This is an optimization exercise on Yosys and OpenROAD, whose aim is a short achievable clock period and few clock cycles per item, not a production implementation. RTL that was checked went through simulation tests only; none was proved equivalent to the original. The series may have gaps, and a smaller design here may also do less where the tests do not look. Only the layout flow was run in runs 2 to 7; the RTL was not checked for function there. Power figures rest on the tool's default switching activity, not on a simulated workload.

### IR drop map, run 1

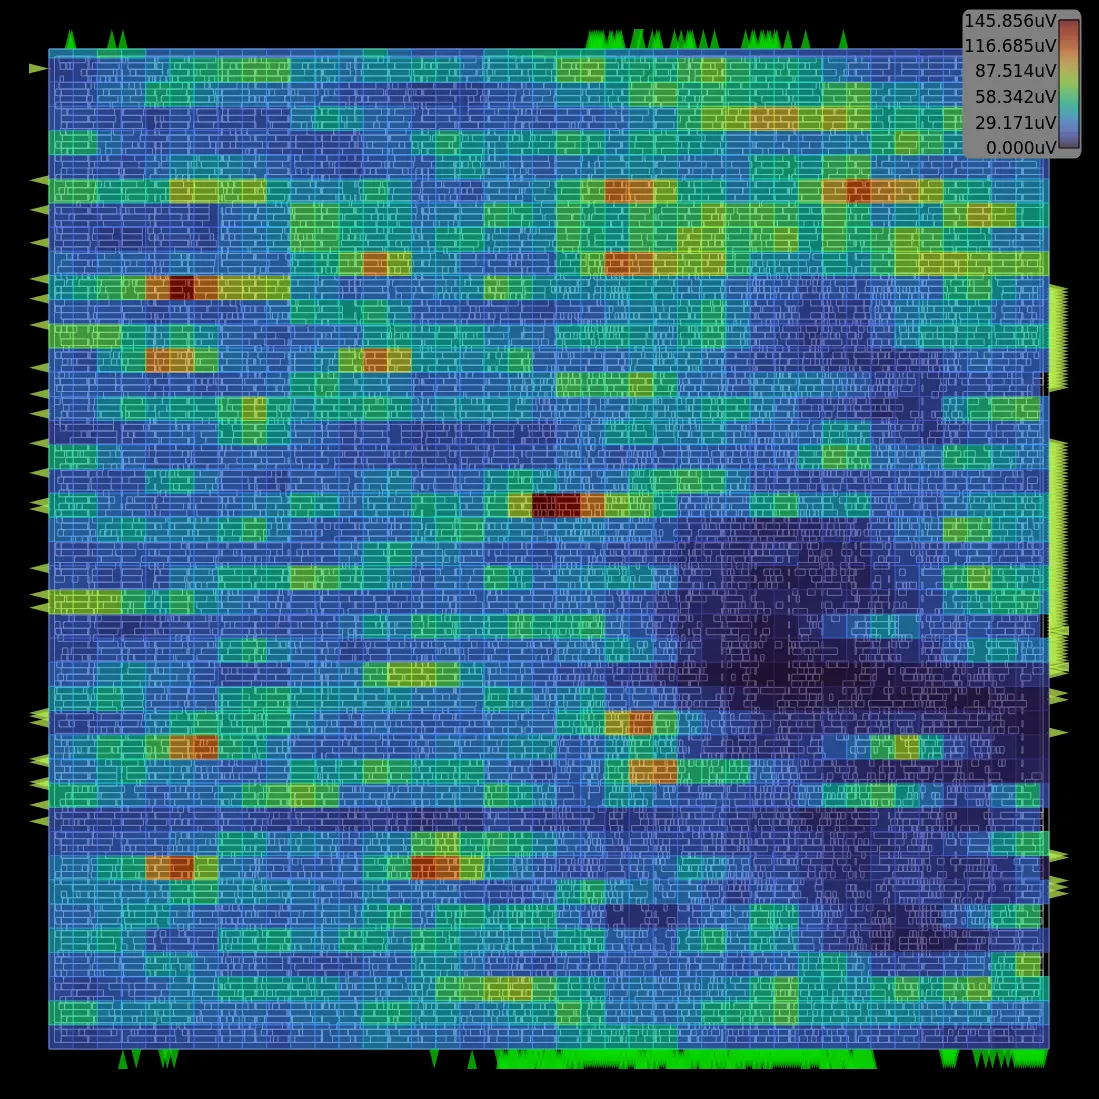
### Met3 routing, run 1

Scale bar: 100 um.
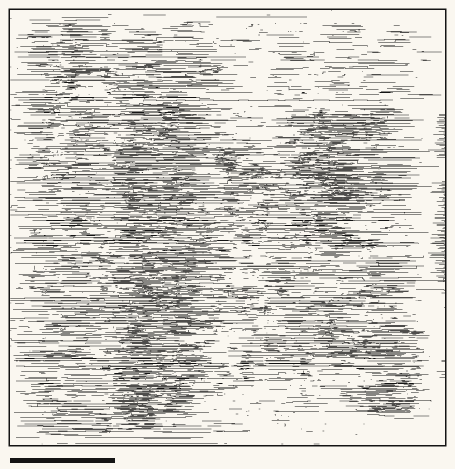
### Routed clock nets over the placement, run 1

Scale bar: 100 um.
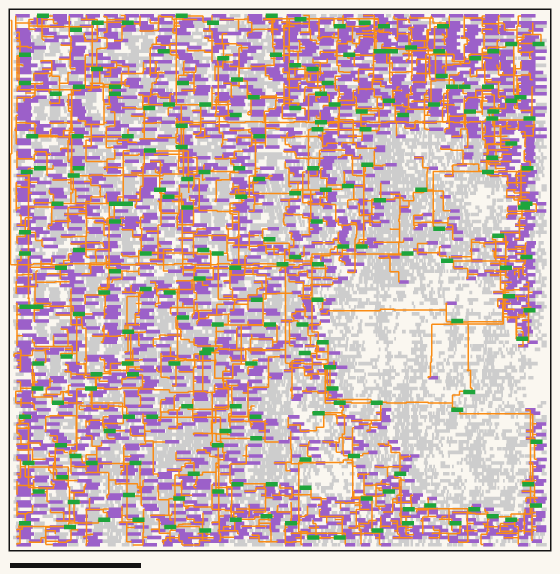
$ cat flow/run.sh
#!/bin/bash
set -euo pipefail
bash standard.sh SETUP_SLACK_MARGIN=8 finish > standard_flow.log 2>&1
$ cat standard.sh
#!/bin/bash
# synth_recipe.tcl (not shown) runs the flow's synth.tcl, then flattens the netlist and writes it again
# the make line also repeats each setting of config.mk as NAME=value (left out here)
make -C /OpenROAD-flow-scripts/flow DESIGN_CONFIG=/design/flow/config.mk WORK_HOME=/design/flow/orfs CLKGATE_MAP_FILE= SYNTH_SCRIPT=/design/flow/synth_recipe.tcl "${@:-finish}"
$ cat config.mk
export PLATFORM = sky130hd
export DESIGN_NAME = hart
export DESIGN_NICKNAME = hart
export VERILOG_FILES = /design/flow/design.v
export SDC_FILE = /design/flow/constraint.sdc
export NUM_CORES = 8
export LEC_CHECK = 0
export CAP_MARGIN = 20
export CORE_MARGIN = 2
export CORE_UTILIZATION = 60
export SLEW_MARGIN = 20
$ cat constraint.sdc
create_clock -name core_clock -period 11.5 [get_ports {i_clk}]
set_input_delay 2.3000 -clock core_clock [delete_from_list [all_inputs] [get_ports {i_clk}]]
set_output_delay 2.3000 -clock core_clock [all_outputs]
set_load 0.01 [all_outputs]
$ cat design.v
module hart #(
    parameter RESET_ADDR = 32'h00000000
) (
    input  wire        i_clk,
    input  wire        i_rst,
    output wire [31:0] o_imem_raddr,
    input  wire [31:0] i_imem_rdata,
    output wire [31:0] o_dmem_addr,
    output wire        o_dmem_ren,
    output wire        o_dmem_wen,
    output wire [31:0] o_dmem_wdata,
    output wire [ 3:0] o_dmem_mask,
    input  wire [31:0] i_dmem_rdata,
    output wire        o_retire_valid,
    output wire [31:0] o_retire_inst,
    output wire        o_retire_trap,
    output wire        o_retire_halt,
    output wire [ 4:0] o_retire_rs1_raddr,
    output wire [ 4:0] o_retire_rs2_raddr,
    output wire [31:0] o_retire_rs1_rdata,
    output wire [31:0] o_retire_rs2_rdata,
    output wire [ 4:0] o_retire_rd_waddr,
    output wire [31:0] o_retire_rd_wdata,
    output wire [31:0] o_retire_pc,
    output wire [31:0] o_retire_next_pc
);
    localparam [6:0] OP_LUI    = 7'b0110111;
    localparam [6:0] OP_AUIPC  = 7'b0010111;
    localparam [6:0] OP_JAL    = 7'b1101111;
    localparam [6:0] OP_JALR   = 7'b1100111;
    localparam [6:0] OP_BRANCH = 7'b1100011;
    localparam [6:0] OP_LOAD   = 7'b0000011;
    localparam [6:0] OP_STORE  = 7'b0100011;
    localparam [6:0] OP_IMM    = 7'b0010011;
    localparam [6:0] OP_REG    = 7'b0110011;
    reg  [31:2] pc_f;
    reg         v_x;
    reg  [31:0] ir_x;
    reg  [31:2] pc_x;
    reg  [31:2] pcp4_x;
    reg  [31:0] imm_x;         
    reg         ptk_x;         
    reg  [31:0] a_x, b_x, s_x;
    reg         sel_pc4_x, sel_add_x, sel_and_x, sel_or_x, sel_xor_x;
    reg         sel_sll_x, sel_srl_x, sel_slt_x;
    reg         sub_x, uns_x, arith_x;
    reg         use1_x;
    reg         br_x, jal_x, jalr_x, ld_x, st_x, wr_x, ill_x, halt_x;
    reg  [2:0]  f3_x;
    reg  [4:0]  rd_x, rs1a_x, rs2a_x;
    reg         v_m;
    reg         ld_m, wr_m, trap_m, halt_m;
    reg  [2:0]  f3_m;
    reg  [1:0]  off_m;
    reg  [4:0]  rd_m;
    reg  [31:0] res_m;
    reg  [31:2] addr_m;
    reg  [31:0] wdata_m;
    reg  [3:0]  mask_m;
    reg         ren_m, wen_m;
    reg  [31:0] ir_m, rs1d_m, rs2d_m;
    reg  [31:2] pc_m, npc_m;
    reg  [4:0]  rs1a_m, rs2a_m;
    reg         v_w;
    reg         wr_w, trap_w, halt_w;
    reg  [4:0]  rd_w;
    reg  [31:0] res_w;
    reg  [31:0] ir_w, rs1d_w, rs2d_w;
    reg  [31:2] pc_w, npc_w;
    reg  [4:0]  rs1a_w, rs2a_w, rdwa_w;
    reg         dead;
    reg         btb_v   [0:15];
    reg  [11:6] btb_tag [0:15];    
    reg  [15:2] btb_tgt [0:15];    
    wire [3:0]  f_idx  = pc_f[5:2];
    wire        f_hit  = btb_v[f_idx] && (btb_tag[f_idx] == pc_f[11:6]);
    wire [31:2] f_ptgt = {pc_f[31:16], btb_tgt[f_idx]};
    assign o_imem_raddr = {pc_f, 2'b00};
    wire [31:0] ir  = i_imem_rdata;
    wire [6:0] d_op  = ir[6:0];
    wire [2:0] d_f3  = ir[14:12];
    wire [6:0] d_f7  = ir[31:25];
    wire [4:0] d_rs1 = ir[19:15];
    wire [4:0] d_rs2 = ir[24:20];
    wire [4:0] d_rd  = ir[11:7];
    wire d_lui   = d_op == OP_LUI;
    wire d_auipc = d_op == OP_AUIPC;
    wire d_jal   = d_op == OP_JAL;
    wire d_jalr  = d_op == OP_JALR;
    wire d_br    = d_op == OP_BRANCH;
    wire d_ld    = d_op == OP_LOAD;
    wire d_st    = d_op == OP_STORE;
    wire d_opi   = d_op == OP_IMM;
    wire d_opr   = d_op == OP_REG;
    wire d_halt  = ir == 32'h00100073;
    wire d_f7z   = d_f7 == 7'b0000000;
    wire d_f7s   = d_f7 == 7'b0100000;
    wire d_ill =
        d_opr   ? !(d_f7z || (d_f7s && (d_f3 == 3'b000 || d_f3 == 3'b101))) :
        d_opi   ? ((d_f3 == 3'b001) && !d_f7z) ||
                  ((d_f3 == 3'b101) && !d_f7z && !d_f7s) :
        d_ld    ? (d_f3 == 3'b011) || (d_f3 == 3'b110) || (d_f3 == 3'b111) :
        d_st    ? (d_f3[2] || d_f3[1:0] == 2'b11) :
        d_br    ? (d_f3[2:1] == 2'b01) :
        d_jalr  ? (d_f3 != 3'b000) :
        (d_jal || d_lui || d_auipc) ? 1'b0 :
        !d_halt;
    wire d_use1 = d_opr | d_opi | d_ld | d_st | d_br | d_jalr;
    wire d_use2 = d_opr | d_st | d_br;
    wire d_wr   = d_opr | d_opi | d_ld | d_jal | d_jalr | d_lui | d_auipc;
    wire [31:0] imm_i = {{20{ir[31]}}, ir[31:20]};
    wire [31:0] imm_s = {{20{ir[31]}}, ir[31:25], ir[11:7]};
    wire [31:0] imm_b = {{20{ir[31]}}, ir[7], ir[30:25], ir[11:8], 1'b0};
    wire [31:0] imm_j = {{12{ir[31]}}, ir[19:12], ir[20], ir[30:21], 1'b0};
    wire [31:0] imm_u = {ir[31:12], 12'd0};
    wire        rf_we;
    wire [31:0] rf_r1, rf_r2;
    rf u_rf (
        .clk    (i_clk),
        .rst    (i_rst),
        .wen    (rf_we),
        .waddr  (rd_w),
        .wdata  (res_w),
        .raddr1 (d_rs1),
        .raddr2 (d_rs2),
        .rdata1 (rf_r1),
        .rdata2 (rf_r2)
    );
    wire nz1  = d_rs1 != 5'd0;
    wire nz2  = d_rs2 != 5'd0;
    wire x_w1 = v_x & wr_x & (rd_x == d_rs1);
    wire x_w2 = v_x & wr_x & (rd_x == d_rs2);
    wire m_w1 = v_m & wr_m & (rd_m == d_rs1);
    wire m_w2 = v_m & wr_m & (rd_m == d_rs2);
    wire w_w1 = v_w & wr_w & (rd_w == d_rs1);
    wire w_w2 = v_w & wr_w & (rd_w == d_rs2);
    wire [31:0] x_res, m_res;
    wire [31:0] d_r1 = (nz1 & x_w1) ? x_res : (nz1 & m_w1) ? m_res :
                       (nz1 & w_w1) ? res_w : rf_r1;
    wire [31:0] d_r2 = (nz2 & x_w2) ? x_res : (nz2 & m_w2) ? m_res :
                       (nz2 & w_w2) ? res_w : rf_r2;
    wire stall = ld_x & ((d_use1 & nz1 & x_w1) | (d_use2 & nz2 & x_w2));
    wire [31:0] xa = a_x;
    wire [31:0] xb = b_x;
    wire [31:0] xs = s_x;
    wire [31:0] x_sum, x_alu;
    wire        x_eq, x_lt;
    alu u_alu (
        .i_a        (xa),
        .i_b        (xb),
        .i_sub      (sub_x),
        .i_unsigned (uns_x),
        .i_arith    (arith_x),
        .i_sel_add  (sel_add_x),
        .i_sel_and  (sel_and_x),
        .i_sel_or   (sel_or_x),
        .i_sel_xor  (sel_xor_x),
        .i_sel_sll  (sel_sll_x),
        .i_sel_srl  (sel_srl_x),
        .i_sel_slt  (sel_slt_x),
        .o_sum      (x_sum),
        .o_result   (x_alu),
        .o_eq       (x_eq),
        .o_lt       (x_lt)
    );
    assign x_res = x_alu | ({32{sel_pc4_x}} & {pcp4_x, 2'b00});
    wire [31:1] x_tgt = {pc_x + imm_x[31:2], imm_x[1]};
    reg x_cond;
    always @(*) begin
        case (f3_x)
            3'b000:  x_cond = x_eq;
            3'b001:  x_cond = !x_eq;
            3'b100:  x_cond = x_lt;
            3'b101:  x_cond = !x_lt;
            3'b110:  x_cond = x_lt;
            default: x_cond = !x_lt;
        endcase
    end
    wire x_taken = br_x & x_cond;
    wire x_jump  = x_taken | jal_x;
    wire x_mem = ld_x | st_x;
    wire x_misal = x_mem & ((f3_x[1:0] == 2'b01 && x_sum[0]) ||
                            (f3_x[1:0] == 2'b10 && x_sum[1:0] != 2'b00));
    wire x_trap = ill_x | x_misal | (x_jump & x_tgt[1]) | (jalr_x & x_sum[1]);
    wire [31:2] tk_a = pc_x, tk_b = imm_x[31:2], tk_c = pc_f;
    wire [31:2] tk_k = (tk_a & tk_b) | ((tk_a ^ tk_b) & ~tk_c);
    wire x_tok   = (tk_a ^ tk_b ^ tk_c) == {tk_k[30:2], 1'b0};
    wire x_redir = v_x & (jalr_x | (x_jump ? !(ptk_x & x_tok) : ptk_x));
    wire [31:2] x_npc = jalr_x ? x_sum[31:2] : x_jump ? x_tgt[31:2] : pcp4_x;
    wire x_flush = x_redir | (v_x & (x_trap | halt_x));
    reg [3:0] x_mask;
    always @(*) begin
        case (f3_x[1:0])
            2'b00:   x_mask = 4'b0001 << x_sum[1:0];
            2'b01:   x_mask = x_sum[1] ? 4'b1100 : 4'b0011;
            default: x_mask = 4'b1111;
        endcase
    end
    wire [31:0] x_wdata = (f3_x[1:0] == 2'b00) ? {4{xs[7:0]}} :
                          (f3_x[1:0] == 2'b01) ? {2{xs[15:0]}} : xs;
    reg         btb_we, btb_clr;
    reg  [3:0]  btb_idx;
    reg  [11:6] btb_wtag;
    reg  [15:2] btb_wtgt;
    always @(posedge i_clk) begin
        btb_we   <= v_x & x_jump;
        btb_clr  <= v_x & ptk_x & !x_jump;
        btb_idx  <= pc_x[5:2];
        btb_wtag <= pc_x[11:6];
        btb_wtgt <= x_tgt[15:2];
    end
    assign o_dmem_addr  = {addr_m, 2'b00};
    assign o_dmem_ren   = ren_m;
    assign o_dmem_wen   = wen_m;
    assign o_dmem_wdata = wdata_m;
    assign o_dmem_mask  = mask_m;
    wire [31:0] m_sh = i_dmem_rdata >> {off_m, 3'b000};
    wire [31:0] m_ld =
        (f3_m[1:0] == 2'b00) ? {{24{~f3_m[2] & m_sh[7]}},  m_sh[7:0]}  :
        (f3_m[1:0] == 2'b01) ? {{16{~f3_m[2] & m_sh[15]}}, m_sh[15:0]} :
                               i_dmem_rdata;
    assign m_res = ld_m ? m_ld : res_m;
    assign rf_we = v_w & wr_w;
    assign o_retire_valid     = v_w;
    assign o_retire_inst      = ir_w;
    assign o_retire_trap      = trap_w;
    assign o_retire_halt      = halt_w;
    assign o_retire_rs1_raddr = rs1a_w;
    assign o_retire_rs2_raddr = rs2a_w;
    assign o_retire_rs1_rdata = rs1d_w;
    assign o_retire_rs2_rdata = rs2d_w;
    assign o_retire_rd_waddr  = rdwa_w;
    assign o_retire_rd_wdata  = res_w;
    assign o_retire_pc        = {pc_w, 2'b00};
    assign o_retire_next_pc   = {npc_w, 2'b00};
    integer k;
    always @(posedge i_clk) begin
        if (i_rst) begin
            for (k = 0; k < 16; k = k + 1)
                btb_v[k] <= 1'b0;
        end else if (btb_we) begin
            btb_v[btb_idx] <= 1'b1;
        end else if (btb_clr) begin
            btb_v[btb_idx] <= 1'b0;
        end
    end
    always @(posedge i_clk) begin
        if (btb_we) begin
            btb_tag[btb_idx] <= btb_wtag;
            btb_tgt[btb_idx] <= btb_wtgt;
        end
    end
    always @(posedge i_clk) begin
        if (i_rst)
            pc_f <= RESET_ADDR[31:2];
        else if (x_flush)
            pc_f <= x_npc;
        else if (!stall)
            pc_f <= f_hit ? f_ptgt : pc_f + 30'd1;
    end
    always @(posedge i_clk) begin
        if (i_rst)
            v_x <= 1'b0;
        else
            v_x <= !stall & !x_flush & !dead;
        if (i_rst)
            dead <= 1'b0;
        else if (v_x & (x_trap | halt_x))
            dead <= 1'b1;
    end
    always @(posedge i_clk) begin
        ir_x    <= ir;
        pc_x    <= pc_f;
        pcp4_x  <= pc_f + 30'd1;
        imm_x   <= d_jal ? imm_j : imm_b;
        ptk_x   <= f_hit;
        a_x     <= d_use1 ? d_r1 : d_auipc ? {pc_f, 2'b00} : 32'd0;
        b_x     <= d_use2 & !d_st ? d_r2 :
                   d_st ? imm_s : (d_lui | d_auipc) ? imm_u : imm_i;
        s_x     <= d_use2 ? d_r2 : 32'd0;
        sel_pc4_x <= d_jal | d_jalr;
        sel_add_x <= d_ld | d_st | d_lui | d_auipc |
                     (d_opr & d_f3 == 3'b000) | (d_opi & d_f3 == 3'b000);
        sel_and_x <= (d_opr | d_opi) & d_f3 == 3'b111;
        sel_or_x  <= (d_opr | d_opi) & d_f3 == 3'b110;
        sel_xor_x <= (d_opr | d_opi) & d_f3 == 3'b100;
        sel_sll_x <= (d_opr | d_opi) & d_f3 == 3'b001;
        sel_srl_x <= (d_opr | d_opi) & d_f3 == 3'b101;
        sel_slt_x <= (d_opr | d_opi) & d_f3[2:1] == 2'b01;
        sub_x     <= d_opr & d_f7[5] & d_f3 == 3'b000;
        uns_x     <= d_br ? d_f3[1] : d_f3[0];
        arith_x   <= d_f7[5];
        use1_x  <= d_use1;
        br_x    <= d_br;
        jal_x   <= d_jal;
        jalr_x  <= d_jalr;
        ld_x    <= d_ld;
        st_x    <= d_st;
        wr_x    <= d_wr & (d_rd != 5'd0);
        ill_x   <= d_ill;
        halt_x  <= d_halt;
        f3_x    <= d_f3;
        rd_x    <= d_rd;
        rs1a_x  <= d_use1 ? d_rs1 : 5'd0;
        rs2a_x  <= d_use2 ? d_rs2 : 5'd0;
    end
    always @(posedge i_clk) begin
        if (i_rst) begin
            v_m   <= 1'b0;
            ren_m <= 1'b0;
            wen_m <= 1'b0;
        end else begin
            v_m   <= v_x;
            ren_m <= v_x & ld_x & !x_trap;
            wen_m <= v_x & st_x & !x_trap;
        end
        ld_m    <= ld_x;
        wr_m    <= wr_x & !x_trap;
        trap_m  <= x_trap;
        halt_m  <= halt_x;
        f3_m    <= f3_x;
        off_m   <= x_sum[1:0];
        rd_m    <= rd_x;
        res_m   <= x_res;
        addr_m  <= x_sum[31:2];
        wdata_m <= x_wdata;
        mask_m  <= x_mask;
        ir_m    <= ir_x;
        rs1d_m  <= use1_x ? xa : 32'd0;
        rs2d_m  <= xs;
        rs1a_m  <= rs1a_x;
        rs2a_m  <= rs2a_x;
        pc_m    <= pc_x;
        npc_m   <= x_npc;
    end
    always @(posedge i_clk) begin
        if (i_rst)
            v_w <= 1'b0;
        else
            v_w <= v_m;
        wr_w   <= wr_m;
        trap_w <= trap_m;
        halt_w <= halt_m;
        rd_w   <= rd_m;
        rdwa_w <= wr_m ? rd_m : 5'd0;
        res_w  <= m_res;
        ir_w   <= ir_m;
        rs1d_w <= rs1d_m;
        rs2d_w <= rs2d_m;
        rs1a_w <= rs1a_m;
        rs2a_w <= rs2a_m;
        pc_w   <= pc_m;
        npc_w  <= npc_m;
    end
endmodule
`default_nettype wire
`default_nettype none
module alu (
    input  wire [31:0] i_a,
    input  wire [31:0] i_b,
    input  wire        i_sub,       
    input  wire        i_unsigned,  
    input  wire        i_arith,     
    input  wire        i_sel_add,
    input  wire        i_sel_and,
    input  wire        i_sel_or,
    input  wire        i_sel_xor,
    input  wire        i_sel_sll,
    input  wire        i_sel_srl,
    input  wire        i_sel_slt,
    output wire [31:0] o_sum,       
    output wire [31:0] o_result,
    output wire        o_eq,
    output wire        o_lt
);
    assign o_sum = i_sub ? (i_a - i_b) : (i_a + i_b);
    wire [32:0] ax = {~i_unsigned & i_a[31], i_a};
    wire [32:0] bx = {~i_unsigned & i_b[31], i_b};
    assign o_lt = $signed(ax) < $signed(bx);
    assign o_eq = (i_a == i_b);
    wire [31:0] sll = i_a << i_b[4:0];
    wire [31:0] srl = $signed({i_arith & i_a[31], i_a}) >>> i_b[4:0];
    assign o_result = ({32{i_sel_add}} & o_sum) |
                      ({32{i_sel_and}} & (i_a & i_b)) |
                      ({32{i_sel_or}}  & (i_a | i_b)) |
                      ({32{i_sel_xor}} & (i_a ^ i_b)) |
                      ({32{i_sel_sll}} & sll) |
                      ({32{i_sel_srl}} & srl) |
                      {31'd0, i_sel_slt & o_lt};
endmodule
`default_nettype wire
`default_nettype none
module rf (
    input  wire        clk,
    input  wire        rst,
    input  wire        wen,
    input  wire [4:0]  waddr,
    input  wire [31:0] wdata,
    input  wire [4:0]  raddr1,
    input  wire [4:0]  raddr2,
    output wire [31:0] rdata1,
    output wire [31:0] rdata2
);
    reg [31:0] mem [1:31];
    integer i;
    always @(posedge clk) begin
        if (rst) begin
            for (i = 1; i < 32; i = i + 1)
                mem[i] <= 32'd0;
        end else if (wen && (waddr != 5'd0)) begin
            mem[waddr] <= wdata;
        end
    end
    assign rdata1 = (raddr1 == 5'd0) ? 32'd0 : mem[raddr1];
    assign rdata2 = (raddr2 == 5'd0) ? 32'd0 : mem[raddr2];
endmodule
`default_nettype wire
==> reports/results.ini, run 1 <==
[run_status]
status=finished clean

[layout]
clock_area_share_pct=5.473
largest_cell_class=sequential cells
layout_commonest_cell=edfxtp_1
num-multi-input-gates=4452
design_area_um2=129000
multi_input_area_um2=46250
top_register=u_rf.mem
n_all_inverters=187
n_sequential_cell=2115
antenna_cells=45
nClkBuffers=281
largest_reg_flops=1024
fill_cells=9454
register_area_um2=56520
areaGrowthSynthToFinish_pct=28.05
nonClkBufAreaFrac_pct=12.01
multi_input_area_share_pct=35.87
n_all_buffers=1211
drive_gt1_share_pct=38.50
final_cell_mix=1,360 x edfxtp_1, 1,053 x and2_1, 806 x mux4_2, 490 x dfxtp_1, 420 x buf_4

[sta]
hold_violations=0
min_period_over_period_pct=36.83
setup_viol=0
slew_headroom_pct=3.767
rsz0062_at_grt=yes
period_minus_slack_ns=4.235
worstMarginPinSlew_ns=1.428
maxSlewViolCount=0
finalSetupTns_ns=0

[place]
gp_congestion=1.043
hpwl_um=232400
port_buffers=369

[cts]
cts_hold_buf=0
post-cts-setup-buffers=373
cts_resized=2623
clockRootBuffer=clkbuf_16
clk_pin_slew_ns=0.06
clock_sinks=2115
cts_made_buffers=210
cts.path.max_buffers=3
cts_tree=yes

[critical_path]
r2r-end=a_x[29]
endpoint_kind=flop
critPathSlowestCell=mux4_2
r2r-start=b_x[18]
cp-startpoint=i_imem_rdata[20]
max_stage_delay_ns=0.59
critical-path-top-delay-family=multiplexers
critPathKind=in -> reg
worst-path-stages=11
reg2reg_slack_ns=7.48
worstPathCellList=buf_16 > buf_12 > buf_12 > buf_16 > mux4_2 > mux4_2 > mux2_4 > a221oi_2 > o21ai_1 > o21ai_1 > a21oi_1
cp_max_fo=5

[detailed_routing]
drtIter0Drc=13110
wl_per_cell_um=40.41
viasPerCell=7.286
drc=0
detail-route-antenna-nets=0
route.layer.met1.wl_um=135200
route.met2.wl_um=184000

[run]
maxCapViolCount=0

[logic_synthesis]
netlist_area_um2=100700
synth_top_area_share_pct=40.55
avgSynthCellArea_um2=13.74
ys_top_cells_by_area=edfxtp_1 41%, mux4_2 18%, dfxtp_1 15%, and2_1 6.6%, clkbuf_1 1.7%
synthAdderAreaFrac_pct=2.214
synth_mux_area_share_pct=19.70
ys.flop_type=edfxtp_1
yosysMostFrequentCell=edfxtp_1
synth_edf_count=1360
async_flop_share_pct=0
ys_top_cells_by_count=1,360 x edfxtp_1, 1,057 x and2_1, 806 x mux4_2
synth_simple_gate_area_share_pct=11.11
ys_types=100
synthCells=7329

[power]
largestPowerGroup=sequential cells
p_seq_mw=8.57
peakVddDrop_uv=176.8
p_leak_nw=48.18
comb-power_mw=2.55
combPwrFrac_pct=14.0

[worst_hold_path]
hold_start=ir_m[3]
hold_class=reg -> reg
hold_depth=0

[floorplanning]
die_area_um2=171100
coreArea_um2=166800
rows=150
fp.dieW_um=413.7
io_pins=378

[global_route]
grt.overflow.total=0
grt_usage_pct=49.18
grt_pass1_vias=73880
met3_usage_pct=19.53
grt_pass1_wl_um=576900
met1_usage_pct=58.65
busiest_layer=met2

Testbench counts for the RTL of run 1, summed over its fixed seeds: cycles 67,756, instructions 60,455.
## Picture notes: 'IR drop map'
NetSw: 4.813 mW
total power: 18.20 mW
P per Cell Area: 141.1 nW/um^2
Internal Power: 13.38 mW

## Picture notes: 'Met3 routing'
share of all routed wire: 16%
wire length on this layer: 67.4 mm
longest straight run: 228 um
main direction: horizontal
Post-Route WL: 428,600 um
via count: 77,270

## Picture notes: 'Routed clock nets over the placement'
legend:
  orange:
    item: clock wires
    length: 24.6 mm
  purple:
    item: flip-flops
    count: 2,115
  green:
    item: clock drivers
    count: 210
routed clock nets: 211
flops lie: spread over the die
Worst-Skew Late Latency: 0.92 ns
clk pwr: 7.08 mW
skew final: 0.06939 ns
Clk pwr share: 38.9%

[run 1: cells by family after synthesis]
logic type / Yosys count
compound gates: 1031
xor+xnor: 160
fa+ha+maj: 159
buf+inv: 812
flops: 2115
mux: 964
other cells: 1
simple gates: 2087
[run 1: worst reg2reg max path, cell delays in order (launching register included)]
cell and delay, ns:
dfxtp_1 0.48, inv_1 0.16, ha_4 0.45, a21oi_1 0.12, o21ai_0 0.38, a21oi_1 0.20, o21ai_0 0.40, o21bai_1 0.19
o41ai_2 0.36, a21boi_2 0.12, xnor2_2 0.20, a221o_2 0.49, a221o_1 0.35
[run 1: metrics by stage]
step	setup slack, ns	instances	hold WS, ns
global placement	4.850	9510	0.3096
floorplan	6.858	7368	0.3096
global route	7.258	10570	0.3292
finish	7.265	10610	0.3208
CTS	7.361	10410	0.3218
detailed placement	4.793	9511	0.3121
[run 1: how the worst min path moves through the flow]
stage	end	slack, ns
after floorplan	halt_w	0.31
after global placement	rs1a_w[1]	0.31
after detailed placement	ir_m[1]	0.31
after CTS	ir_m[15]	0.32
after global routing	ir_m[15]	0.33
final	ir_w[3]	0.32
### Metal 2, run 1

Cells faint in the background.
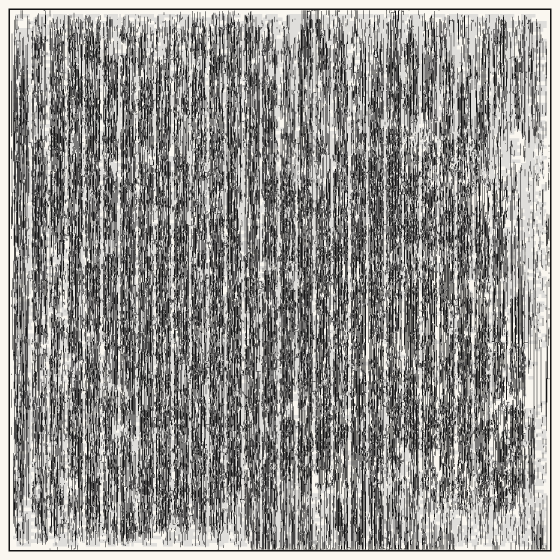

==> run 2: changes to the inputs <==
--- a/design.v
+++ b/design.v
@@ -41,6 +41,7 @@
     reg  [31:0] imm_x;         
     reg         ptk_x;         
     reg  [31:0] a_x, b_x, s_x;
+    reg         fm_a_x, fw_a_x, fm_b_x, fw_b_x, fm_s_x, fw_s_x;
     reg         sel_pc4_x, sel_add_x, sel_and_x, sel_or_x, sel_xor_x;
     reg         sel_sll_x, sel_srl_x, sel_slt_x;
     reg         sub_x, uns_x, arith_x;
@@ -70,11 +71,11 @@
     reg  [4:0]  rs1a_w, rs2a_w, rdwa_w;
     reg         dead;
     reg         btb_v   [0:15];
-    reg  [11:6] btb_tag [0:15];    
-    reg  [15:2] btb_tgt [0:15];    
+    reg  [31:6] btb_tag [0:15];
+    reg  [31:2] btb_tgt [0:15];
     wire [3:0]  f_idx  = pc_f[5:2];
-    wire        f_hit  = btb_v[f_idx] && (btb_tag[f_idx] == pc_f[11:6]);
-    wire [31:2] f_ptgt = {pc_f[31:16], btb_tgt[f_idx]};
+    wire        f_hit  = btb_v[f_idx] && (btb_tag[f_idx] == pc_f[31:6]);
+    wire [31:2] f_ptgt = btb_tgt[f_idx];
     assign o_imem_raddr = {pc_f, 2'b00};
     wire [31:0] ir  = i_imem_rdata;
     wire [6:0] d_op  = ir[6:0];
@@ -134,15 +135,16 @@
     wire m_w2 = v_m & wr_m & (rd_m == d_rs2);
     wire w_w1 = v_w & wr_w & (rd_w == d_rs1);
     wire w_w2 = v_w & wr_w & (rd_w == d_rs2);
-    wire [31:0] x_res, m_res;
-    wire [31:0] d_r1 = (nz1 & x_w1) ? x_res : (nz1 & m_w1) ? m_res :
-                       (nz1 & w_w1) ? res_w : rf_r1;
-    wire [31:0] d_r2 = (nz2 & x_w2) ? x_res : (nz2 & m_w2) ? m_res :
-                       (nz2 & w_w2) ? res_w : rf_r2;
-    wire stall = ld_x & ((d_use1 & nz1 & x_w1) | (d_use2 & nz2 & x_w2));
-    wire [31:0] xa = a_x;
-    wire [31:0] xb = b_x;
-    wire [31:0] xs = s_x;
+    wire [31:0] d_r1 = w_w1 ? res_w : rf_r1;
+    wire [31:0] d_r2 = w_w2 ? res_w : rf_r2;
+    wire d_fm1 = d_use1 & nz1 & x_w1;
+    wire d_fw1 = d_use1 & nz1 & !x_w1 & m_w1;
+    wire d_fm2 = d_use2 & nz2 & x_w2;
+    wire d_fw2 = d_use2 & nz2 & !x_w2 & m_w2;
+    wire stall = ld_x & (d_fm1 | d_fm2);
+    wire [31:0] xa = fm_a_x ? res_m : fw_a_x ? res_w : a_x;
+    wire [31:0] xb = fm_b_x ? res_m : fw_b_x ? res_w : b_x;
+    wire [31:0] xs = fm_s_x ? res_m : fw_s_x ? res_w : s_x;
     wire [31:0] x_sum, x_alu;
     wire        x_eq, x_lt;
     alu u_alu (
@@ -163,7 +165,7 @@
         .o_eq       (x_eq),
         .o_lt       (x_lt)
     );
-    assign x_res = x_alu | ({32{sel_pc4_x}} & {pcp4_x, 2'b00});
+    wire [31:0] x_res = x_alu | ({32{sel_pc4_x}} & {pcp4_x, 2'b00});
     wire [31:1] x_tgt = {pc_x + imm_x[31:2], imm_x[1]};
     reg x_cond;
     always @(*) begin
@@ -182,10 +184,7 @@
     wire x_misal = x_mem & ((f3_x[1:0] == 2'b01 && x_sum[0]) ||
                             (f3_x[1:0] == 2'b10 && x_sum[1:0] != 2'b00));
     wire x_trap = ill_x | x_misal | (x_jump & x_tgt[1]) | (jalr_x & x_sum[1]);
-    wire [31:2] tk_a = pc_x, tk_b = imm_x[31:2], tk_c = pc_f;
-    wire [31:2] tk_k = (tk_a & tk_b) | ((tk_a ^ tk_b) & ~tk_c);
-    wire x_tok   = (tk_a ^ tk_b ^ tk_c) == {tk_k[30:2], 1'b0};
-    wire x_redir = v_x & (jalr_x | (x_jump ? !(ptk_x & x_tok) : ptk_x));
+    wire x_redir = v_x & ((x_jump != ptk_x) | jalr_x);
     wire [31:2] x_npc = jalr_x ? x_sum[31:2] : x_jump ? x_tgt[31:2] : pcp4_x;
     wire x_flush = x_redir | (v_x & (x_trap | halt_x));
     reg [3:0] x_mask;
@@ -200,14 +199,14 @@
                           (f3_x[1:0] == 2'b01) ? {2{xs[15:0]}} : xs;
     reg         btb_we, btb_clr;
     reg  [3:0]  btb_idx;
-    reg  [11:6] btb_wtag;
-    reg  [15:2] btb_wtgt;
+    reg  [31:6] btb_wtag;
+    reg  [31:2] btb_wtgt;
     always @(posedge i_clk) begin
         btb_we   <= v_x & x_jump;
-        btb_clr  <= v_x & ptk_x & !x_jump;
+        btb_clr  <= v_x & br_x & ptk_x & !x_taken;
         btb_idx  <= pc_x[5:2];
-        btb_wtag <= pc_x[11:6];
-        btb_wtgt <= x_tgt[15:2];
+        btb_wtag <= pc_x[31:6];
+        btb_wtgt <= x_tgt[31:2];
     end
     assign o_dmem_addr  = {addr_m, 2'b00};
     assign o_dmem_ren   = ren_m;
@@ -219,7 +218,7 @@
         (f3_m[1:0] == 2'b00) ? {{24{~f3_m[2] & m_sh[7]}},  m_sh[7:0]}  :
         (f3_m[1:0] == 2'b01) ? {{16{~f3_m[2] & m_sh[15]}}, m_sh[15:0]} :
                                i_dmem_rdata;
-    assign m_res = ld_m ? m_ld : res_m;
+    wire [31:0] m_res = ld_m ? m_ld : res_m;
     assign rf_we = v_w & wr_w;
     assign o_retire_valid     = v_w;
     assign o_retire_inst      = ir_w;
@@ -278,6 +277,12 @@
         b_x     <= d_use2 & !d_st ? d_r2 :
                    d_st ? imm_s : (d_lui | d_auipc) ? imm_u : imm_i;
         s_x     <= d_use2 ? d_r2 : 32'd0;
+        fm_a_x  <= d_fm1;
+        fw_a_x  <= d_fw1;
+        fm_b_x  <= d_fm2 & !d_st;
+        fw_b_x  <= d_fw2 & !d_st;
+        fm_s_x  <= d_fm2;
+        fw_s_x  <= d_fw2;
         sel_pc4_x <= d_jal | d_jalr;
         sel_add_x <= d_ld | d_st | d_lui | d_auipc |
                      (d_opr & d_f3 == 3'b000) | (d_opi & d_f3 == 3'b000);
--- a/config.mk
+++ b/config.mk
@@ -7,5 +7,5 @@
 export LEC_CHECK = 0
 export CAP_MARGIN = 20
 export CORE_MARGIN = 2
-export CORE_UTILIZATION = 60
+export CORE_UTILIZATION = 50
 export SLEW_MARGIN = 20
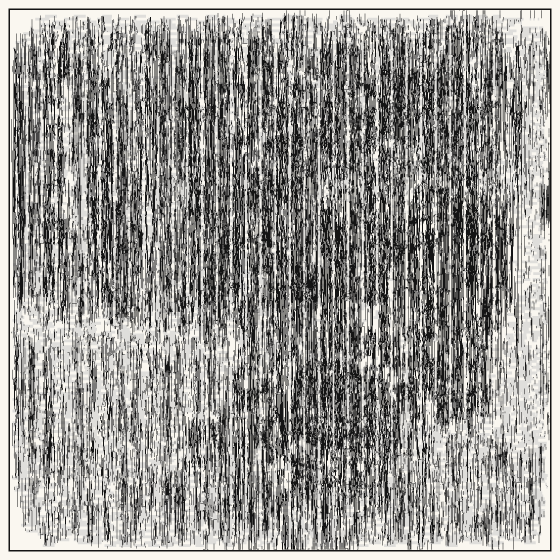
*Metal 2, run 2*
Cells faint in the background.
wire length on this layer: 220 mm
longest straight run: 180 um

==> run 2 against run 1 <==
Effect of this change:
- clock-buffer cell count rose by 138
- non-clock buffer count rose by 116
- utilization fell by 13 points
- sequential power rose by 28%
- worst setup slack got worse by 0.40 ns
- combinational power rose by 28%
- power rose by 31%
- critical path depth rose by 10
- sequential share of layout area rose by 3.3 points
- worst hold slack got worse by 0.038 ns
- critical path type is now reg -> reg
- critical endpoint is now pc_f[11]
- largest cell class unchanged
==> reports/results.ini, run 2 <==
[sta]
maxSlewViolCount=0  ; unchanged

[critical_path]
r2r-start=fw_b_x  ; was b_x[18]
worst-path-stages=21  ; was 11
worstPathCellList=buf_12 > buf_6 > mux2i_1 > o21a_2 > buf_12 > ha_4 > or4_4 > nor3_4 > nand4bb_4 > buf_4 > buf_6 > nand3_2 > o21ai_4 > or3_4 > o22ai_4 > buf_12 > buf_4 > o221a_4 > nor3_4 > buf_12 > a32o_1  ; was buf_16 > buf_12 > buf_12 > buf_16 > mux4_2 > mux4_2 > mux2_4 > a221oi_2 > o21ai_1 > o21ai_1 > a21oi_1
cp_max_fo=7  ; was 5

[logic_synthesis]
avgSynthCellArea_um2=14.46  ; was 13.74 um^2
synth_top_area_share_pct=46.85  ; was 40.55%
netlist_area_um2=124100  ; was 100,700 um^2
ys_types=97  ; was 100
synthCells=8585  ; was 7,329

[layout]
num-multi-input-gates=4975  ; was 4,452
nClkBuffers=419  ; was 281
register_area_um2=74140  ; was 56,520 um^2
n_all_inverters=191  ; was 187
n_all_buffers=1327  ; was 1,211
final_cell_mix=1,936 x edfxtp_1, 1,057 x and2_1, 902 x mux4_2, 544 x dfxtp_1, 477 x buf_4  ; was 1,360 x edfxtp_1, 1,053 x and2_1, 806 x mux4_2, 490 x dfxtp_1, 420 x buf_4
antenna_cells=40  ; was 45

[floorplanning]
io_pins=378  ; unchanged
coreArea_um2=246400  ; was 166,800 um^2
fp.dieW_um=502.2  ; was 413.7 um

[global_route]
grt_pass1_vias=83950  ; was 73,880
grt_usage_pct=42.15  ; was 49.18%

[cts]
cts.path.max_buffers=4  ; was 3
cts_tree=yes  ; unchanged
clk_pin_slew_ns=0.06  ; about the same
cts_hold_buf=0  ; unchanged
clockRootBuffer=clkbuf_16  ; unchanged

[worst_hold_path]
hold_start=rs2d_m[11]  ; was ir_m[3]
hold_class=reg -> reg  ; unchanged
hold_depth=0  ; unchanged
min_to=rs2d_w[11]  ; was ir_w[3]

[power]
largestPowerGroup=sequential cells  ; unchanged
p_seq_mw=11.0  ; was 8.57 mW
pwr-share-clk_pct=40.4  ; was 38.9%

[place]
hpwl_um=310800  ; was 232,400 um

[detailed_routing]
wl_per_cell_um=41.26  ; was 40.41 um
drc=0  ; unchanged
detail-route-antenna-nets=0  ; unchanged

[run_status]
status=finished clean  ; unchanged

[run]
maxCapViolCount=0  ; unchanged

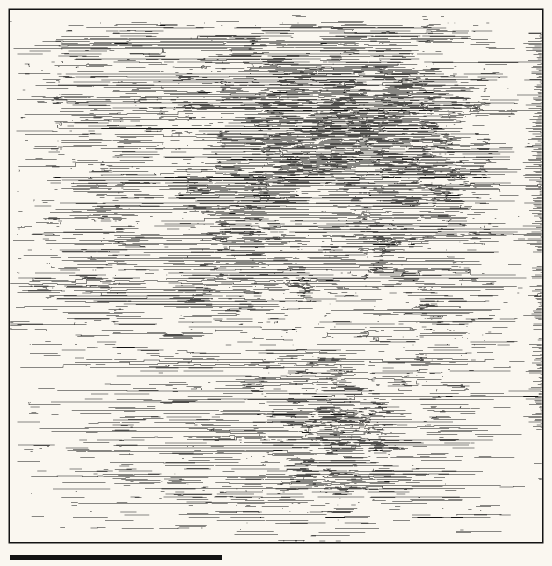
*Met3 routing, run 2*
Scale bar: 200 um.
main direction: horizontal
share of all routed wire: 16%
via count: 89,480
Post-Route WL: 539,900 um
GR Layer Usage met3: 17.62%

run 2: cell types whose count changed after synthesis, sizes merged, moves of 24 or more:
cell | before | now
a22o | 7 | 39
clkbuf | 451 | 568
edfxtp | 1360 | 1936
fa | 32 | 3
mux2 | 72 | 48
mux2i | 86 | 292
mux4 | 806 | 902
nand2 | 307 | 395
o21a | 24 | 67
o21ai | 275 | 304
xnor2 | 120 | 87
run 2: cells by family after synthesis:
kind of cell | synth area share (%)
xor+xnor | 0.8963
mux | 19.16
compound gates | 6.576
simple gates | 9.564
buf+inv | 3.080
other cells | 0.003022
flops | 59.38
fa+ha+maj | 1.339
run 2: what timing repair did:
item | in CTS | in global routing
endpoints found under the setup margin | 2228 | 667
pin swaps | 168 | 150
gates resized for setup | 2652 | 383
buffers inserted | 448 | 131
gates cloned | 124 | 10
run 2: metrics by stage:
step                hold WS (ns)  setup WS (ns)  std cells  power [mW]  util, %
CTS                       0.2794          6.813      12910       23.67    62.68
global placement          0.3098          4.054      11800       13.60    53.87
detailed placement        0.3121          4.749      11810       13.63    53.91
global route              0.2800          6.762      13060       24.38    63.89
floorplan                 0.3096          7.057       8624       12.61        -
finish                    0.2824          6.869      13090       23.90    63.92
### Routed clock nets over the placement, run 2

Scale bar: 200 um.
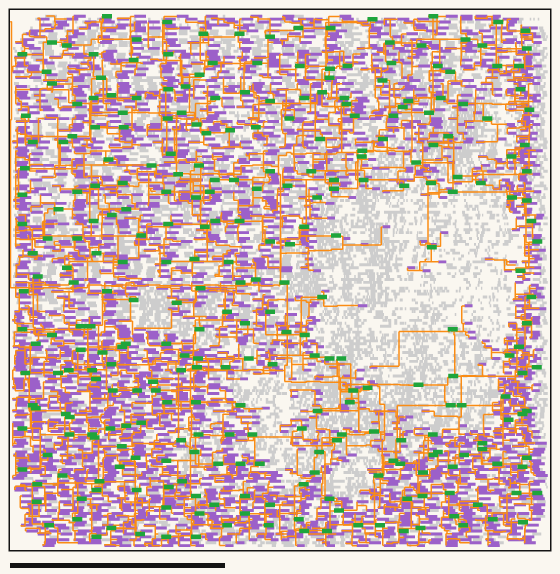

==> run 3: changes to the inputs <==
--- a/design.v
+++ b/design.v
@@ -197,17 +197,9 @@
     end
     wire [31:0] x_wdata = (f3_x[1:0] == 2'b00) ? {4{xs[7:0]}} :
                           (f3_x[1:0] == 2'b01) ? {2{xs[15:0]}} : xs;
-    reg         btb_we, btb_clr;
-    reg  [3:0]  btb_idx;
-    reg  [31:6] btb_wtag;
-    reg  [31:2] btb_wtgt;
-    always @(posedge i_clk) begin
-        btb_we   <= v_x & x_jump;
-        btb_clr  <= v_x & br_x & ptk_x & !x_taken;
-        btb_idx  <= pc_x[5:2];
-        btb_wtag <= pc_x[31:6];
-        btb_wtgt <= x_tgt[31:2];
-    end
+    wire        btb_we  = v_x & x_jump;
+    wire        btb_clr = v_x & br_x & ptk_x & !x_taken;
+    wire [3:0]  x_idx   = pc_x[5:2];
     assign o_dmem_addr  = {addr_m, 2'b00};
     assign o_dmem_ren   = ren_m;
     assign o_dmem_wen   = wen_m;
@@ -238,15 +230,15 @@
             for (k = 0; k < 16; k = k + 1)
                 btb_v[k] <= 1'b0;
         end else if (btb_we) begin
-            btb_v[btb_idx] <= 1'b1;
+            btb_v[x_idx] <= 1'b1;
         end else if (btb_clr) begin
-            btb_v[btb_idx] <= 1'b0;
+            btb_v[x_idx] <= 1'b0;
         end
     end
     always @(posedge i_clk) begin
         if (btb_we) begin
-            btb_tag[btb_idx] <= btb_wtag;
-            btb_tgt[btb_idx] <= btb_wtgt;
+            btb_tag[x_idx] <= pc_x[31:6];
+            btb_tgt[x_idx] <= x_tgt[31:2];
         end
     end
     always @(posedge i_clk) begin
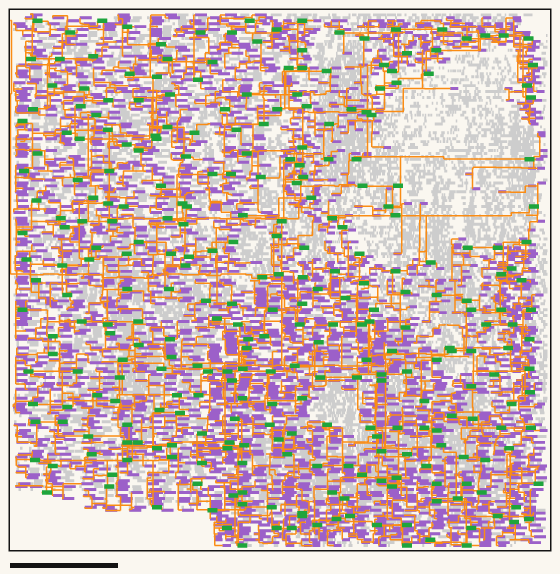
*Routed clock nets over the placement, run 3*
Scale bar: 100 um.
legend:
  green:
    item: clock drivers
    count: 304
  orange:
    item: clock wires
    length: 33.8 mm
  purple:
    item: flip-flops
    count: 2,681
routed clock nets: 305
flops lie: spread over the die

==> run 3 against run 2 <==
Effect of this change:
- fmax decreased by 0.52%
- critical endpoint is now btb_tag[5][18]
- die area decreased by 1.6%
- non-clock buffer count increased by 262
- register-to-register slack got worse by 0.02 ns
- first-iteration DRC count decreased by 4.5%
- cell area increased by 2.3%
- worst setup slack got worse by 0.024 ns
- sequential share of layout area decreased by 1.4 points
- wire length increased by 2.7%
- power decreased by 0.73%
- via count increased by 0.53%
==> reports/results.ini, run 3 <==
[run_status]
status=finished clean  ; unchanged

[place]
hpwl_um=289100  ; was 310,800 um
gp_congestion=0.9989  ; was 1.063
dp_worst_setup_slack_ns=4.652  ; was 4.749 ns
dp_cells=11560  ; was 11,810

[layout]
largest_reg_flops=1024  ; unchanged
layout_commonest_cell=edfxtp_1  ; unchanged
final_cell_mix=1,936 x edfxtp_1, 1,036 x and2_1, 880 x mux4_2, 482 x buf_4, 481 x dfxtp_1  ; was 1,936 x edfxtp_1, 1,057 x and2_1, 902 x mux4_2, 544 x dfxtp_1, 477 x buf_4
n_sequential_cell=2681  ; was 2,713
nClkBuffers=387  ; was 419
largest_cell_class=sequential cells  ; unchanged
n_all_buffers=1589  ; was 1,327
antenna_cells=49  ; was 40
num-multi-input-gates=4993  ; was 4,975
multi_input_area_share_pct=31.30  ; was 32.93%
n_all_inverters=148  ; was 191
drive_gt1_share_pct=39.73  ; was 37.11%
areaGrowthSynthToFinish_pct=31.98  ; was 26.90%
top_register=u_rf.mem  ; unchanged

[logic_synthesis]
ys_top_cells_by_area=edfxtp_1 48%, mux4_2 16%, dfxtp_1 12%, and2_1 5.3%, mux2i_1 2.0%  ; was edfxtp_1 47%, mux4_2 16%, dfxtp_1 13%, and2_1 5.4%, mux2i_1 2.4%
ys_top_cells_by_count=1,936 x edfxtp_1, 1,040 x and2_1, 880 x mux4_2  ; was 1,936 x edfxtp_1, 1,066 x and2_1, 902 x mux4_2
async_flop_share_pct=0  ; unchanged
synthCells=8481  ; was 8,585
netlist_area_um2=122100  ; was 124,100 um^2
synth_edf_count=1936  ; unchanged
avgSynthCellArea_um2=14.40  ; was 14.46 um^2
ys.flop_type=edfxtp_1  ; unchanged
synth_top_area_share_pct=47.61  ; was 46.85%
ys_types=84  ; was 97

[worst_hold_path]
hold_start=pc_m[23]  ; was rs2d_m[11]
hold_depth=0  ; unchanged
hold_class=reg -> reg  ; unchanged

[critical_path]
cp-startpoint=fw_a_x  ; was fw_b_x
max_stage_delay_ns=0.42  ; was 0.54 ns
cp_max_fo=8  ; was 7
endpoint_kind=flop  ; unchanged
critPathSlowestCell=or4_1  ; was or4_4
critical-path-top-delay-family=compound AO/OA/AOI/OAI gates  ; was simple AND/OR/NAND/NOR gates
r2r-end=btb_tag[5][18]  ; was pc_f[11]
reg2reg_slack_ns=6.85  ; was 6.87 ns
critPathKind=reg -> reg  ; unchanged

[sta]
rsz0062_at_grt=yes  ; unchanged
worstMarginPinSlew_ns=1.140  ; was 1.200 ns
min_period_over_period_pct=40.48  ; was 40.27%
clock_skew_ns=0.09682  ; was 0.08591 ns
setup_viol=0  ; unchanged
finalSetupTns_ns=0  ; unchanged
maxSlewViolCount=0  ; unchanged
hold_ws_ns=0.2887  ; was 0.2824 ns
slew_headroom_pct=23.16  ; was 20.01%

[cts]
clk_pin_slew_ns=0.06  ; about the same
clock_sinks=2681  ; was 2,713
clockRootBuffer=clkbuf_16  ; unchanged
cts_tree=yes  ; unchanged
cts_resized=2964  ; was 2,652
cts_hold_buf=0  ; unchanged
cts_made_buffers=304  ; was 303

[global_route]
grt_pass1_vias=84610  ; was 83,950
grt_usage_pct=43.30  ; was 42.15%
grt_pass1_wl_um=730400  ; was 718,800 um
grt.overflow.total=0  ; unchanged

[detailed_routing]
detail-route-antenna-nets=0  ; unchanged
wl_per_cell_um=42.05  ; was 41.26 um

[floorplanning]
fp.dieW_um=498.2  ; was 502.2 um
rows=181  ; was 182
io_pins=378  ; unchanged

[power]
cellPowerDensity_nw_per_um2=147.3  ; was 151.8 nW/um^2
peakVddDrop_uv=120.3  ; was 168.0 uV
comb-power_mw=3.24  ; was 3.27 mW
p_sw_mw=6.118  ; was 6.120 mW
power_mw=23.73  ; was 23.90 mW
intPower_mw=17.61  ; was 17.79 mW

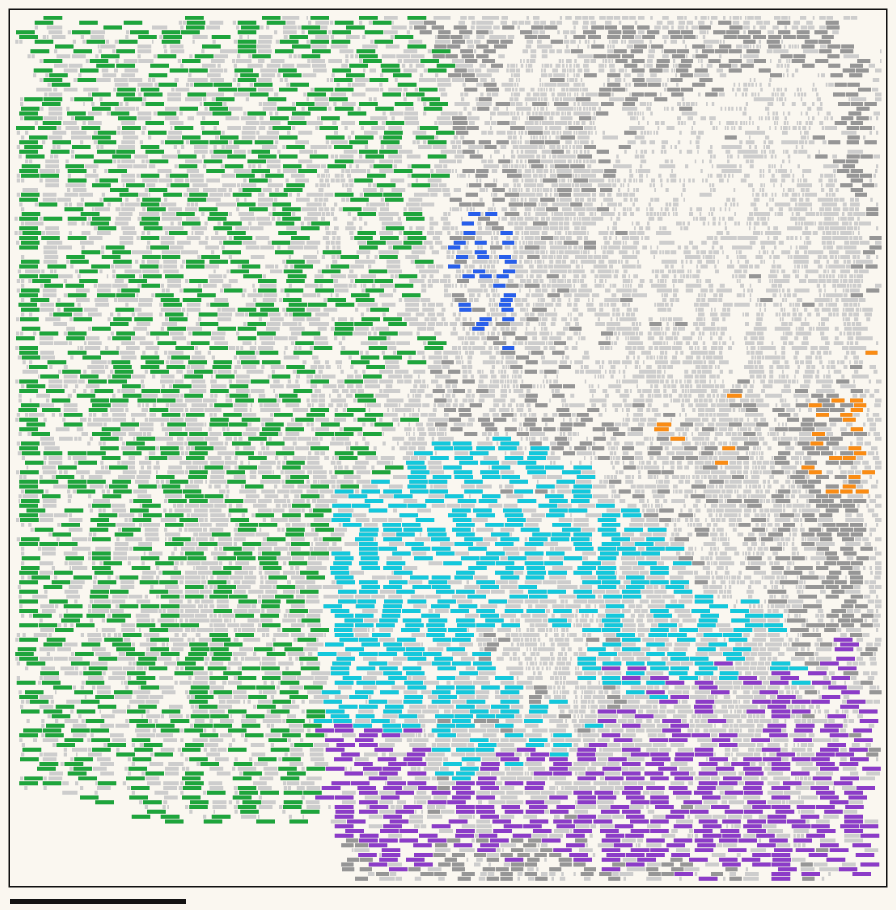
*Where the registers sit, run 3*
Scale bar: 100 um. Other sequential cells in the stronger gray, the rest of the logic in the fainter gray.
legend:
  green:
    netlist_name: `u_rf.mem`
    flops: 1,024
  purple:
    netlist_name: `btb_tag`
    flops: 416
  blue:
    netlist_name: `b_x`
    flops: 32
  orange:
    netlist_name: `addr_m`
    flops: 30
    where: middle right
  cyan:
    netlist_name: `btb_tgt`
    flops: 480
P_seq: 10.8 mW
flip-flop and latch area: 73,550 um^2
sequential portion of the cell area: 45.64%
final core occ: 66.31%

==> run 3: cell types whose count changed in the layout (fill, tap and decap cells not counted), moves of 27 or more <==
cell,delta
a22oi_2,+28
nand2_4,+35
nand2_2,+37
nand2_1,+49
or2_4,+49
o21ai_4,-32
a22o_1,-31
clkbuf_1,-27
a21oi_1,+62
dfxtp_1,-63
buf_16,+77
buf_12,+138
inv_1,-31
==> run 3: logic make-up (layout without fill, tap and decap cells) <==
logic type	Yosys count	in the layout	synth area share (%)
flip-flops	2681	2681	59.83
AND/OR/NAND/NOR	2291	2322	9.797
multiplexers	1213	1213	19.05
AO/OA/AOI/OAI	1147	1148	6.045
buffers and inverters	878	2260	2.918
XOR/XNOR	139	139	0.9971
adder cells (fa/ha/maj)	131	131	1.361
other	1	89	0.003071
==> run 3: layer usage <==
metal / GRT usage (%) / share of wire [%] / wire [um] / up-vias
met2: 62.84 / 43 / 236400 / 7622
li1: - / - / - / 34680
met3: 13.19 / 14 / 75760 / 1924
met4: 30.66 / 9.2 / 50900 / 38
met1: 55.56 / 34 / 191100 / 45690
met5: 0 / 0.043 / 241 / -
### IR drop map, run 3

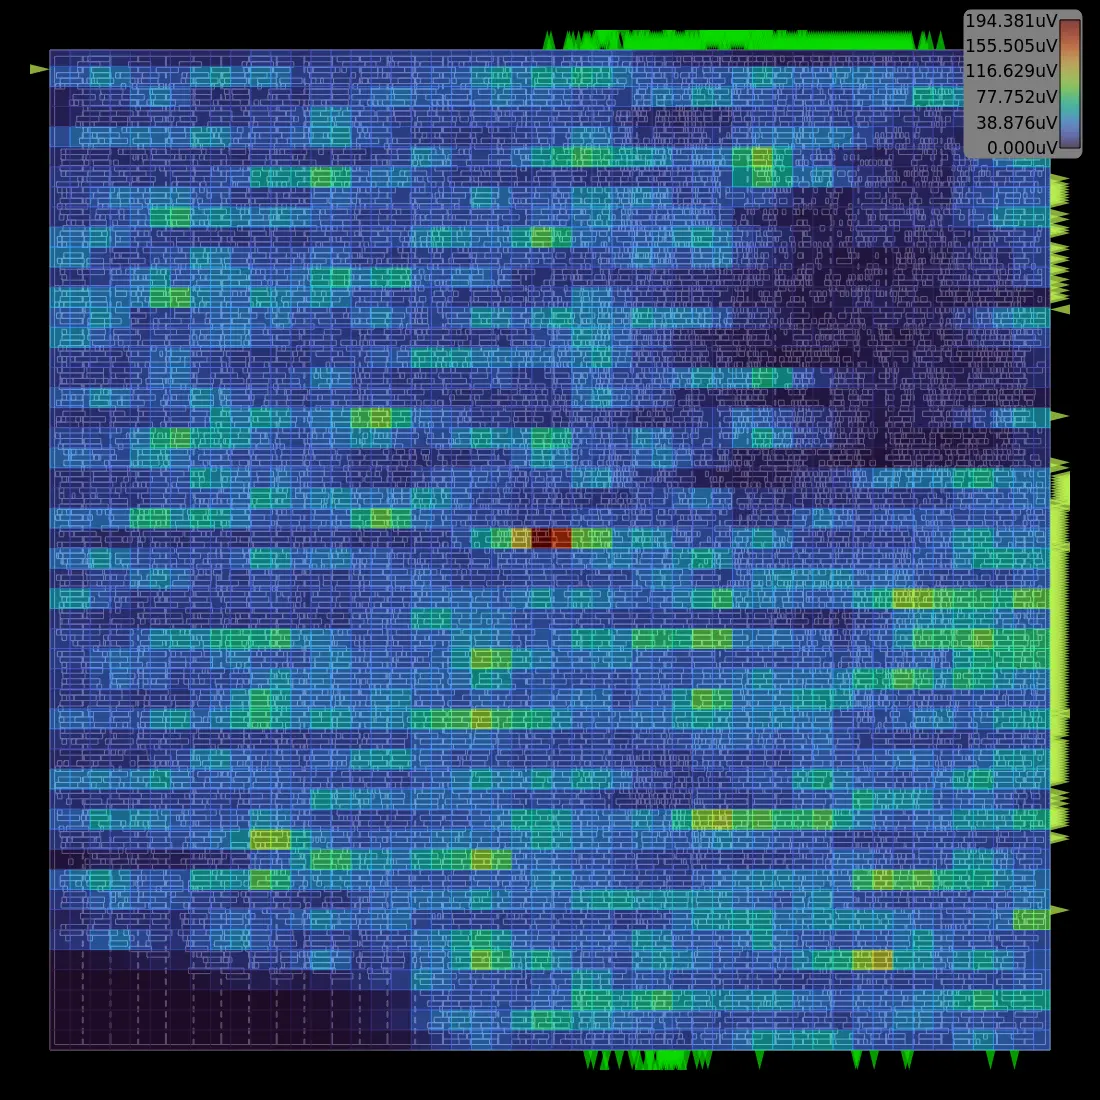

## Run 4: files that changed since run 3, shown whole
removed: flow/run.sh
removed: standard.sh
==> design.v <==
module hart #(
    parameter RESET_ADDR = 32'h00000000
) (
    input  wire        i_clk,
    input  wire        i_rst,
    output wire [31:0] o_imem_raddr,
    input  wire [31:0] i_imem_rdata,
    output wire [31:0] o_dmem_addr,
    output wire        o_dmem_ren,
    output wire        o_dmem_wen,
    output wire [31:0] o_dmem_wdata,
    output wire [ 3:0] o_dmem_mask,
    input  wire [31:0] i_dmem_rdata,
    output wire        o_retire_valid,
    output wire [31:0] o_retire_inst,
    output wire        o_retire_trap,
    output wire        o_retire_halt,
    output wire [ 4:0] o_retire_rs1_raddr,
    output wire [ 4:0] o_retire_rs2_raddr,
    output wire [31:0] o_retire_rs1_rdata,
    output wire [31:0] o_retire_rs2_rdata,
    output wire [ 4:0] o_retire_rd_waddr,
    output wire [31:0] o_retire_rd_wdata,
    output wire [31:0] o_retire_pc,
    output wire [31:0] o_retire_next_pc
);
    localparam [6:0] OP_LUI    = 7'b0110111;
    localparam [6:0] OP_AUIPC  = 7'b0010111;
    localparam [6:0] OP_JAL    = 7'b1101111;
    localparam [6:0] OP_JALR   = 7'b1100111;
    localparam [6:0] OP_BRANCH = 7'b1100011;
    localparam [6:0] OP_LOAD   = 7'b0000011;
    localparam [6:0] OP_STORE  = 7'b0100011;
    localparam [6:0] OP_IMM    = 7'b0010011;
    localparam [6:0] OP_REG    = 7'b0110011;
    reg  [31:2] pc_f;
    reg         v_d;
    reg  [31:0] ir_d;
    reg  [31:2] pc_d;
    reg         ptk_d;         
    reg         v_x;
    reg  [31:0] ir_x;
    reg  [31:2] pc_x;
    reg  [31:2] pcp4_x;
    reg  [31:1] tgt_x;         
    reg         ptk_x;         
    reg  [31:0] a_x, b_x, s_x;
    reg         fm_a_x, fw_a_x, fm_b_x, fw_b_x, fm_s_x, fw_s_x;
    reg  [31:0] dres_x;        
    reg         sel_d_x, sel_add_x, sel_and_x, sel_or_x, sel_xor_x;
    reg         sel_sll_x, sel_srl_x, sel_slt_x;
    reg         sub_x, uns_x, arith_x;
    reg         br_x, jal_x, jalr_x, ld_x, st_x, wr_x, ill_x, halt_x;
    reg  [2:0]  f3_x;
    reg  [4:0]  rd_x, rs1a_x, rs2a_x;
    reg         v_m;
    reg         ld_m, wr_m, trap_m, halt_m;
    reg  [2:0]  f3_m;
    reg  [1:0]  off_m;
    reg  [4:0]  rd_m;
    reg  [31:0] res_m;
    reg  [31:2] addr_m;
    reg  [31:0] wdata_m;
    reg  [3:0]  mask_m;
    reg         ren_m, wen_m;
    reg  [31:0] ir_m, rs1d_m, rs2d_m;
    reg  [31:2] pc_m, npc_m;
    reg  [4:0]  rs1a_m, rs2a_m;
    reg         v_w;
    reg         wr_w, trap_w, halt_w;
    reg  [4:0]  rd_w;
    reg  [31:0] res_w;
    reg  [31:0] ir_w, rs1d_w, rs2d_w;
    reg  [31:2] pc_w, npc_w;
    reg  [4:0]  rs1a_w, rs2a_w, rdwa_w;
    reg         dead;
    reg         btb_v   [0:15];
    reg  [31:6] btb_tag [0:15];
    reg  [31:2] btb_tgt [0:15];
    wire [3:0]  f_idx  = pc_f[5:2];
    wire        f_hit  = btb_v[f_idx] && (btb_tag[f_idx] == pc_f[31:6]);
    wire [31:2] f_ptgt = btb_tgt[f_idx];
    assign o_imem_raddr = {pc_f, 2'b00};
    wire [6:0] d_op  = ir_d[6:0];
    wire [2:0] d_f3  = ir_d[14:12];
    wire [6:0] d_f7  = ir_d[31:25];
    wire [4:0] d_rs1 = ir_d[19:15];
    wire [4:0] d_rs2 = ir_d[24:20];
    wire [4:0] d_rd  = ir_d[11:7];
    wire d_lui   = d_op == OP_LUI;
    wire d_auipc = d_op == OP_AUIPC;
    wire d_jal   = d_op == OP_JAL;
    wire d_jalr  = d_op == OP_JALR;
    wire d_br    = d_op == OP_BRANCH;
    wire d_ld    = d_op == OP_LOAD;
    wire d_st    = d_op == OP_STORE;
    wire d_opi   = d_op == OP_IMM;
    wire d_opr   = d_op == OP_REG;
    wire d_halt  = ir_d == 32'h00100073;
    wire d_f7z   = d_f7 == 7'b0000000;
    wire d_f7s   = d_f7 == 7'b0100000;
    wire d_ill =
        d_opr   ? !(d_f7z || (d_f7s && (d_f3 == 3'b000 || d_f3 == 3'b101))) :
        d_opi   ? ((d_f3 == 3'b001) && !d_f7z) ||
                  ((d_f3 == 3'b101) && !d_f7z && !d_f7s) :
        d_ld    ? (d_f3 == 3'b011) || (d_f3 == 3'b110) || (d_f3 == 3'b111) :
        d_st    ? (d_f3[2] || d_f3[1:0] == 2'b11) :
        d_br    ? (d_f3[2:1] == 2'b01) :
        d_jalr  ? (d_f3 != 3'b000) :
        (d_jal || d_lui || d_auipc) ? 1'b0 :
        !d_halt;
    wire d_use1 = d_opr | d_opi | d_ld | d_st | d_br | d_jalr;
    wire d_use2 = d_opr | d_st | d_br;
    wire d_wr   = d_opr | d_opi | d_ld | d_jal | d_jalr | d_lui | d_auipc;
    wire [31:0] imm_i = {{20{ir_d[31]}}, ir_d[31:20]};
    wire [31:0] imm_s = {{20{ir_d[31]}}, ir_d[31:25], ir_d[11:7]};
    wire [31:0] imm_b = {{20{ir_d[31]}}, ir_d[7], ir_d[30:25], ir_d[11:8], 1'b0};
    wire [31:0] imm_j = {{12{ir_d[31]}}, ir_d[19:12], ir_d[20], ir_d[30:21], 1'b0};
    wire [31:0] imm_u = {ir_d[31:12], 12'd0};
    wire [31:0] d_boff = d_jal ? imm_j : imm_b;
    wire [31:1] d_tgt  = {pc_d + d_boff[31:2], d_boff[1]};
    wire [31:2] d_pcp4 = pc_d + 30'd1;
    wire [31:0] d_res  = d_lui   ? imm_u :
                         d_auipc ? {pc_d[31:12] + imm_u[31:12], pc_d[11:2], 2'b00} :
                                   {d_pcp4, 2'b00};
    wire        rf_we;
    wire [31:0] rf_r1, rf_r2;
    rf u_rf (
        .clk    (i_clk),
        .rst    (i_rst),
        .wen    (rf_we),
        .waddr  (rd_w),
        .wdata  (res_w),
        .raddr1 (d_rs1),
        .raddr2 (d_rs2),
        .rdata1 (rf_r1),
        .rdata2 (rf_r2)
    );
    wire x_w1 = v_x & wr_x & (rd_x == d_rs1);
    wire x_w2 = v_x & wr_x & (rd_x == d_rs2);
    wire m_w1 = v_m & wr_m & (rd_m == d_rs1);
    wire m_w2 = v_m & wr_m & (rd_m == d_rs2);
    wire w_w1 = v_w & wr_w & (rd_w == d_rs1);
    wire w_w2 = v_w & wr_w & (rd_w == d_rs2);
    wire nz1  = d_rs1 != 5'd0;
    wire nz2  = d_rs2 != 5'd0;
    wire [31:0] d_r1 = m_w1 ? res_m : w_w1 ? res_w : rf_r1;
    wire [31:0] d_r2 = m_w2 ? res_m : w_w2 ? res_w : rf_r2;
    wire d_fm1 = d_use1 & nz1 & x_w1;
    wire d_fw1 = d_use1 & nz1 & !x_w1 & m_w1 & ld_m;
    wire d_fm2 = d_use2 & nz2 & x_w2;
    wire d_fw2 = d_use2 & nz2 & !x_w2 & m_w2 & ld_m;
    wire stall = v_d & v_x & ld_x & ((d_fm1) | (d_fm2));
    wire d_redir_raw = !ptk_d & (d_jal | (d_br & ir_d[31]));
    wire [31:0] xa = fm_a_x ? res_m : fw_a_x ? res_w : a_x;
    wire [31:0] xb = fm_b_x ? res_m : fw_b_x ? res_w : b_x;
    wire [31:0] xs = fm_s_x ? res_m : fw_s_x ? res_w : s_x;
    wire [31:0] x_sum, x_alu;
    wire        x_eq, x_lt;
    alu u_alu (
        .i_a        (xa),
        .i_b        (xb),
        .i_sub      (sub_x),
        .i_unsigned (uns_x),
        .i_arith    (arith_x),
        .i_sel_add  (sel_add_x),
        .i_sel_and  (sel_and_x),
        .i_sel_or   (sel_or_x),
        .i_sel_xor  (sel_xor_x),
        .i_sel_sll  (sel_sll_x),
        .i_sel_srl  (sel_srl_x),
        .i_sel_slt  (sel_slt_x),
        .o_sum      (x_sum),
        .o_result   (x_alu),
        .o_eq       (x_eq),
        .o_lt       (x_lt)
    );
    wire [31:0] x_res = x_alu | ({32{sel_d_x}} & dres_x);
    reg x_cond;
    always @(*) begin
        case (f3_x)
            3'b000:  x_cond = x_eq;
            3'b001:  x_cond = !x_eq;
            3'b100:  x_cond = x_lt;
            3'b101:  x_cond = !x_lt;
            3'b110:  x_cond = x_lt;
            default: x_cond = !x_lt;
        endcase
    end
    wire x_taken = br_x & x_cond;
    wire x_mem = ld_x | st_x;
    wire x_misal = x_mem & ((f3_x[1:0] == 2'b01 && x_sum[0]) ||
                            (f3_x[1:0] == 2'b10 && x_sum[1:0] != 2'b00));
    wire x_trap = ill_x | x_misal | ((x_taken | jal_x) & tgt_x[1]) | (jalr_x & x_sum[1]);
    wire x_redir = v_x & ((br_x & (x_taken != ptk_x)) | jalr_x);
    wire [31:2] x_rtgt = jalr_x ? x_sum[31:2] : x_taken ? tgt_x[31:2] : pcp4_x;
    wire x_flush = v_x & (x_redir | x_trap | halt_x);
    wire [31:2] x_npc = (x_taken | jal_x) ? tgt_x[31:2] : jalr_x ? x_sum[31:2] : pcp4_x;
    reg [3:0] x_mask;
    always @(*) begin
        case (f3_x[1:0])
            2'b00:   x_mask = 4'b0001 << x_sum[1:0];
            2'b01:   x_mask = x_sum[1] ? 4'b1100 : 4'b0011;
            default: x_mask = 4'b1111;
        endcase
    end
    wire [31:0] x_wdata = (f3_x[1:0] == 2'b00) ? {4{xs[7:0]}} :
                          (f3_x[1:0] == 2'b01) ? {2{xs[15:0]}} : xs;
    wire        btb_we = v_x & !x_trap & (x_taken | jal_x);
    wire        btb_clr = v_x & br_x & ptk_x & !x_taken;
    wire [3:0]  x_idx = pc_x[5:2];
    assign o_dmem_addr  = {addr_m, 2'b00};
    assign o_dmem_ren   = ren_m;
    assign o_dmem_wen   = wen_m;
    assign o_dmem_wdata = wdata_m;
    assign o_dmem_mask  = mask_m;
    wire [31:0] m_sh = i_dmem_rdata >> {off_m, 3'b000};
    wire [31:0] m_ld =
        (f3_m[1:0] == 2'b00) ? {{24{~f3_m[2] & m_sh[7]}},  m_sh[7:0]}  :
        (f3_m[1:0] == 2'b01) ? {{16{~f3_m[2] & m_sh[15]}}, m_sh[15:0]} :
                               i_dmem_rdata;
    wire [31:0] m_res = ld_m ? m_ld : res_m;
    assign rf_we = v_w & wr_w;
    assign o_retire_valid     = v_w;
    assign o_retire_inst      = ir_w;
    assign o_retire_trap      = trap_w;
    assign o_retire_halt      = halt_w;
    assign o_retire_rs1_raddr = rs1a_w;
    assign o_retire_rs2_raddr = rs2a_w;
    assign o_retire_rs1_rdata = rs1d_w;
    assign o_retire_rs2_rdata = rs2d_w;
    assign o_retire_rd_waddr  = rdwa_w;
    assign o_retire_rd_wdata  = res_w;
    assign o_retire_pc        = {pc_w, 2'b00};
    assign o_retire_next_pc   = {npc_w, 2'b00};
    integer k;
    always @(posedge i_clk) begin
        if (i_rst) begin
            for (k = 0; k < 16; k = k + 1)
                btb_v[k] <= 1'b0;
        end else if (btb_we) begin
            btb_v[x_idx] <= 1'b1;
        end else if (btb_clr) begin
            btb_v[x_idx] <= 1'b0;
        end
    end
    always @(posedge i_clk) begin
        if (btb_we) begin
            btb_tag[x_idx] <= pc_x[31:6];
            btb_tgt[x_idx] <= x_rtgt;
        end
    end
    wire d_redir = v_d & !stall & d_redir_raw;
    always @(posedge i_clk) begin
        if (i_rst) begin
            pc_f <= RESET_ADDR[31:2];
            v_d  <= 1'b0;
        end else if (x_flush) begin
            pc_f <= x_rtgt;
            v_d  <= 1'b0;
        end else if (stall) begin
            pc_f <= pc_f;
        end else if (d_redir) begin
            pc_f <= d_tgt[31:2];
            v_d  <= 1'b0;
        end else begin
            pc_f  <= f_hit ? f_ptgt : pc_f + 30'd1;
            v_d   <= 1'b1;
        end
    end
    always @(posedge i_clk) begin
        if (!stall) begin
            ir_d  <= i_imem_rdata;
            pc_d  <= pc_f;
            ptk_d <= f_hit;
        end
    end
    always @(posedge i_clk) begin
        if (i_rst)
            v_x <= 1'b0;
        else
            v_x <= v_d & !stall & !x_flush & !dead;
        if (i_rst)
            dead <= 1'b0;
        else if (v_x & (x_trap | halt_x))
            dead <= 1'b1;
    end
    always @(posedge i_clk) begin
        ir_x    <= ir_d;
        pc_x    <= pc_d;
        pcp4_x  <= d_pcp4;
        tgt_x   <= d_tgt;
        ptk_x   <= ptk_d | d_redir_raw;
        a_x     <= d_use1 ? d_r1 : 32'd0;
        b_x     <= d_use2 & !d_st ? d_r2 :
                   d_st ? imm_s : imm_i;
        s_x     <= d_use2 ? d_r2 : 32'd0;
        fm_a_x  <= d_fm1;
        fw_a_x  <= d_fw1;
        fm_b_x  <= d_fm2 & !d_st;
        fw_b_x  <= d_fw2 & !d_st;
        fm_s_x  <= d_fm2;
        fw_s_x  <= d_fw2;
        dres_x  <= d_res;
        sel_d_x   <= d_lui | d_auipc | d_jal | d_jalr;
        sel_add_x <= d_ld | d_st | (d_opr & d_f3 == 3'b000) | (d_opi & d_f3 == 3'b000);
        sel_and_x <= (d_opr | d_opi) & d_f3 == 3'b111;
        sel_or_x  <= (d_opr | d_opi) & d_f3 == 3'b110;
        sel_xor_x <= (d_opr | d_opi) & d_f3 == 3'b100;
        sel_sll_x <= (d_opr | d_opi) & d_f3 == 3'b001;
        sel_srl_x <= (d_opr | d_opi) & d_f3 == 3'b101;
        sel_slt_x <= (d_opr | d_opi) & d_f3[2:1] == 2'b01;
        sub_x     <= d_opr & d_f7[5] & d_f3 == 3'b000;
        uns_x     <= d_br ? d_f3[1] : d_f3[0];
        arith_x   <= d_f7[5];
        br_x    <= d_br;
        jal_x   <= d_jal;
        jalr_x  <= d_jalr;
        ld_x    <= d_ld;
        st_x    <= d_st;
        wr_x    <= d_wr & (d_rd != 5'd0);
        ill_x   <= d_ill;
        halt_x  <= d_halt;
        f3_x    <= d_f3;
        rd_x    <= d_rd;
        rs1a_x  <= d_use1 ? d_rs1 : 5'd0;
        rs2a_x  <= d_use2 ? d_rs2 : 5'd0;
    end
    always @(posedge i_clk) begin
        if (i_rst) begin
            v_m   <= 1'b0;
            ren_m <= 1'b0;
            wen_m <= 1'b0;
        end else begin
            v_m   <= v_x;
            ren_m <= v_x & ld_x & !x_trap;
            wen_m <= v_x & st_x & !x_trap;
        end
        ld_m    <= ld_x;
        wr_m    <= wr_x & !x_trap;
        trap_m  <= x_trap;
        halt_m  <= halt_x;
        f3_m    <= f3_x;
        off_m   <= x_sum[1:0];
        rd_m    <= rd_x;
        res_m   <= x_res;
        addr_m  <= x_sum[31:2];
        wdata_m <= x_wdata;
        mask_m  <= x_mask;
        ir_m    <= ir_x;
        rs1d_m  <= xa;
        rs2d_m  <= xs;
        rs1a_m  <= rs1a_x;
        rs2a_m  <= rs2a_x;
        pc_m    <= pc_x;
        npc_m   <= x_npc;
    end
    always @(posedge i_clk) begin
        if (i_rst)
            v_w <= 1'b0;
        else
            v_w <= v_m;
        wr_w   <= wr_m;
        trap_w <= trap_m;
        halt_w <= halt_m;
        rd_w   <= rd_m;
        rdwa_w <= wr_m ? rd_m : 5'd0;
        res_w  <= m_res;
        ir_w   <= ir_m;
        rs1d_w <= rs1d_m;
        rs2d_w <= rs2d_m;
        rs1a_w <= rs1a_m;
        rs2a_w <= rs2a_m;
        pc_w   <= pc_m;
        npc_w  <= npc_m;
    end
endmodule
`default_nettype wire
`default_nettype none
module alu (
    input  wire [31:0] i_a,
    input  wire [31:0] i_b,
    input  wire        i_sub,       
    input  wire        i_unsigned,  
    input  wire        i_arith,     
    input  wire        i_sel_add,
    input  wire        i_sel_and,
    input  wire        i_sel_or,
    input  wire        i_sel_xor,
    input  wire        i_sel_sll,
    input  wire        i_sel_srl,
    input  wire        i_sel_slt,
    output wire [31:0] o_sum,       
    output wire [31:0] o_result,
    output wire        o_eq,
    output wire        o_lt
);
    assign o_sum = i_sub ? (i_a - i_b) : (i_a + i_b);
    wire [32:0] ax = {~i_unsigned & i_a[31], i_a};
    wire [32:0] bx = {~i_unsigned & i_b[31], i_b};
    assign o_lt = $signed(ax) < $signed(bx);
    assign o_eq = (i_a == i_b);
    wire [31:0] sll = i_a << i_b[4:0];
    wire [31:0] srl = $signed({i_arith & i_a[31], i_a}) >>> i_b[4:0];
    assign o_result = ({32{i_sel_add}} & o_sum) |
                      ({32{i_sel_and}} & (i_a & i_b)) |
                      ({32{i_sel_or}}  & (i_a | i_b)) |
                      ({32{i_sel_xor}} & (i_a ^ i_b)) |
                      ({32{i_sel_sll}} & sll) |
                      ({32{i_sel_srl}} & srl) |
                      {31'd0, i_sel_slt & o_lt};
endmodule
`default_nettype wire
`default_nettype none
module rf (
    input  wire        clk,
    input  wire        rst,
    input  wire        wen,
    input  wire [4:0]  waddr,
    input  wire [31:0] wdata,
    input  wire [4:0]  raddr1,
    input  wire [4:0]  raddr2,
    output wire [31:0] rdata1,
    output wire [31:0] rdata2
);
    reg [31:0] mem [1:31];
    integer i;
    always @(posedge clk) begin
        if (rst) begin
            for (i = 1; i < 32; i = i + 1)
                mem[i] <= 32'd0;
        end else if (wen && (waddr != 5'd0)) begin
            mem[waddr] <= wdata;
        end
    end
    assign rdata1 = (raddr1 == 5'd0) ? 32'd0 : mem[raddr1];
    assign rdata2 = (raddr2 == 5'd0) ? 32'd0 : mem[raddr2];
endmodule
`default_nettype wire
==> run.sh <==
#!/bin/bash
# synth_recipe.tcl (not shown) runs the flow's synth.tcl, then flattens the netlist and writes it again
# the make line also repeats each setting of config.mk as NAME=value (left out here)
make -C /OpenROAD-flow-scripts/flow DESIGN_CONFIG=/design/flow/config.mk WORK_HOME=/design/flow/orfs CLKGATE_MAP_FILE= SYNTH_SCRIPT=/design/flow/synth_recipe.tcl finish
==> config.mk <==
export PLATFORM = sky130hd
export DESIGN_NAME = hart
export DESIGN_NICKNAME = hart
export VERILOG_FILES = /design/flow/design.v
export SDC_FILE = /design/flow/constraint.sdc
export NUM_CORES = 8
export LEC_CHECK = 0
export CAP_MARGIN = 20
export CORE_MARGIN = 2
export CORE_UTILIZATION = 40
export SETUP_SLACK_MARGIN = 5
export SLEW_MARGIN = 20
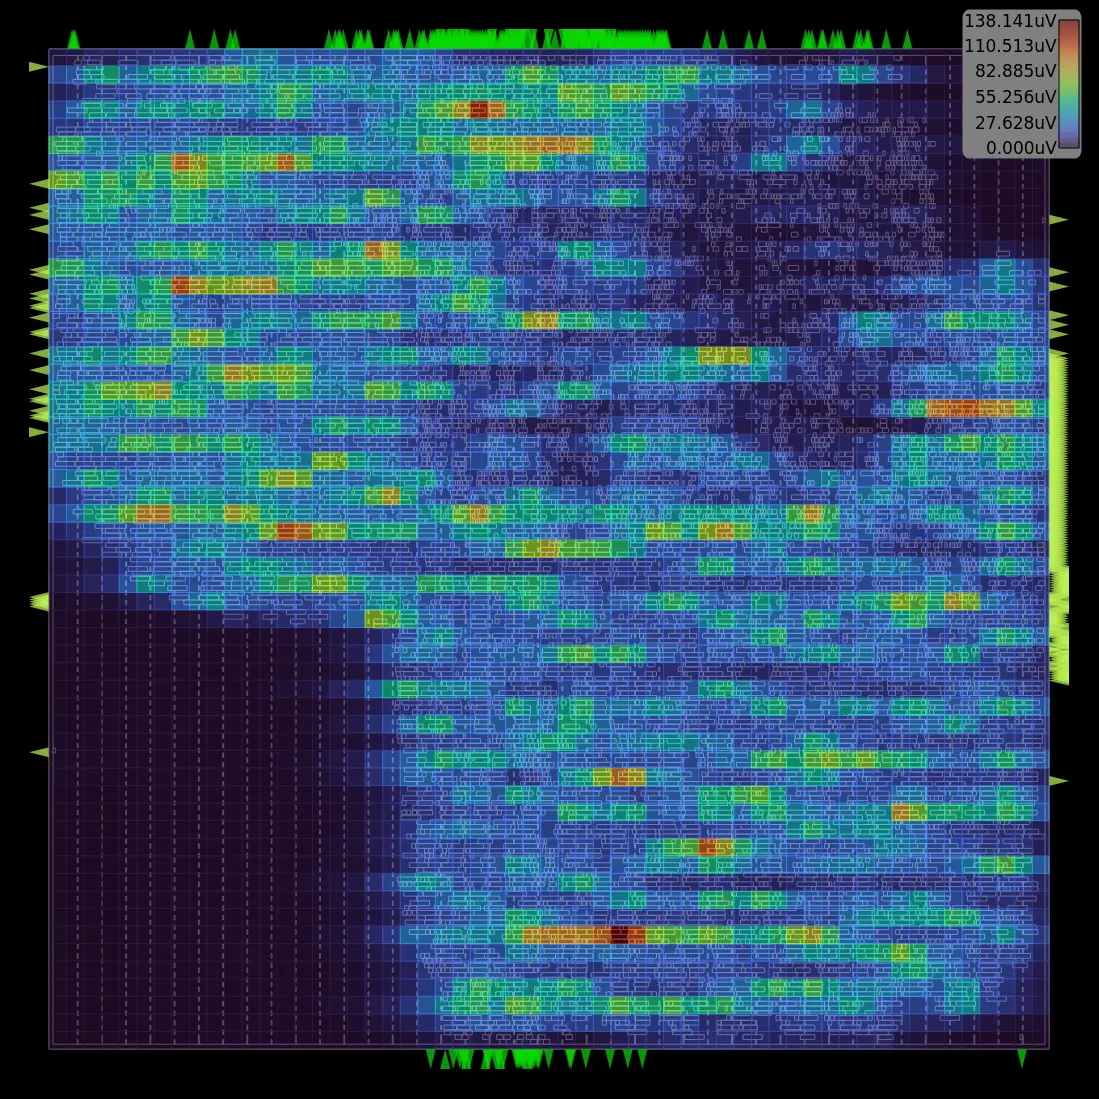
*IR drop map, run 4*
P per Cell Area: 158.2 nW/um^2
Internal Power: 17.55 mW
NetSw: 5.711 mW
total power: 23.26 mW

==> run 4 against run 3 <==
Effect of this change:
- cell count rose by 3.9%
- flip-flop and latch count rose by 121
- synthesized cell count rose by 6.0%
- non-clock buffer count fell by 939
- wire length fell by 16%
- worst hold slack improved by 0.032 ns
- critical endpoint is now btb_tgt[12][14]
- largest cell class unchanged
==> reports/results.ini, run 4 <==
[detailed_routing]
route.layer.met1.wl_um=180600  ; was 191,100 um
vias=82750  ; was 89,950
drtIter0Drc=10600  ; was 14,800
drt_wl_total_um=466400  ; was 554,400 um
wl_per_cell_um=34.06  ; was 42.05 um
viasPerCell=6.043  ; was 6.822
drc=0  ; unchanged
detail-route-antenna-nets=0  ; unchanged
top_layer=met5  ; unchanged

[layout]
n_all_buffers=650  ; was 1,589
final_cell_mix=1,999 x edfxtp_1, 1,021 x and2_1, 897 x mux4_2, 773 x dfxtp_1, 543 x nand2_1  ; was 1,936 x edfxtp_1, 1,036 x and2_1, 880 x mux4_2, 482 x buf_4, 481 x dfxtp_1
nClkBuffers=381  ; was 387
clock_area_share_pct=6.815  ; was 6.034%
fill_cells=27630  ; was 16,840
largest_reg_flops=1024  ; unchanged

[sta]
period_minus_slack_ns=6.357  ; was 4.655 ns
maxSlewViolCount=0  ; unchanged
worstMarginPinSlew_ns=1.286  ; was 1.140 ns
min_period_over_period_pct=55.28  ; was 40.48%
setup_viol=0  ; unchanged
finalSetupTns_ns=0  ; unchanged
rsz0062_at_grt=yes  ; unchanged

[logic_synthesis]
avgSynthCellArea_um2=14.23  ; was 14.40 um^2
netlist_area_um2=127900  ; was 122,100 um^2
yosysMostFrequentCell=edfxtp_1  ; unchanged
synth_top_area_share_pct=46.94  ; was 47.61%
ys_top_cells_by_area=edfxtp_1 47%, mux4_2 16%, dfxtp_1 13%, and2_1 5.0%, mux2i_1 2.0%  ; was edfxtp_1 48%, mux4_2 16%, dfxtp_1 12%, and2_1 5.3%, mux2i_1 2.0%
synth_edf_count=1999  ; was 1,936

[critical_path]
worstPathCellList=buf_8 > mux2_2 > mux2i_1 > ha_1 > nor2_1 > nand3_1 > or4_1 > o311ai_2 > mux2i_1 > or3_1 > a31oi_1 > and2_2 > nand2_2 > nor2_4 > buf_6  ; was buf_12 > buf_16 > mux2i_1 > o21a_1 > inv_2 > ha_2 > nor2b_1 > o21ai_1 > a21oi_1 > o31a_1 > or4_1 > o211ai_1 > o41ai_4 > buf_6 > buf_12 > or2_4 > buf_6 > nor2_4 > buf_12 > buf_12 > buf_16
reg2reg_slack_ns=5.14  ; was 6.85 ns
cp_max_fo=34  ; was 8
r2r-start=fw_a_x  ; unchanged

[floorplanning]
fp.dieW_um=569.4  ; was 498.2 um
coreArea_um2=318100  ; was 243,000 um^2
io_pins=378  ; unchanged

[cts]
cts_resized=34  ; was 2,964
cts_made_buffers=305  ; was 304
cts_tree=yes  ; unchanged
post-cts-setup-buffers=16  ; was 607
clk_pin_slew_ns=0.06  ; about the same

[global_route]
met3_usage_pct=4.699  ; was 13.19%
grt_pass1_wl_um=643000  ; was 730,400 um
busiest_layer=met2  ; unchanged
grt_pass1_vias=81780  ; was 84,610

[place]
dp_worst_setup_slack_ns=3.836  ; was 4.652 ns
port_buffers=369  ; unchanged

[worst_hold_path]
min_to=pc_w[15]  ; was pc_w[23]
hold_class=reg -> reg  ; unchanged

[run_status]
status=finished clean  ; unchanged

[run]
maxCapViolCount=0  ; unchanged

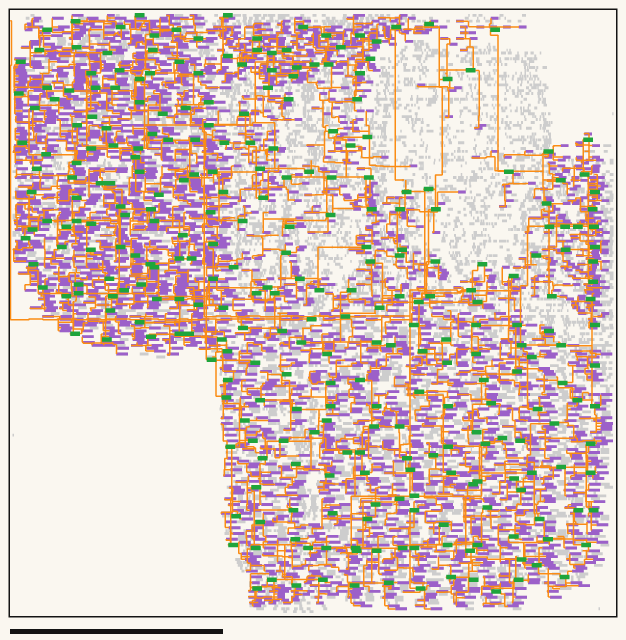
*Routed clock nets over the placement, run 4*
Scale bar: 200 um.
legend:
  orange:
    item: clock wires
    length: 34.8 mm
  green:
    item: clock drivers
    count: 305
  purple:
    item: flip-flops
    count: 2,802
flops lie: spread over the die
routed clock nets: 306

==> run 4: logic make-up (layout without fill, tap and decap cells) <==
| kind of cell | Yosys count | in the layout | share of synthesized area (%) |
|---|---|---|---|
| other | 1 | 62 | 0.002932 |
| buffers and inverters | 903 | 1359 | 2.818 |
| multiplexers | 1253 | 1253 | 18.69 |
| AO/OA/AOI/OAI | 1251 | 1251 | 6.274 |
| XOR/XNOR | 192 | 192 | 1.315 |
| AND/OR/NAND/NOR | 2432 | 2442 | 9.885 |
| adder cells (fa/ha/maj) | 152 | 152 | 1.511 |
| flip-flops | 2802 | 2802 | 59.51 |
==> run 4: through the flow <==
stage | cells | instance area [um^2] | util [%]
after global routing | 13680 | 147000 | 46.22
after global placement | 13080 | 136300 | 42.85
final | 13690 | 147100 | 46.24
after floorplan | 9025 | 128100 | -
after CTS | 13670 | 146700 | 46.13
after detailed placement | 13090 | 136400 | 42.87
==> run 4: power by group through the flow <==
stage / Sequential (mW) / Combinational (mW) / Clock (mW)
global route: 11.2 / 2.21 / 10.4
CTS: 11.2 / 2.11 / 10.0
floorplan: 11.3 / 1.32 / 0
detailed placement: 11.4 / 2.09 / 0
global placement: 11.4 / 2.09 / 0
finish: 11.2 / 2.13 / 9.91
### Metal 2, run 4

Cells faint in the background.
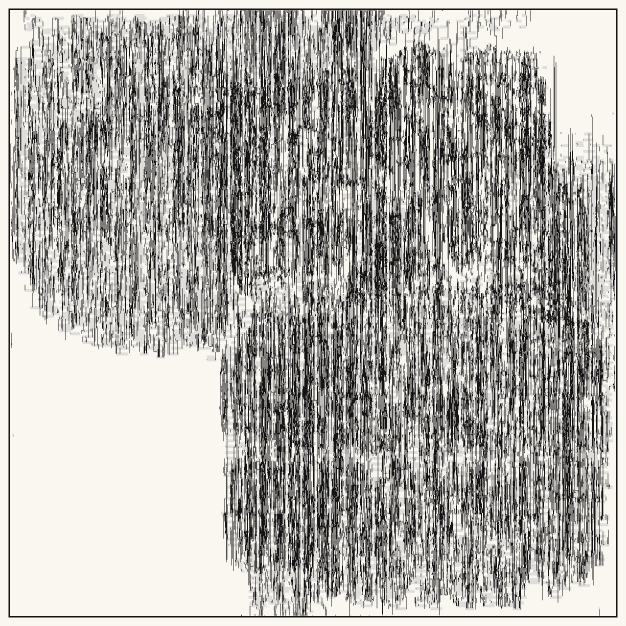

--- run 5: outline of the changes from run 4 ---
design.v: 439 -> 518 lines; modules unchanged: 1
  hart: edited, 377 -> 410 lines
  ks_add: new, 31 lines
  alu: edited, 33 -> 48 lines
==> module ks_add as of run 5 <==
module ks_add #(
    parameter W = 32
) (
    input  wire [W-1:0] a,
    input  wire [W-1:0] b,
    input  wire         cin,
    output wire [W-1:0] sum,
    output wire         cout
);
    localparam L = $clog2(W);
    wire [W-1:0] g [0:L];
    wire [W-1:0] p [0:L];
    assign g[0] = (a & b) | {{(W-1){1'b0}}, (a[0] ^ b[0]) & cin};
    assign p[0] = a ^ b;
    genvar l, i;
    generate
        for (l = 0; l < L; l = l + 1) begin : lvl
            for (i = 0; i < W; i = i + 1) begin : bt
                if (i >= (1 << l)) begin : comb
                    assign g[l+1][i] = g[l][i] | (p[l][i] & g[l][i-(1<<l)]);
                    assign p[l+1][i] = p[l][i] & p[l][i-(1<<l)];
                end else begin : ps
                    assign g[l+1][i] = g[l][i];
                    assign p[l+1][i] = p[l][i];
                end
            end
        end
    endgenerate
    assign sum  = p[0] ^ {g[L][W-2:0], cin};
    assign cout = g[L][W-1];
endmodule
==> module alu as of run 5 <==
module alu (
    input  wire [31:0] i_a,
    input  wire [31:0] i_b,
    input  wire        i_sub,       
    input  wire        i_unsigned,  
    input  wire        i_arith,     
    input  wire        i_sel_add,
    input  wire        i_sel_and,
    input  wire        i_sel_or,
    input  wire        i_sel_xor,
    input  wire        i_sel_sll,
    input  wire        i_sel_srl,
    input  wire        i_sel_slt,
    output wire [31:0] o_sum,       
    output wire [31:0] o_result,
    output wire        o_eq,
    output wire        o_lt
);
    wire unused_c;
    ks_add #(.W(32)) u_add (
        .a    (i_a),
        .b    (i_sub ? ~i_b : i_b),
        .cin  (i_sub),
        .sum  (o_sum),
        .cout (unused_c)
    );
    wire [31:0] nb = ~i_b;
    wire        lt_c;
    wire [31:0] lt_s;
    ks_add #(.W(32)) u_cmp (
        .a    ({i_a[31] ^ ~i_unsigned, i_a[30:0]}),
        .b    ({nb[31] ^ ~i_unsigned, nb[30:0]}),
        .cin  (1'b1),
        .sum  (lt_s),
        .cout (lt_c)
    );
    assign o_lt = !lt_c;
    assign o_eq = (i_a == i_b);
    wire [31:0] sll = i_a << i_b[4:0];
    wire [31:0] srl = $signed({i_arith & i_a[31], i_a}) >>> i_b[4:0];
    assign o_result = ({32{i_sel_add}} & o_sum) |
                      ({32{i_sel_and}} & (i_a & i_b)) |
                      ({32{i_sel_or}}  & (i_a | i_b)) |
                      ({32{i_sel_xor}} & (i_a ^ i_b)) |
                      ({32{i_sel_sll}} & sll) |
                      ({32{i_sel_srl}} & srl) |
                      {31'd0, i_sel_slt & o_lt};
endmodule
==> flow/run.sh (new file) <==
#!/bin/bash
set -euo pipefail
bash standard.sh SETUP_SLACK_MARGIN=8 finish > standard_flow.log 2>&1
==> standard.sh (new file) <==
#!/bin/bash
# synth_recipe.tcl (not shown) runs the flow's synth.tcl, then flattens the netlist and writes it again
# the make line also repeats each setting of config.mk as NAME=value (left out here)
make -C /OpenROAD-flow-scripts/flow DESIGN_CONFIG=/design/flow/config.mk WORK_HOME=/design/flow/orfs CLKGATE_MAP_FILE= SYNTH_SCRIPT=/design/flow/synth_recipe.tcl "${@:-finish}"
--- a/config.mk
+++ b/config.mk
@@ -8,5 +8,4 @@
 export CAP_MARGIN = 20
 export CORE_MARGIN = 2
-export CORE_UTILIZATION = 40
-export SETUP_SLACK_MARGIN = 5
+export CORE_UTILIZATION = 45
 export SLEW_MARGIN = 20
removed: run.sh
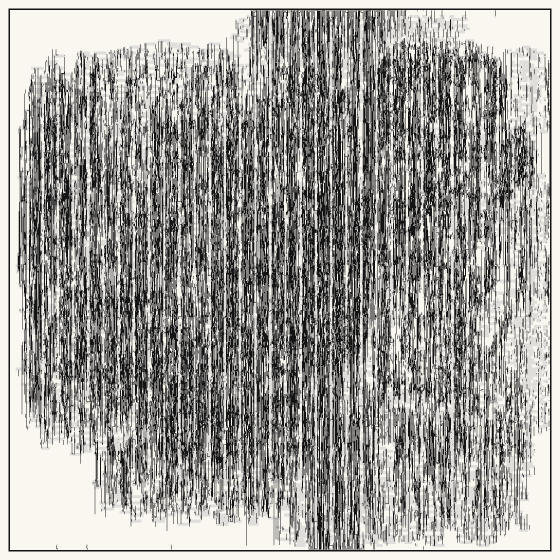
*Metal 2, run 5*
Cells faint in the background.
nets with wire on the layer: 7,511
share of all routed wire: 45%
wire length on this layer: 199 mm
longest straight run: 173 um

==> run 5 against run 4 <==
Effect of this change:
- worst hold slack got worse by 0.00083 ns
- clock skew is 0.034 ns lower
- flip-flop and latch count fell by 640
- largest cell class unchanged
- fmax rose by 46%
- register-to-register slack improved by 2.0 ns
- synthesized cell count down 16%
- cell area decreased by 9.2%
- critical path type unchanged
- power fell by 19%
- still clean on timing, DRC and antenna
- clock power fell by 25%
- wire length down 4.3%
==> reports/results.ini, run 5 <==
[cts]
cts_hold_buf=0  ; unchanged
cts_tree=yes  ; unchanged
clock_sinks=2162  ; was 2,802
clk_latency_ns=0.90  ; was 0.95 ns
clockRootBuffer=clkbuf_16  ; unchanged

[detailed_routing]
drtIter0Drc=11370  ; was 10,600
wl_met3_um=49590  ; was 40,980 um
route.met2.wl_um=199200  ; was 215,500 um
top_layer=met5  ; unchanged
viasPerCell=6.524  ; was 6.043
route.layer.met1.wl_um=158700  ; was 180,600 um
drt_wl_total_um=446400  ; was 466,400 um
drc=0  ; unchanged
wl_per_cell_um=38.23  ; was 34.06 um
vias=76180  ; was 82,750

[layout]
num-multi-input-gates=4676  ; was 5,330
n_all_buffers=1173  ; was 650
layout_commonest_cell=edfxtp_1  ; unchanged
largest_cell_class=sequential cells  ; unchanged
sh_seq_area_pct=43.22  ; was 51.80%
top_register=u_rf.mem  ; unchanged
final_cell_mix=1,392 x edfxtp_1, 1,055 x and2_1, 778 x mux4_2, 491 x dfxtp_1, 344 x buf_4  ; was 1,999 x edfxtp_1, 1,021 x and2_1, 897 x mux4_2, 773 x dfxtp_1, 543 x nand2_1
multi_input_area_share_pct=35.99  ; was 33.26%
n_all_inverters=207  ; was 155
antenna_cells=25  ; was 22
areaGrowthSynthToFinish_pct=29.16  ; was 14.99%
nClkBuffers=312  ; was 381
design_area_um2=133500  ; was 147,100 um^2
multi_input_area_um2=48040  ; was 48,900 um^2
drive_gt1_share_pct=38.52  ; was 20.51%

[critical_path]
critPathSlowestCell=or4_4  ; was or4_1
critPathKind=reg -> reg  ; unchanged
cp-startpoint=a_x[30]  ; was fw_a_x
worstPathCellList=inv_4 > ha_4 > or4_4 > or4_4 > buf_6 > o41ai_4 > a211oi_4 > or4b_1 > a21o_1 > o21ai_4 > buf_6 > buf_6 > nor2_4 > buf_8 > a32o_1  ; was buf_8 > mux2_2 > mux2i_1 > ha_1 > nor2_1 > nand3_1 > or4_1 > o311ai_2 > mux2i_1 > or3_1 > a31oi_1 > and2_2 > nand2_2 > nor2_4 > buf_6
endpoint_kind=flop  ; unchanged
max_stage_delay_ns=0.58  ; was 0.67 ns
r2r-start=a_x[30]  ; was fw_a_x
critical-path-top-delay-family=simple AND/OR/NAND/NOR gates  ; unchanged

[sta]
period_minus_slack_ns=4.355  ; was 6.357 ns
rsz0062_at_grt=yes  ; unchanged
slew_headroom_pct=18.89  ; was 14.24%
setup_viol=0  ; unchanged
hold_violations=0  ; unchanged
maxSlewViolCount=0  ; unchanged

[logic_synthesis]
synth_mux_area_share_pct=19.67  ; was 18.69%
synthCells=7578  ; was 8,986
yosysMostFrequentCell=edfxtp_1  ; unchanged
synth_top_area_share_pct=40.45  ; was 46.94%
synth_simple_gate_area_share_pct=11.20  ; was 9.885%
synth_edf_count=1392  ; was 1,999
ys_top_cells_by_count=1,392 x edfxtp_1, 1,059 x and2_1, 778 x mux4_2  ; was 1,999 x edfxtp_1, 1,022 x and2_1, 897 x mux4_2
ys_types=88  ; was 87
synth_compound_area_share_pct=6.262  ; was 6.274%
synth_top_family_by_area=multiplexers  ; unchanged
netlist_area_um2=103300  ; was 127,900 um^2
async_flop_share_pct=0  ; unchanged
ys.flop_type=edfxtp_1  ; unchanged

[place]
hpwl_um=251900  ; was 307,600 um
dp_worst_setup_slack_ns=4.849  ; was 3.836 ns
gp_congestion=1.001  ; was 0.9800
dpl-instance-area_um2=110800  ; was 136,400 um^2

[power]
p_sw_mw=4.997  ; was 5.711 mW
combPwrFrac_pct=14.1  ; was 9.2%
pwr-share-clk_pct=39.2  ; was 42.6%
p_leak_nw=50.55  ; was 51.88 nW
comb-power_mw=2.67  ; was 2.13 mW
cellPowerDensity_nw_per_um2=141.4  ; was 158.2 nW/um^2
peakVddDrop_uv=123.3  ; was 123.6 uV
p_seq_mw=8.81  ; was 11.2 mW
intPower_mw=13.88  ; was 17.55 mW
power_mw=18.88  ; was 23.26 mW

[global_route]
grt.overflow.total=0  ; unchanged
grt_pass1_wl_um=602700  ; was 643,000 um
met2_usage_pct=57.12  ; was 44.43%

[floorplanning]
io_pins=378  ; unchanged
rows=175  ; was 207
coreArea_um2=227900  ; was 318,100 um^2
fp.dieW_um=483.2  ; was 569.4 um

[run]
maxCapViolCount=0  ; unchanged

[run_status]
status=finished clean  ; unchanged

[worst_hold_path]
hold_start=rs1d_m[0]  ; was pc_m[15]

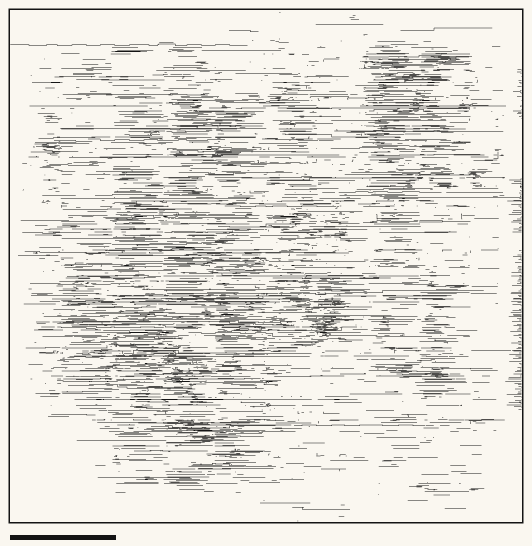
*Met3 routing, run 5*
Scale bar: 100 um.
share of all routed wire: 11%
nets with wire on the layer: 1,541
main direction: horizontal

==> run 5: cell count changes in the layout (fill, tap and decap cells not counted), moves of 88 or more <==
cell             delta
o21ai_0           -156
nand2_1           -227
buf_16            +100
buf_12            +173
a21oi_1           -115
clkdlybuf4s50_1   -344
nor2_1            -140
dfxtp_2           +212
mux4_2            -119
edfxtp_1          -607
buf_2              +88
buf_4              +98
buf_6             +304
dfxtp_1           -282
==> run 5: repair_timing <==
action,CTS,global route
endpoints found under the setup margin,2270,1329
pin swaps,159,142
buffers inserted,406,115
gates cloned,136,13
resized for setup,2684,494
==> run 5: through the flow <==
| stage | util [%] | hold slack [ns] | instances |
|---|---|---|---|
| after floorplan | - | 0.3096 | 7617 |
| after global placement | 48.59 | 0.3104 | 10540 |
| after detailed placement | 48.61 | 0.3121 | 10540 |
| after CTS | 56.97 | 0.3218 | 11510 |
| after global routing | 58.53 | 0.3271 | 11650 |
| final | 58.56 | 0.3197 | 11680 |
==> run 5: final timing paths <==
path,end,depth (start not counted),slack [ns]
max reg2reg,pc_f[15],15,7.14
min reg2reg,rs1d_w[0],0,0.32
min,rs1d_w[0],0,0.32
max,pc_f[15],15,7.14
==> run 6: changes to the inputs <==
--- a/design.v
+++ b/design.v
@@ -34,9 +34,8 @@
     localparam [6:0] OP_IMM    = 7'b0010011;
     localparam [6:0] OP_REG    = 7'b0110011;
     reg  [31:2] pc_f;
-    reg  [31:2] pc_on;         
+    reg  [31:2] pc_o;          
     reg         v_x;
-    reg         rp_x;          
     reg  [31:0] ir_x;
     reg  [31:2] pc_x;
     reg  [31:2] pcp4_x;
@@ -61,8 +60,7 @@
     reg  [3:0]  mask_m;
     reg         ren_m, wen_m;
     reg  [31:0] ir_m, rs1d_m, rs2d_m;
-    reg  [31:2] pc_m, tgt_m;
-    reg         jump_m, jalr_m;
+    reg  [31:2] pc_m, npc_m;
     reg  [4:0]  rs1a_m, rs2a_m;
     reg         v_w;
     reg         trap_w, halt_w;
@@ -74,14 +72,13 @@
     reg  [31:2] pc_w, npc_w;
     reg  [4:0]  rs1a_w, rs2a_w, rdwa_w;
     reg         dead;
-    wire        m_stop;
     reg         btb_v   [0:15];
     reg  [11:6] btb_tag [0:15];    
     reg  [15:2] btb_tgt [0:15];    
     wire [3:0]  f_idx  = pc_f[5:2];
     wire        f_hit  = btb_v[f_idx] && (btb_tag[f_idx] == pc_f[11:6]);
     wire [31:2] f_ptgt = {pc_f[31:16], btb_tgt[f_idx]};
-    assign o_imem_raddr = {~pc_on, 2'b00};
+    assign o_imem_raddr = {pc_o, 2'b00};
     wire [31:0] ir  = i_imem_rdata;
     wire [6:0] d_op  = ir[6:0];
     wire [2:0] d_f3  = ir[14:12];
@@ -141,16 +138,10 @@
     wire w_w1 = we_w & (rd_w == d_rs1);
     wire w_w2 = we_w & (rd_w == d_rs2);
     wire [31:0] x_res, m_res;
-    wire rf1 = !(nz1 & (x_w1 | m_w1 | w_w1));
-    wire rf2 = !(nz2 & (x_w2 | m_w2 | w_w2));
-    wire [31:0] d_o1 = x_w1 ? x_res : m_w1 ? m_res : res_w;
-    wire [31:0] d_o2 = x_w2 ? x_res : m_w2 ? m_res : res_w;
-    wire [31:0] d_ra = !d_use1 ? (d_auipc ? {pc_f, 2'b00} : 32'd0) : d_o1;
-    wire [31:0] d_rb = !(d_use2 & !d_st) ? (d_st ? imm_s : (d_lui | d_auipc) ? imm_u : imm_i) : d_o2;
-    wire [31:0] d_rs = !d_use2 ? 32'd0 : d_o2;
-    wire d_sa = d_use1 & rf1;
-    wire d_sb = d_use2 & !d_st & rf2;
-    wire d_ss = d_use2 & rf2;
+    wire [31:0] d_r1 = (nz1 & x_w1) ? x_res : (nz1 & m_w1) ? m_res :
+                       (nz1 & w_w1) ? res_w : rf_r1;
+    wire [31:0] d_r2 = (nz2 & x_w2) ? x_res : (nz2 & m_w2) ? m_res :
+                       (nz2 & w_w2) ? res_w : rf_r2;
     wire        f_static = d_jal | (d_br & ir[31]);
     wire [11:0] fb_lo;
     wire [19:0] fj_lo;
@@ -167,8 +158,8 @@
     wire [31:21] fj_hi = (fj_lo[19] == ir[31]) ? pc_f[31:21] :
                          fj_lo[19] ? pcj_p1 : pcj_m1;
     wire [31:2]  f_stgt = d_jal ? {fj_hi, fj_lo[18:0]} : {fb_hi, fb_lo[10:0]};
-    wire [31:2] f_next   = f_hit ? f_ptgt : pc_f + 30'd1;
-    wire f_wait = ld_x & ((d_use1 & nz1 & x_w1) | (d_use2 & nz2 & x_w2));
+    wire [31:2] f_next   = f_hit ? f_ptgt : f_static ? f_stgt : pc_f + 30'd1;
+    wire stall = ld_x & ((d_use1 & nz1 & x_w1) | (d_use2 & nz2 & x_w2));
     wire [31:0] xa = a_x;
     wire [31:0] xb = b_x;
     wire [31:0] xs = s_x;
@@ -214,8 +205,7 @@
     wire x_mem = ld_x | st_x;
     wire x_misal = x_mem & ((f3_x[1:0] == 2'b01 && x_sum[0]) ||
                             (f3_x[1:0] == 2'b10 && x_sum[1:0] != 2'b00));
-    wire x_strap = ill_x | x_misal | (jal_x & imm_x[1]) | (jalr_x & x_sum[1]);
-    wire x_trap  = x_strap | (x_taken & imm_x[1]);
+    wire x_trap = ill_x | x_misal | (x_jump & x_tgt[1]) | (jalr_x & x_sum[1]);
     wire [31:2] tk_a = pc_x, tk_b = imm_x[31:2], tk_c = pc_f;
     wire [31:2] tk_k = (tk_a & tk_b) | ((tk_a ^ tk_b) & ~tk_c);
     wire x_tok   = (tk_a ^ tk_b ^ tk_c) == {tk_k[30:2], 1'b0};
@@ -254,7 +244,6 @@
         (f3_m[1:0] == 2'b01) ? {{16{~f3_m[2] & m_sh[15]}}, m_sh[15:0]} :
                                i_dmem_rdata;
     assign m_res = ld_m ? m_ld : res_m;
-    assign m_stop = dead | (v_m & (trap_m | halt_m));
     assign rf_we = we_w;
     assign o_retire_valid     = v_w;
     assign o_retire_inst      = ir_w;
@@ -290,32 +279,27 @@
             pc_f <= RESET_ADDR[31:2];
         else if (x_flush)
             pc_f <= x_npc;
-        else if (rp_x)
-            pc_f <= pc_x;
-        else
+        else if (!stall)
             pc_f <= f_next;
     end
     always @(posedge i_clk) begin
         if (i_rst)
-            pc_on <= ~RESET_ADDR[31:2];
+            pc_o <= RESET_ADDR[31:2];
         else if (x_flush)
-            pc_on <= ~x_npc;
-        else if (rp_x)
-            pc_on <= ~pc_x;
+            pc_o <= x_npc;
+        else if (stall)
+            pc_o <= pc_f;
         else
-            pc_on <= ~f_next;
+            pc_o <= f_next;
     end
     always @(posedge i_clk) begin
-        if (i_rst) begin
-            v_x  <= 1'b0;
-            rp_x <= 1'b0;
-        end else begin
-            v_x  <= !x_flush & !rp_x & !m_stop & !f_wait;
-            rp_x <= !x_flush & !rp_x & !m_stop & f_wait;
-        end
+        if (i_rst)
+            v_x <= 1'b0;
+        else
+            v_x <= !stall & !x_flush & !dead;
         if (i_rst)
             dead <= 1'b0;
-        else if (m_stop)
+        else if (v_x & (x_trap | halt_x))
             dead <= 1'b1;
     end
     always @(posedge i_clk) begin
@@ -323,10 +307,11 @@
         pc_x    <= pc_f;
         pcp4_x  <= pc_f + 30'd1;
         imm_x   <= d_jal ? imm_j : imm_b;
-        ptk_x   <= f_hit;
-        a_x     <= d_sa ? rf_r1 : d_ra;
-        b_x     <= d_sb ? rf_r2 : d_rb;
-        s_x     <= d_ss ? rf_r2 : d_rs;
+        ptk_x   <= f_hit | f_static;
+        a_x     <= d_use1 ? d_r1 : d_auipc ? {pc_f, 2'b00} : 32'd0;
+        b_x     <= d_use2 & !d_st ? d_r2 :
+                   d_st ? imm_s : (d_lui | d_auipc) ? imm_u : imm_i;
+        s_x     <= d_use2 ? d_r2 : 32'd0;
         sel_pc4_x <= d_jal | d_jalr;
         sel_add_x <= d_ld | d_st | d_lui | d_auipc |
                      (d_opr & d_f3 == 3'b000) | (d_opi & d_f3 == 3'b000);
@@ -360,11 +345,11 @@
             wen_m <= 1'b0;
         end else begin
             v_m   <= v_x;
-            ren_m <= v_x & ld_x & !ill_x & !x_misal;
-            wen_m <= v_x & st_x & !ill_x & !x_misal;
+            ren_m <= v_x & ld_x & !x_trap;
+            wen_m <= v_x & st_x & !x_trap;
         end
         ld_m    <= ld_x;
-        wr_m    <= wr_x & !x_strap;    
+        wr_m    <= wr_x & !x_trap;
         trap_m  <= x_trap;
         halt_m  <= halt_x;
         f3_m    <= f3_x;
@@ -380,9 +365,7 @@
         rs1a_m  <= rs1a_x;
         rs2a_m  <= rs2a_x;
         pc_m    <= pc_x;
-        tgt_m   <= x_tgt[31:2];
-        jump_m  <= x_jump;
-        jalr_m  <= jalr_x;
+        npc_m   <= x_npc;
     end
     always @(posedge i_clk) begin
         if (i_rst) begin
@@ -405,7 +388,7 @@
         rs1a_w <= rs1a_m;
         rs2a_w <= rs2a_m;
         pc_w   <= pc_m;
-        npc_w  <= jalr_m ? addr_m : jump_m ? tgt_m : pc_m + 30'd1;
+        npc_w  <= npc_m;
     end
 endmodule
 `default_nettype wire
@@ -512,7 +495,16 @@
             mem[waddr] <= wdata;
         end
     end
-    assign rdata1 = (raddr1 == 5'd0) ? 32'd0 : mem[raddr1];
-    assign rdata2 = (raddr2 == 5'd0) ? 32'd0 : mem[raddr2];
+    reg [31:0] r1, r2;
+    always @(*) begin
+        r1 = 32'd0;
+        r2 = 32'd0;
+        for (i = 1; i < 32; i = i + 1) begin
+            r1 = r1 | ({32{raddr1 == i[4:0]}} & mem[i]);
+            r2 = r2 | ({32{raddr2 == i[4:0]}} & mem[i]);
+        end
+    end
+    assign rdata1 = r1;
+    assign rdata2 = r2;
 endmodule
 `default_nettype wire
--- a/config.mk
+++ b/config.mk
@@ -7,5 +7,5 @@
 export LEC_CHECK = 0
 export CAP_MARGIN = 20
 export CORE_MARGIN = 2
-export CORE_UTILIZATION = 45
+export CORE_UTILIZATION = 60
 export SLEW_MARGIN = 20
==> run 6 against run 5 <==
Effect of this change:
- the run now fails in 5_1_grt
- area after synthesis down 5.7%
- synthesized cell count up 8.6%
==> reports/results.ini, run 6 <==
[global_route]
grt_usage_pct=71.13
grt.overflow.total=11
grt_max_degree=54

[cts]
htree_num_levels=4  ; unchanged
clock_sinks=2115  ; was 2,162
cts.path.max_buffers=3  ; unchanged
clockRootBuffer=clkbuf_16  ; unchanged
cts_hold_buf=0  ; unchanged
cts_made_buffers=206  ; was 226

[logic_synthesis]
synth_top_cell_by_area=edfxtp_1  ; unchanged
seq_area_frac_synth_pct=57.41  ; was 55.37%
netlist_area_um2=97470  ; was 103,300 um^2
yosysMostFrequentCell=edfxtp_1  ; unchanged
synth_edf_count=1360  ; was 1,392
avgSynthCellArea_um2=11.84  ; was 13.64 um^2
ys_types=89  ; was 88
synth_top_area_share_pct=41.90  ; was 40.45%
synth-seq-cells=2115  ; was 2,162
synthCells=8229  ; was 7,578
ys_top_cells_by_area=edfxtp_1 42%, dfxtp_1 16%, and2_1 6.9%, a22oi_1 5.4%, mux4_2 3.6%  ; was edfxtp_1 40%, mux4_2 17%, dfxtp_1 15%, and2_1 6.4%, mux2i_1 2.0%
ys_top_cells_by_count=1,360 x edfxtp_1, 1,073 x and2_1, 755 x dfxtp_1  ; was 1,392 x edfxtp_1, 1,059 x and2_1, 778 x mux4_2
async_flop_share_pct=0  ; unchanged
ys.flop_type=edfxtp_1  ; unchanged
synth-warning-count=6  ; unchanged

[place]
port_buffers=369  ; unchanged
hpwl_um=278900  ; was 251,900 um
dp_cells=10370  ; was 10,540
gp_congestion=1.078  ; was 1.001

[floorplanning]
initial_core_util_pct=60.56  ; was 45.34%
rows=147  ; was 175
fp.dieW_um=407.0  ; was 483.2 um
io_pins=378  ; unchanged
die_y_um=407.0  ; was 483.2 um

[run_status]
stop_stage=5_1_grt
tool.error=[ERROR GRT-0232] Routing congestion too high. Check the congestion heatmap in the GUI.
status=aborted with a tool error  ; was finished clean

[run 6: kinds of logic after synthesis]
group           count (synthesis)  synth area share, %
flops                        2115                57.41
buf+inv                       837                3.352
fa+ha+maj                     241                3.363
simple gates                 2530                14.09
xor+xnor                      211                1.896
compound gates               1993                14.76
other cells                     1             0.003847
mux                           301                5.127
[run 6: metal layers]
metal / track usage, % / overflow
met1: 75.25 / 0
met2: 82.44 / 2
met3: 57.94 / 4
met4: 63.11 / 5
met5: 49.12 / 0
[run 6: worst max path at each step]
stage                     depth (start not counted)  slack [ns]        to             start
after floorplan                                  20        5.40  pc_f[31]  i_imem_rdata[29]
after global placement                           21        3.95  pc_f[31]  i_imem_rdata[28]
after detailed placement                         21        3.97  pc_f[31]  i_imem_rdata[28]
after CTS                                        22        5.97  pc_f[31]  i_imem_rdata[29]
[run 6: metrics by stage]
stage | setup WS, ns | hold WS, ns | cell area (um^2)
CTS | 5.965 | 0.3103 | 126300
detailed placement | 3.968 | 0.3121 | 105700
global placement | 3.953 | 0.3105 | 105700
floorplan | 5.402 | 0.3096 | 101100
[run 6: timing repair]
action / in CTS
setup endpoints to repair: 1879
setup buffers: 638
pin swaps: 363
gates cloned: 82
resized for setup: 3007
## Run 7: large edit since run 6, in outline
design.v: 510 -> 537 lines; modules unchanged: 2
  hart: edited, 393 -> 412 lines
  rf: edited, 33 -> 41 lines
==> module rf as of run 7 <==
module rf (
    input  wire        clk,
    input  wire        rst,
    input  wire        wen,
    input  wire [4:0]  waddr,
    input  wire [31:0] wdata,
    input  wire [4:0]  raddr1,
    input  wire [4:0]  raddr2,
    output wire [31:0] rdata1_lo,    
    output wire [31:0] rdata1_hi,    
    output wire [31:0] rdata2_lo,
    output wire [31:0] rdata2_hi
);
    reg [31:0] mem [1:31];
    integer i;
    always @(posedge clk) begin
        if (rst) begin
            for (i = 1; i < 32; i = i + 1)
                mem[i] <= 32'd0;
        end else if (wen && (waddr != 5'd0)) begin
            mem[waddr] <= wdata;
        end
    end
    reg [31:0] r1l, r1h, r2l, r2h;
    always @(*) begin
        r1l = 32'd0;
        r1h = mem[16] & {32{raddr1[3:0] == 4'd0}};
        r2l = 32'd0;
        r2h = mem[16] & {32{raddr2[3:0] == 4'd0}};
        for (i = 1; i < 16; i = i + 1) begin
            r1l = r1l | ({32{raddr1[3:0] == i[3:0]}} & mem[i]);
            r1h = r1h | ({32{raddr1[3:0] == i[3:0]}} & mem[i+16]);
            r2l = r2l | ({32{raddr2[3:0] == i[3:0]}} & mem[i]);
            r2h = r2h | ({32{raddr2[3:0] == i[3:0]}} & mem[i+16]);
        end
    end
    assign rdata1_lo = r1l;
    assign rdata1_hi = r1h;
    assign rdata2_lo = r2l;
    assign rdata2_hi = r2h;
endmodule
--- a/config.mk
+++ b/config.mk
@@ -8,4 +8,4 @@
 export CAP_MARGIN = 20
 export CORE_MARGIN = 2
-export CORE_UTILIZATION = 60
+export CORE_UTILIZATION = 45
 export SLEW_MARGIN = 20
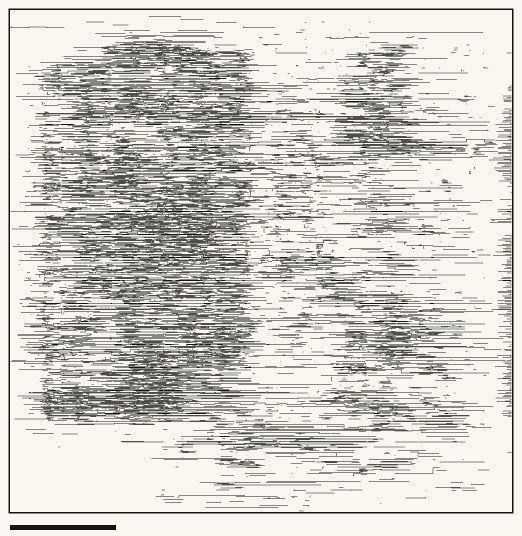
*Met3 routing, run 7*
Scale bar: 100 um.
nets with wire on the layer: 2,070
main direction: horizontal
share of all routed wire: 16%
longest straight run: 247 um
GR Layer Usage met3: 22.20%
Post-Route WL: 551,500 um
via count: 92,030

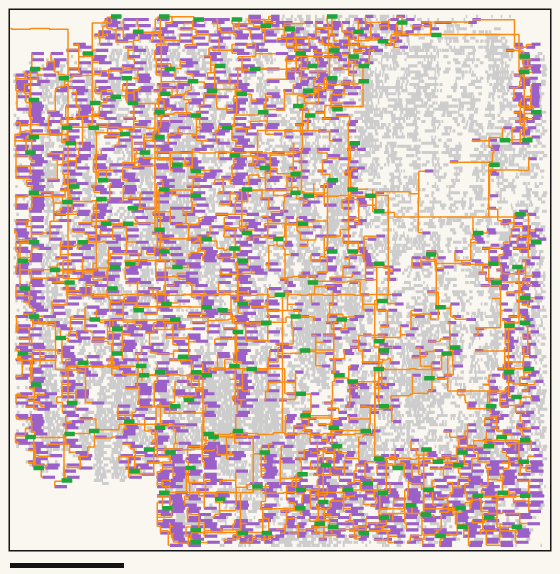
*Routed clock nets over the placement, run 7*
Scale bar: 100 um.
legend:
  green:
    item: clock drivers
    count: 218
  orange:
    item: clock wires
    length: 26.9 mm
  purple:
    item: flip-flops
    count: 2,129
flops lie: spread over the die
routed clock nets: 219

==> run 7 against run 6 <==
Effect of this change:
- the run now finishes clean
- synthesized cell count rose by 6.0%
- area after synthesis rose by 2.3%
==> reports/results.ini, run 7 <==
[layout]
multi_input_area_um2=47100
antenna_cells=49
largest_reg_flops=992
layout_commonest_cell=edfxtp_1
multi_input_area_share_pct=35.06
final_cell_mix=1,360 x edfxtp_1, 1,057 x and2_1, 549 x buf_4, 535 x a22oi_1, 498 x dfxtp_1
clock_area_share_pct=5.467
n_sequential_cell=2129
largest_cell_class=sequential cells
n_all_inverters=239
top_register=u_rf.mem
nonClkBufAreaFrac_pct=13.63
areaGrowthSynthToFinish_pct=34.68
fill_cells=17190
drive_gt1_share_pct=32.57
num-multi-input-gates=5670
n_all_buffers=1470
sh_seq_area_pct=42.21
nClkBuffers=290

[logic_synthesis]
yosys.area_share.xor_xnor_pct=1.923  ; was 1.896%
synth_compound_area_share_pct=16.50  ; was 14.76%
avgSynthCellArea_um2=11.44  ; was 11.84 um^2
ys_top_cells_by_area=edfxtp_1 41%, dfxtp_1 15%, and2_1 6.7%, a22oi_1 4.2%, mux4_2 2.6%  ; was edfxtp_1 42%, dfxtp_1 16%, and2_1 6.9%, a22oi_1 5.4%, mux4_2 3.6%
ys_top_cells_by_count=1,360 x edfxtp_1, 1,063 x and2_1, 769 x dfxtp_1  ; was 1,360 x edfxtp_1, 1,073 x and2_1, 755 x dfxtp_1
synthCells=8720  ; was 8,229
async_flop_share_pct=0  ; unchanged
synth_mux_area_share_pct=4.863  ; was 5.127%
seq_area_frac_synth_pct=56.37  ; was 57.41%
ys_types=91  ; was 89
yosysMostFrequentCell=edfxtp_1  ; unchanged
ys.flop_type=edfxtp_1  ; unchanged
synth_top_area_share_pct=40.94  ; was 41.90%
synth_edf_count=1360  ; unchanged
netlist_area_um2=99750  ; was 97,470 um^2
synth-warning-count=6  ; unchanged
synthAdderAreaFrac_pct=2.679  ; was 3.363%
synth_top_family_by_area=compound AO/OA/AOI/OAI gates  ; unchanged
synth_simple_gate_area_share_pct=13.98  ; was 14.09%

[critical_path]
start_kind=input pin
critical-path-top-delay-family=simple AND/OR/NAND/NOR gates
reg2reg_slack_ns=7.44
path_buf_inv=5
worst-path-stages=10
worstPathCellList=buf_8 > buf_12 > buf_12 > nand2b_4 > nor2_4 > buf_12 > buf_16 > a221oi_2 > nand4_1 > a311o_1
endpoint_kind=flop
ff2ff_path_depth=8
critPathKind=in -> reg
endpoint=a_x[26]
max_stage_delay_ns=0.85
cp-startpoint=i_imem_rdata[15]
cp_max_fo=17
r2r-start=sel_sll_x

[place]
port_buffers=369  ; unchanged
hpwl_um=300500  ; was 278,900 um
gp_congestion=0.9967  ; was 1.078

[sta]
setup_viol=0
clock_skew_ns=0.07483
slew_headroom_pct=17.68
min_period_over_period_pct=36.70
maxSlewViolCount=0
finalSetupTns_ns=0
hold_violations=0
rsz0062_at_grt=yes
final.setup.worst_slack_ns=7.280
period_minus_slack_ns=4.220

[detailed_routing]
viasPerCell=7.120
drc=0
wl_per_cell_um=42.67
drtIter0Drc=18370

[floorplanning]
io_pins=378  ; unchanged
initial_core_util_pct=45.35  ; was 60.56%
die_y_um=474.8  ; was 407.0 um
die_area_um2=225500
coreArea_um2=219900
rows=172  ; was 147

[global_route]
grt.overflow.total=0
grt_pass1_vias=84890
grt_usage_pct=47.27
grt_max_degree=66
grt_pass1_wl_um=725500

[worst_hold_path]
hold_start=rs1a_m[4]
min_to=rs1a_w[4]
hold_class=reg -> reg
hold_depth=0

[cts]
cts_tree=yes
post-cts-setup-buffers=517  ; was 638
cts.path.max_buffers=3  ; unchanged
clockRootBuffer=clkbuf_16  ; unchanged
cts_made_buffers=218  ; was 206
cts_hold_buf=0  ; unchanged
cts_resized=3087  ; was 3,007
clk_pin_slew_ns=0.06
clock_sinks=2129  ; was 2,115
htree_num_levels=4  ; unchanged
clk_latency_ns=0.98

[power]
peakVddDrop_uv=184.5
p_leak_nw=50.76
cellPowerDensity_nw_per_um2=134.4

[run_status]
status=finished clean  ; was aborted with a tool error

[run]
maxCapViolCount=0

[run 7: changes by cell type after synthesis, sizes merged, moves of 71 or more]
cell    previous run  this run
a22oi            695       553
a221oi           136       256
nand3            135       225
o21ai            272       360
nand4            161        83
a22o             121       192
[run 7: through the flow]
stage / std cells / power (mW) / instance area (um^2) / utilization (%) / hold WS (ns)
2_1_floorplan: 8727 / 9.366 / 102000 / - / 0.3096
3_3_place_gp: 11630 / 10.12 / 108500 / 49.32 / 0.3100
3_5_place_dp: 11640 / 10.13 / 108600 / 49.38 / 0.3121
4_1_cts: 12680 / 17.76 / 129500 / 58.87 / 0.2949
5_1_grt: 12880 / 18.32 / 134200 / 61.04 / 0.3000
6_report: 12930 / 18.06 / 134400 / 61.09 / 0.2998
[run 7: report_power, final]
part	switching [mW]	leakage, nW	internal [mW]
Combinational	1.34	27.2	0.759
Clock	3.32	3.57	4.08
Sequential	0.228	20.0	8.33
Total	4.89	50.8	13.2
[run 7: layer usage]
metal,track usage [%],share of wire (%),vias up
met2,65.55,40,9545
met3,22.20,16,3157
met4,41.23,11,40
li1,-,-,34950
met5,1.730,0.18,-
met1,54.29,33,44340

==> gallery <==
IR drop map.
Plate I
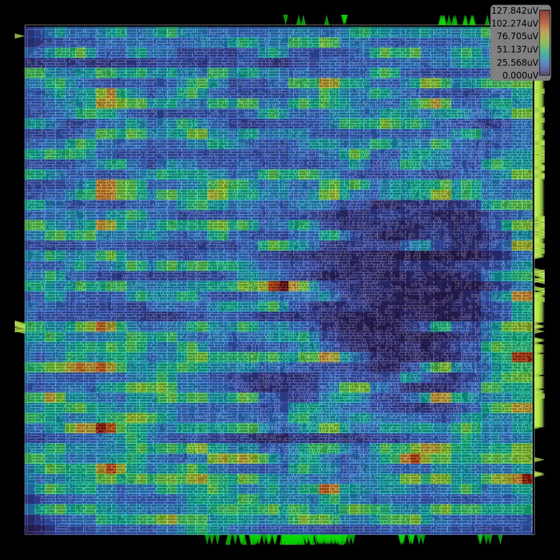
Plate II
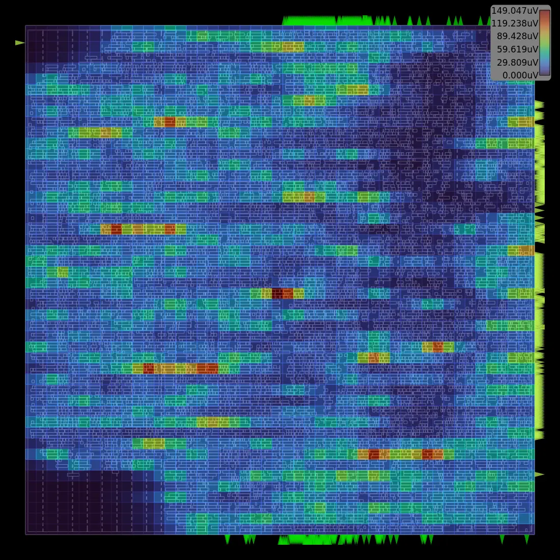
Run 2 is Plate I.
Run 7 is Plate II.


==> layout pictures side by side <==
Where the registers sit.
image #1
Scale bar: 100 um. Other sequential cells in the stronger gray, the rest of the logic in the fainter gray.
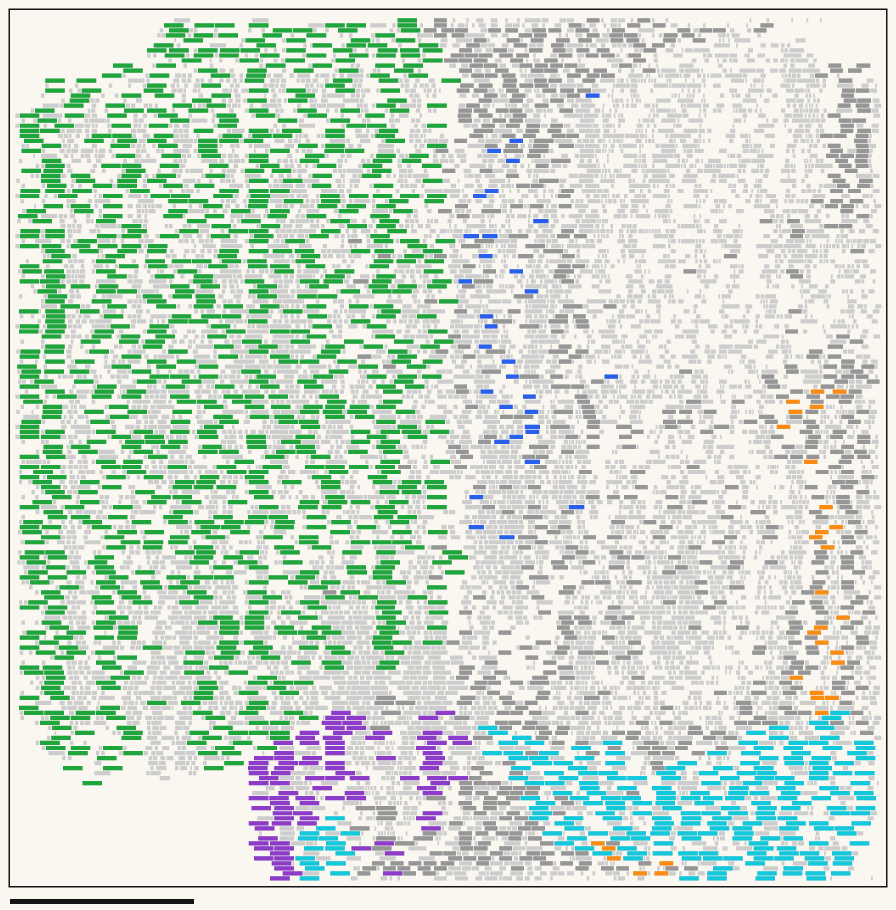
image #2
Scale bar: 100 um. Other sequential cells in the stronger gray, the rest of the logic in the fainter gray.
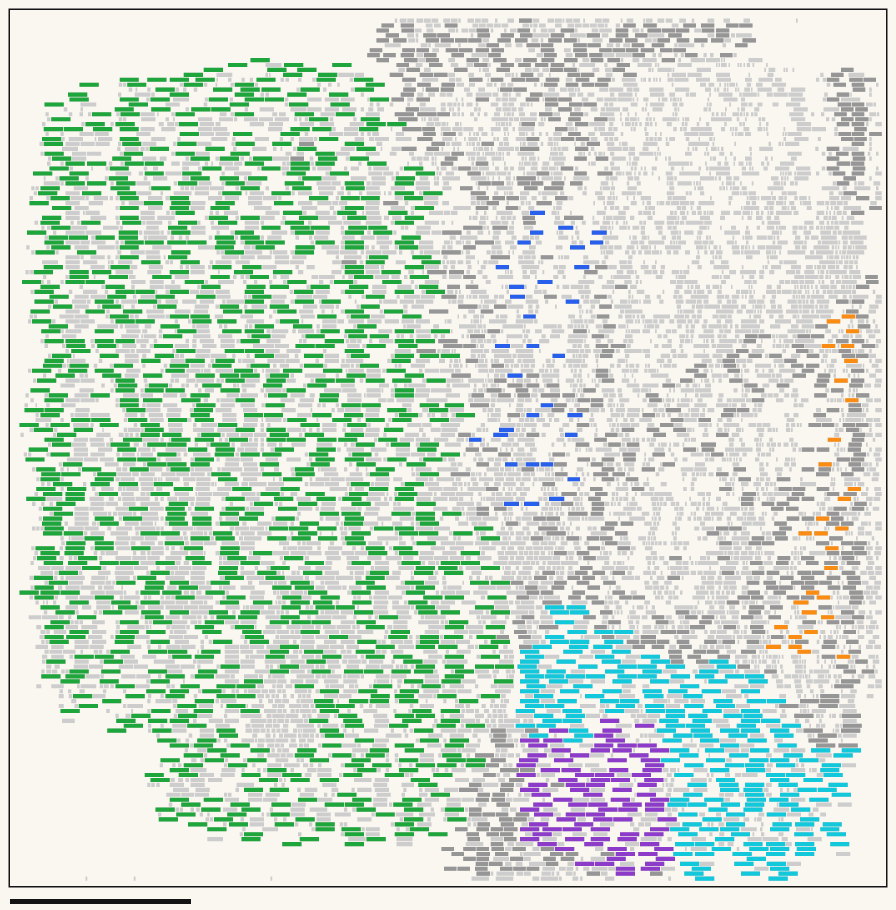
image #3
Scale bar: 200 um. Other sequential cells in the stronger gray, the rest of the logic in the fainter gray.
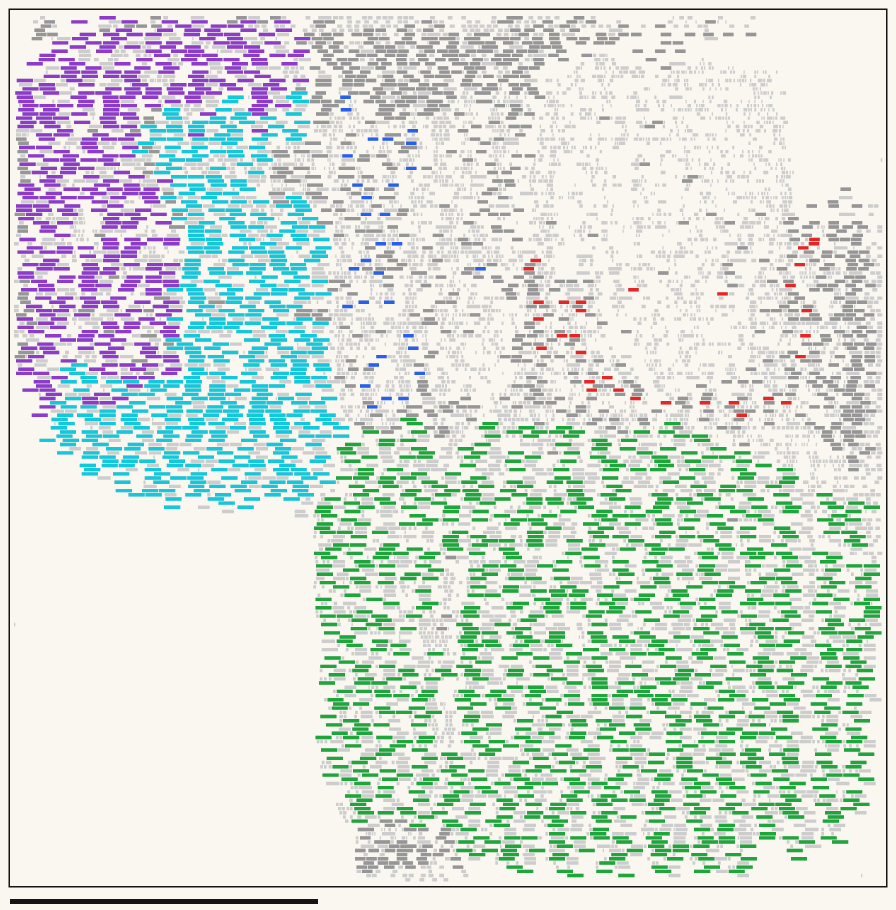
image #4
Scale bar: 200 um. Other sequential cells in the stronger gray, the rest of the logic in the fainter gray.
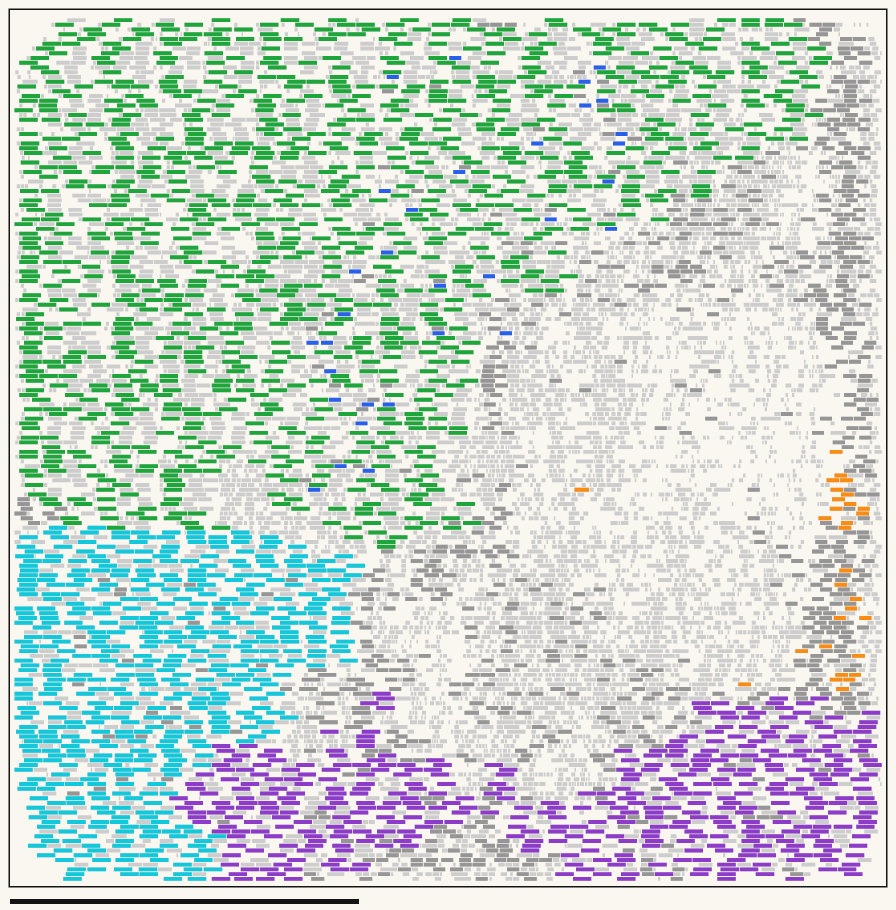
image #5
Scale bar: 100 um. Other sequential cells in the stronger gray, the rest of the logic in the fainter gray.
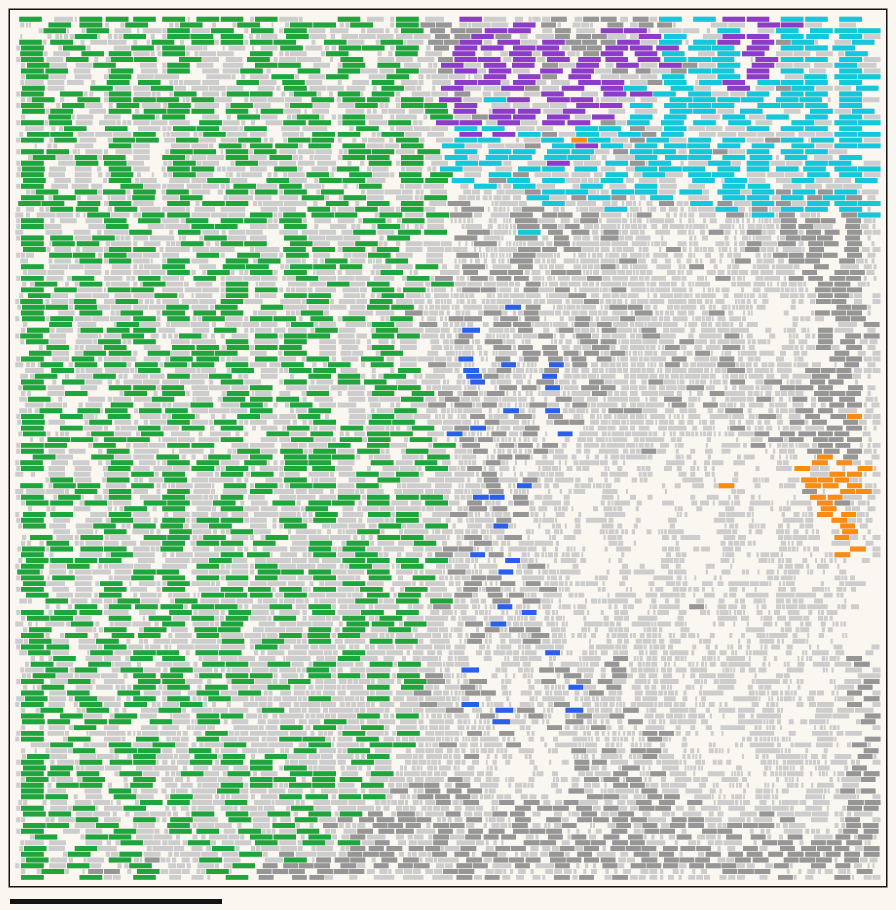
run 7 -> image #1
run 5 -> image #2
run 1 -> image #5
run 4 -> image #3
run 2 -> image #4

-- re-timing with driven ports --
No port has a modelled driver above. Below, the same layouts with a new extraction and two added sets of constraints. Step 1 assumes that a clkbuf_16 drives the clock port and a buf_2 every other input. Step 2, shift: input delay + t, output delay - t, t = (earliest + latest rising clock arrival at the registers) / 2. This alone moves slack from input paths to output paths. Three values: no drivers, after step 1, after step 2; two values: the first two.
run	t (ns)	setup slack, ns
run 1	0.980	7.265 / 6.929 / 5.948
run 2	1.058	6.869 / 6.869 / 5.848
run 3	1.054	6.845 / 6.845 / 5.995
run 4	1.002	5.143 / 5.143 / 5.143
run 5	0.965	7.145 / 7.145 / 6.311
run 7	1.056	7.280 / 7.354 / 6.298
After both steps every run listed still meets setup and hold.
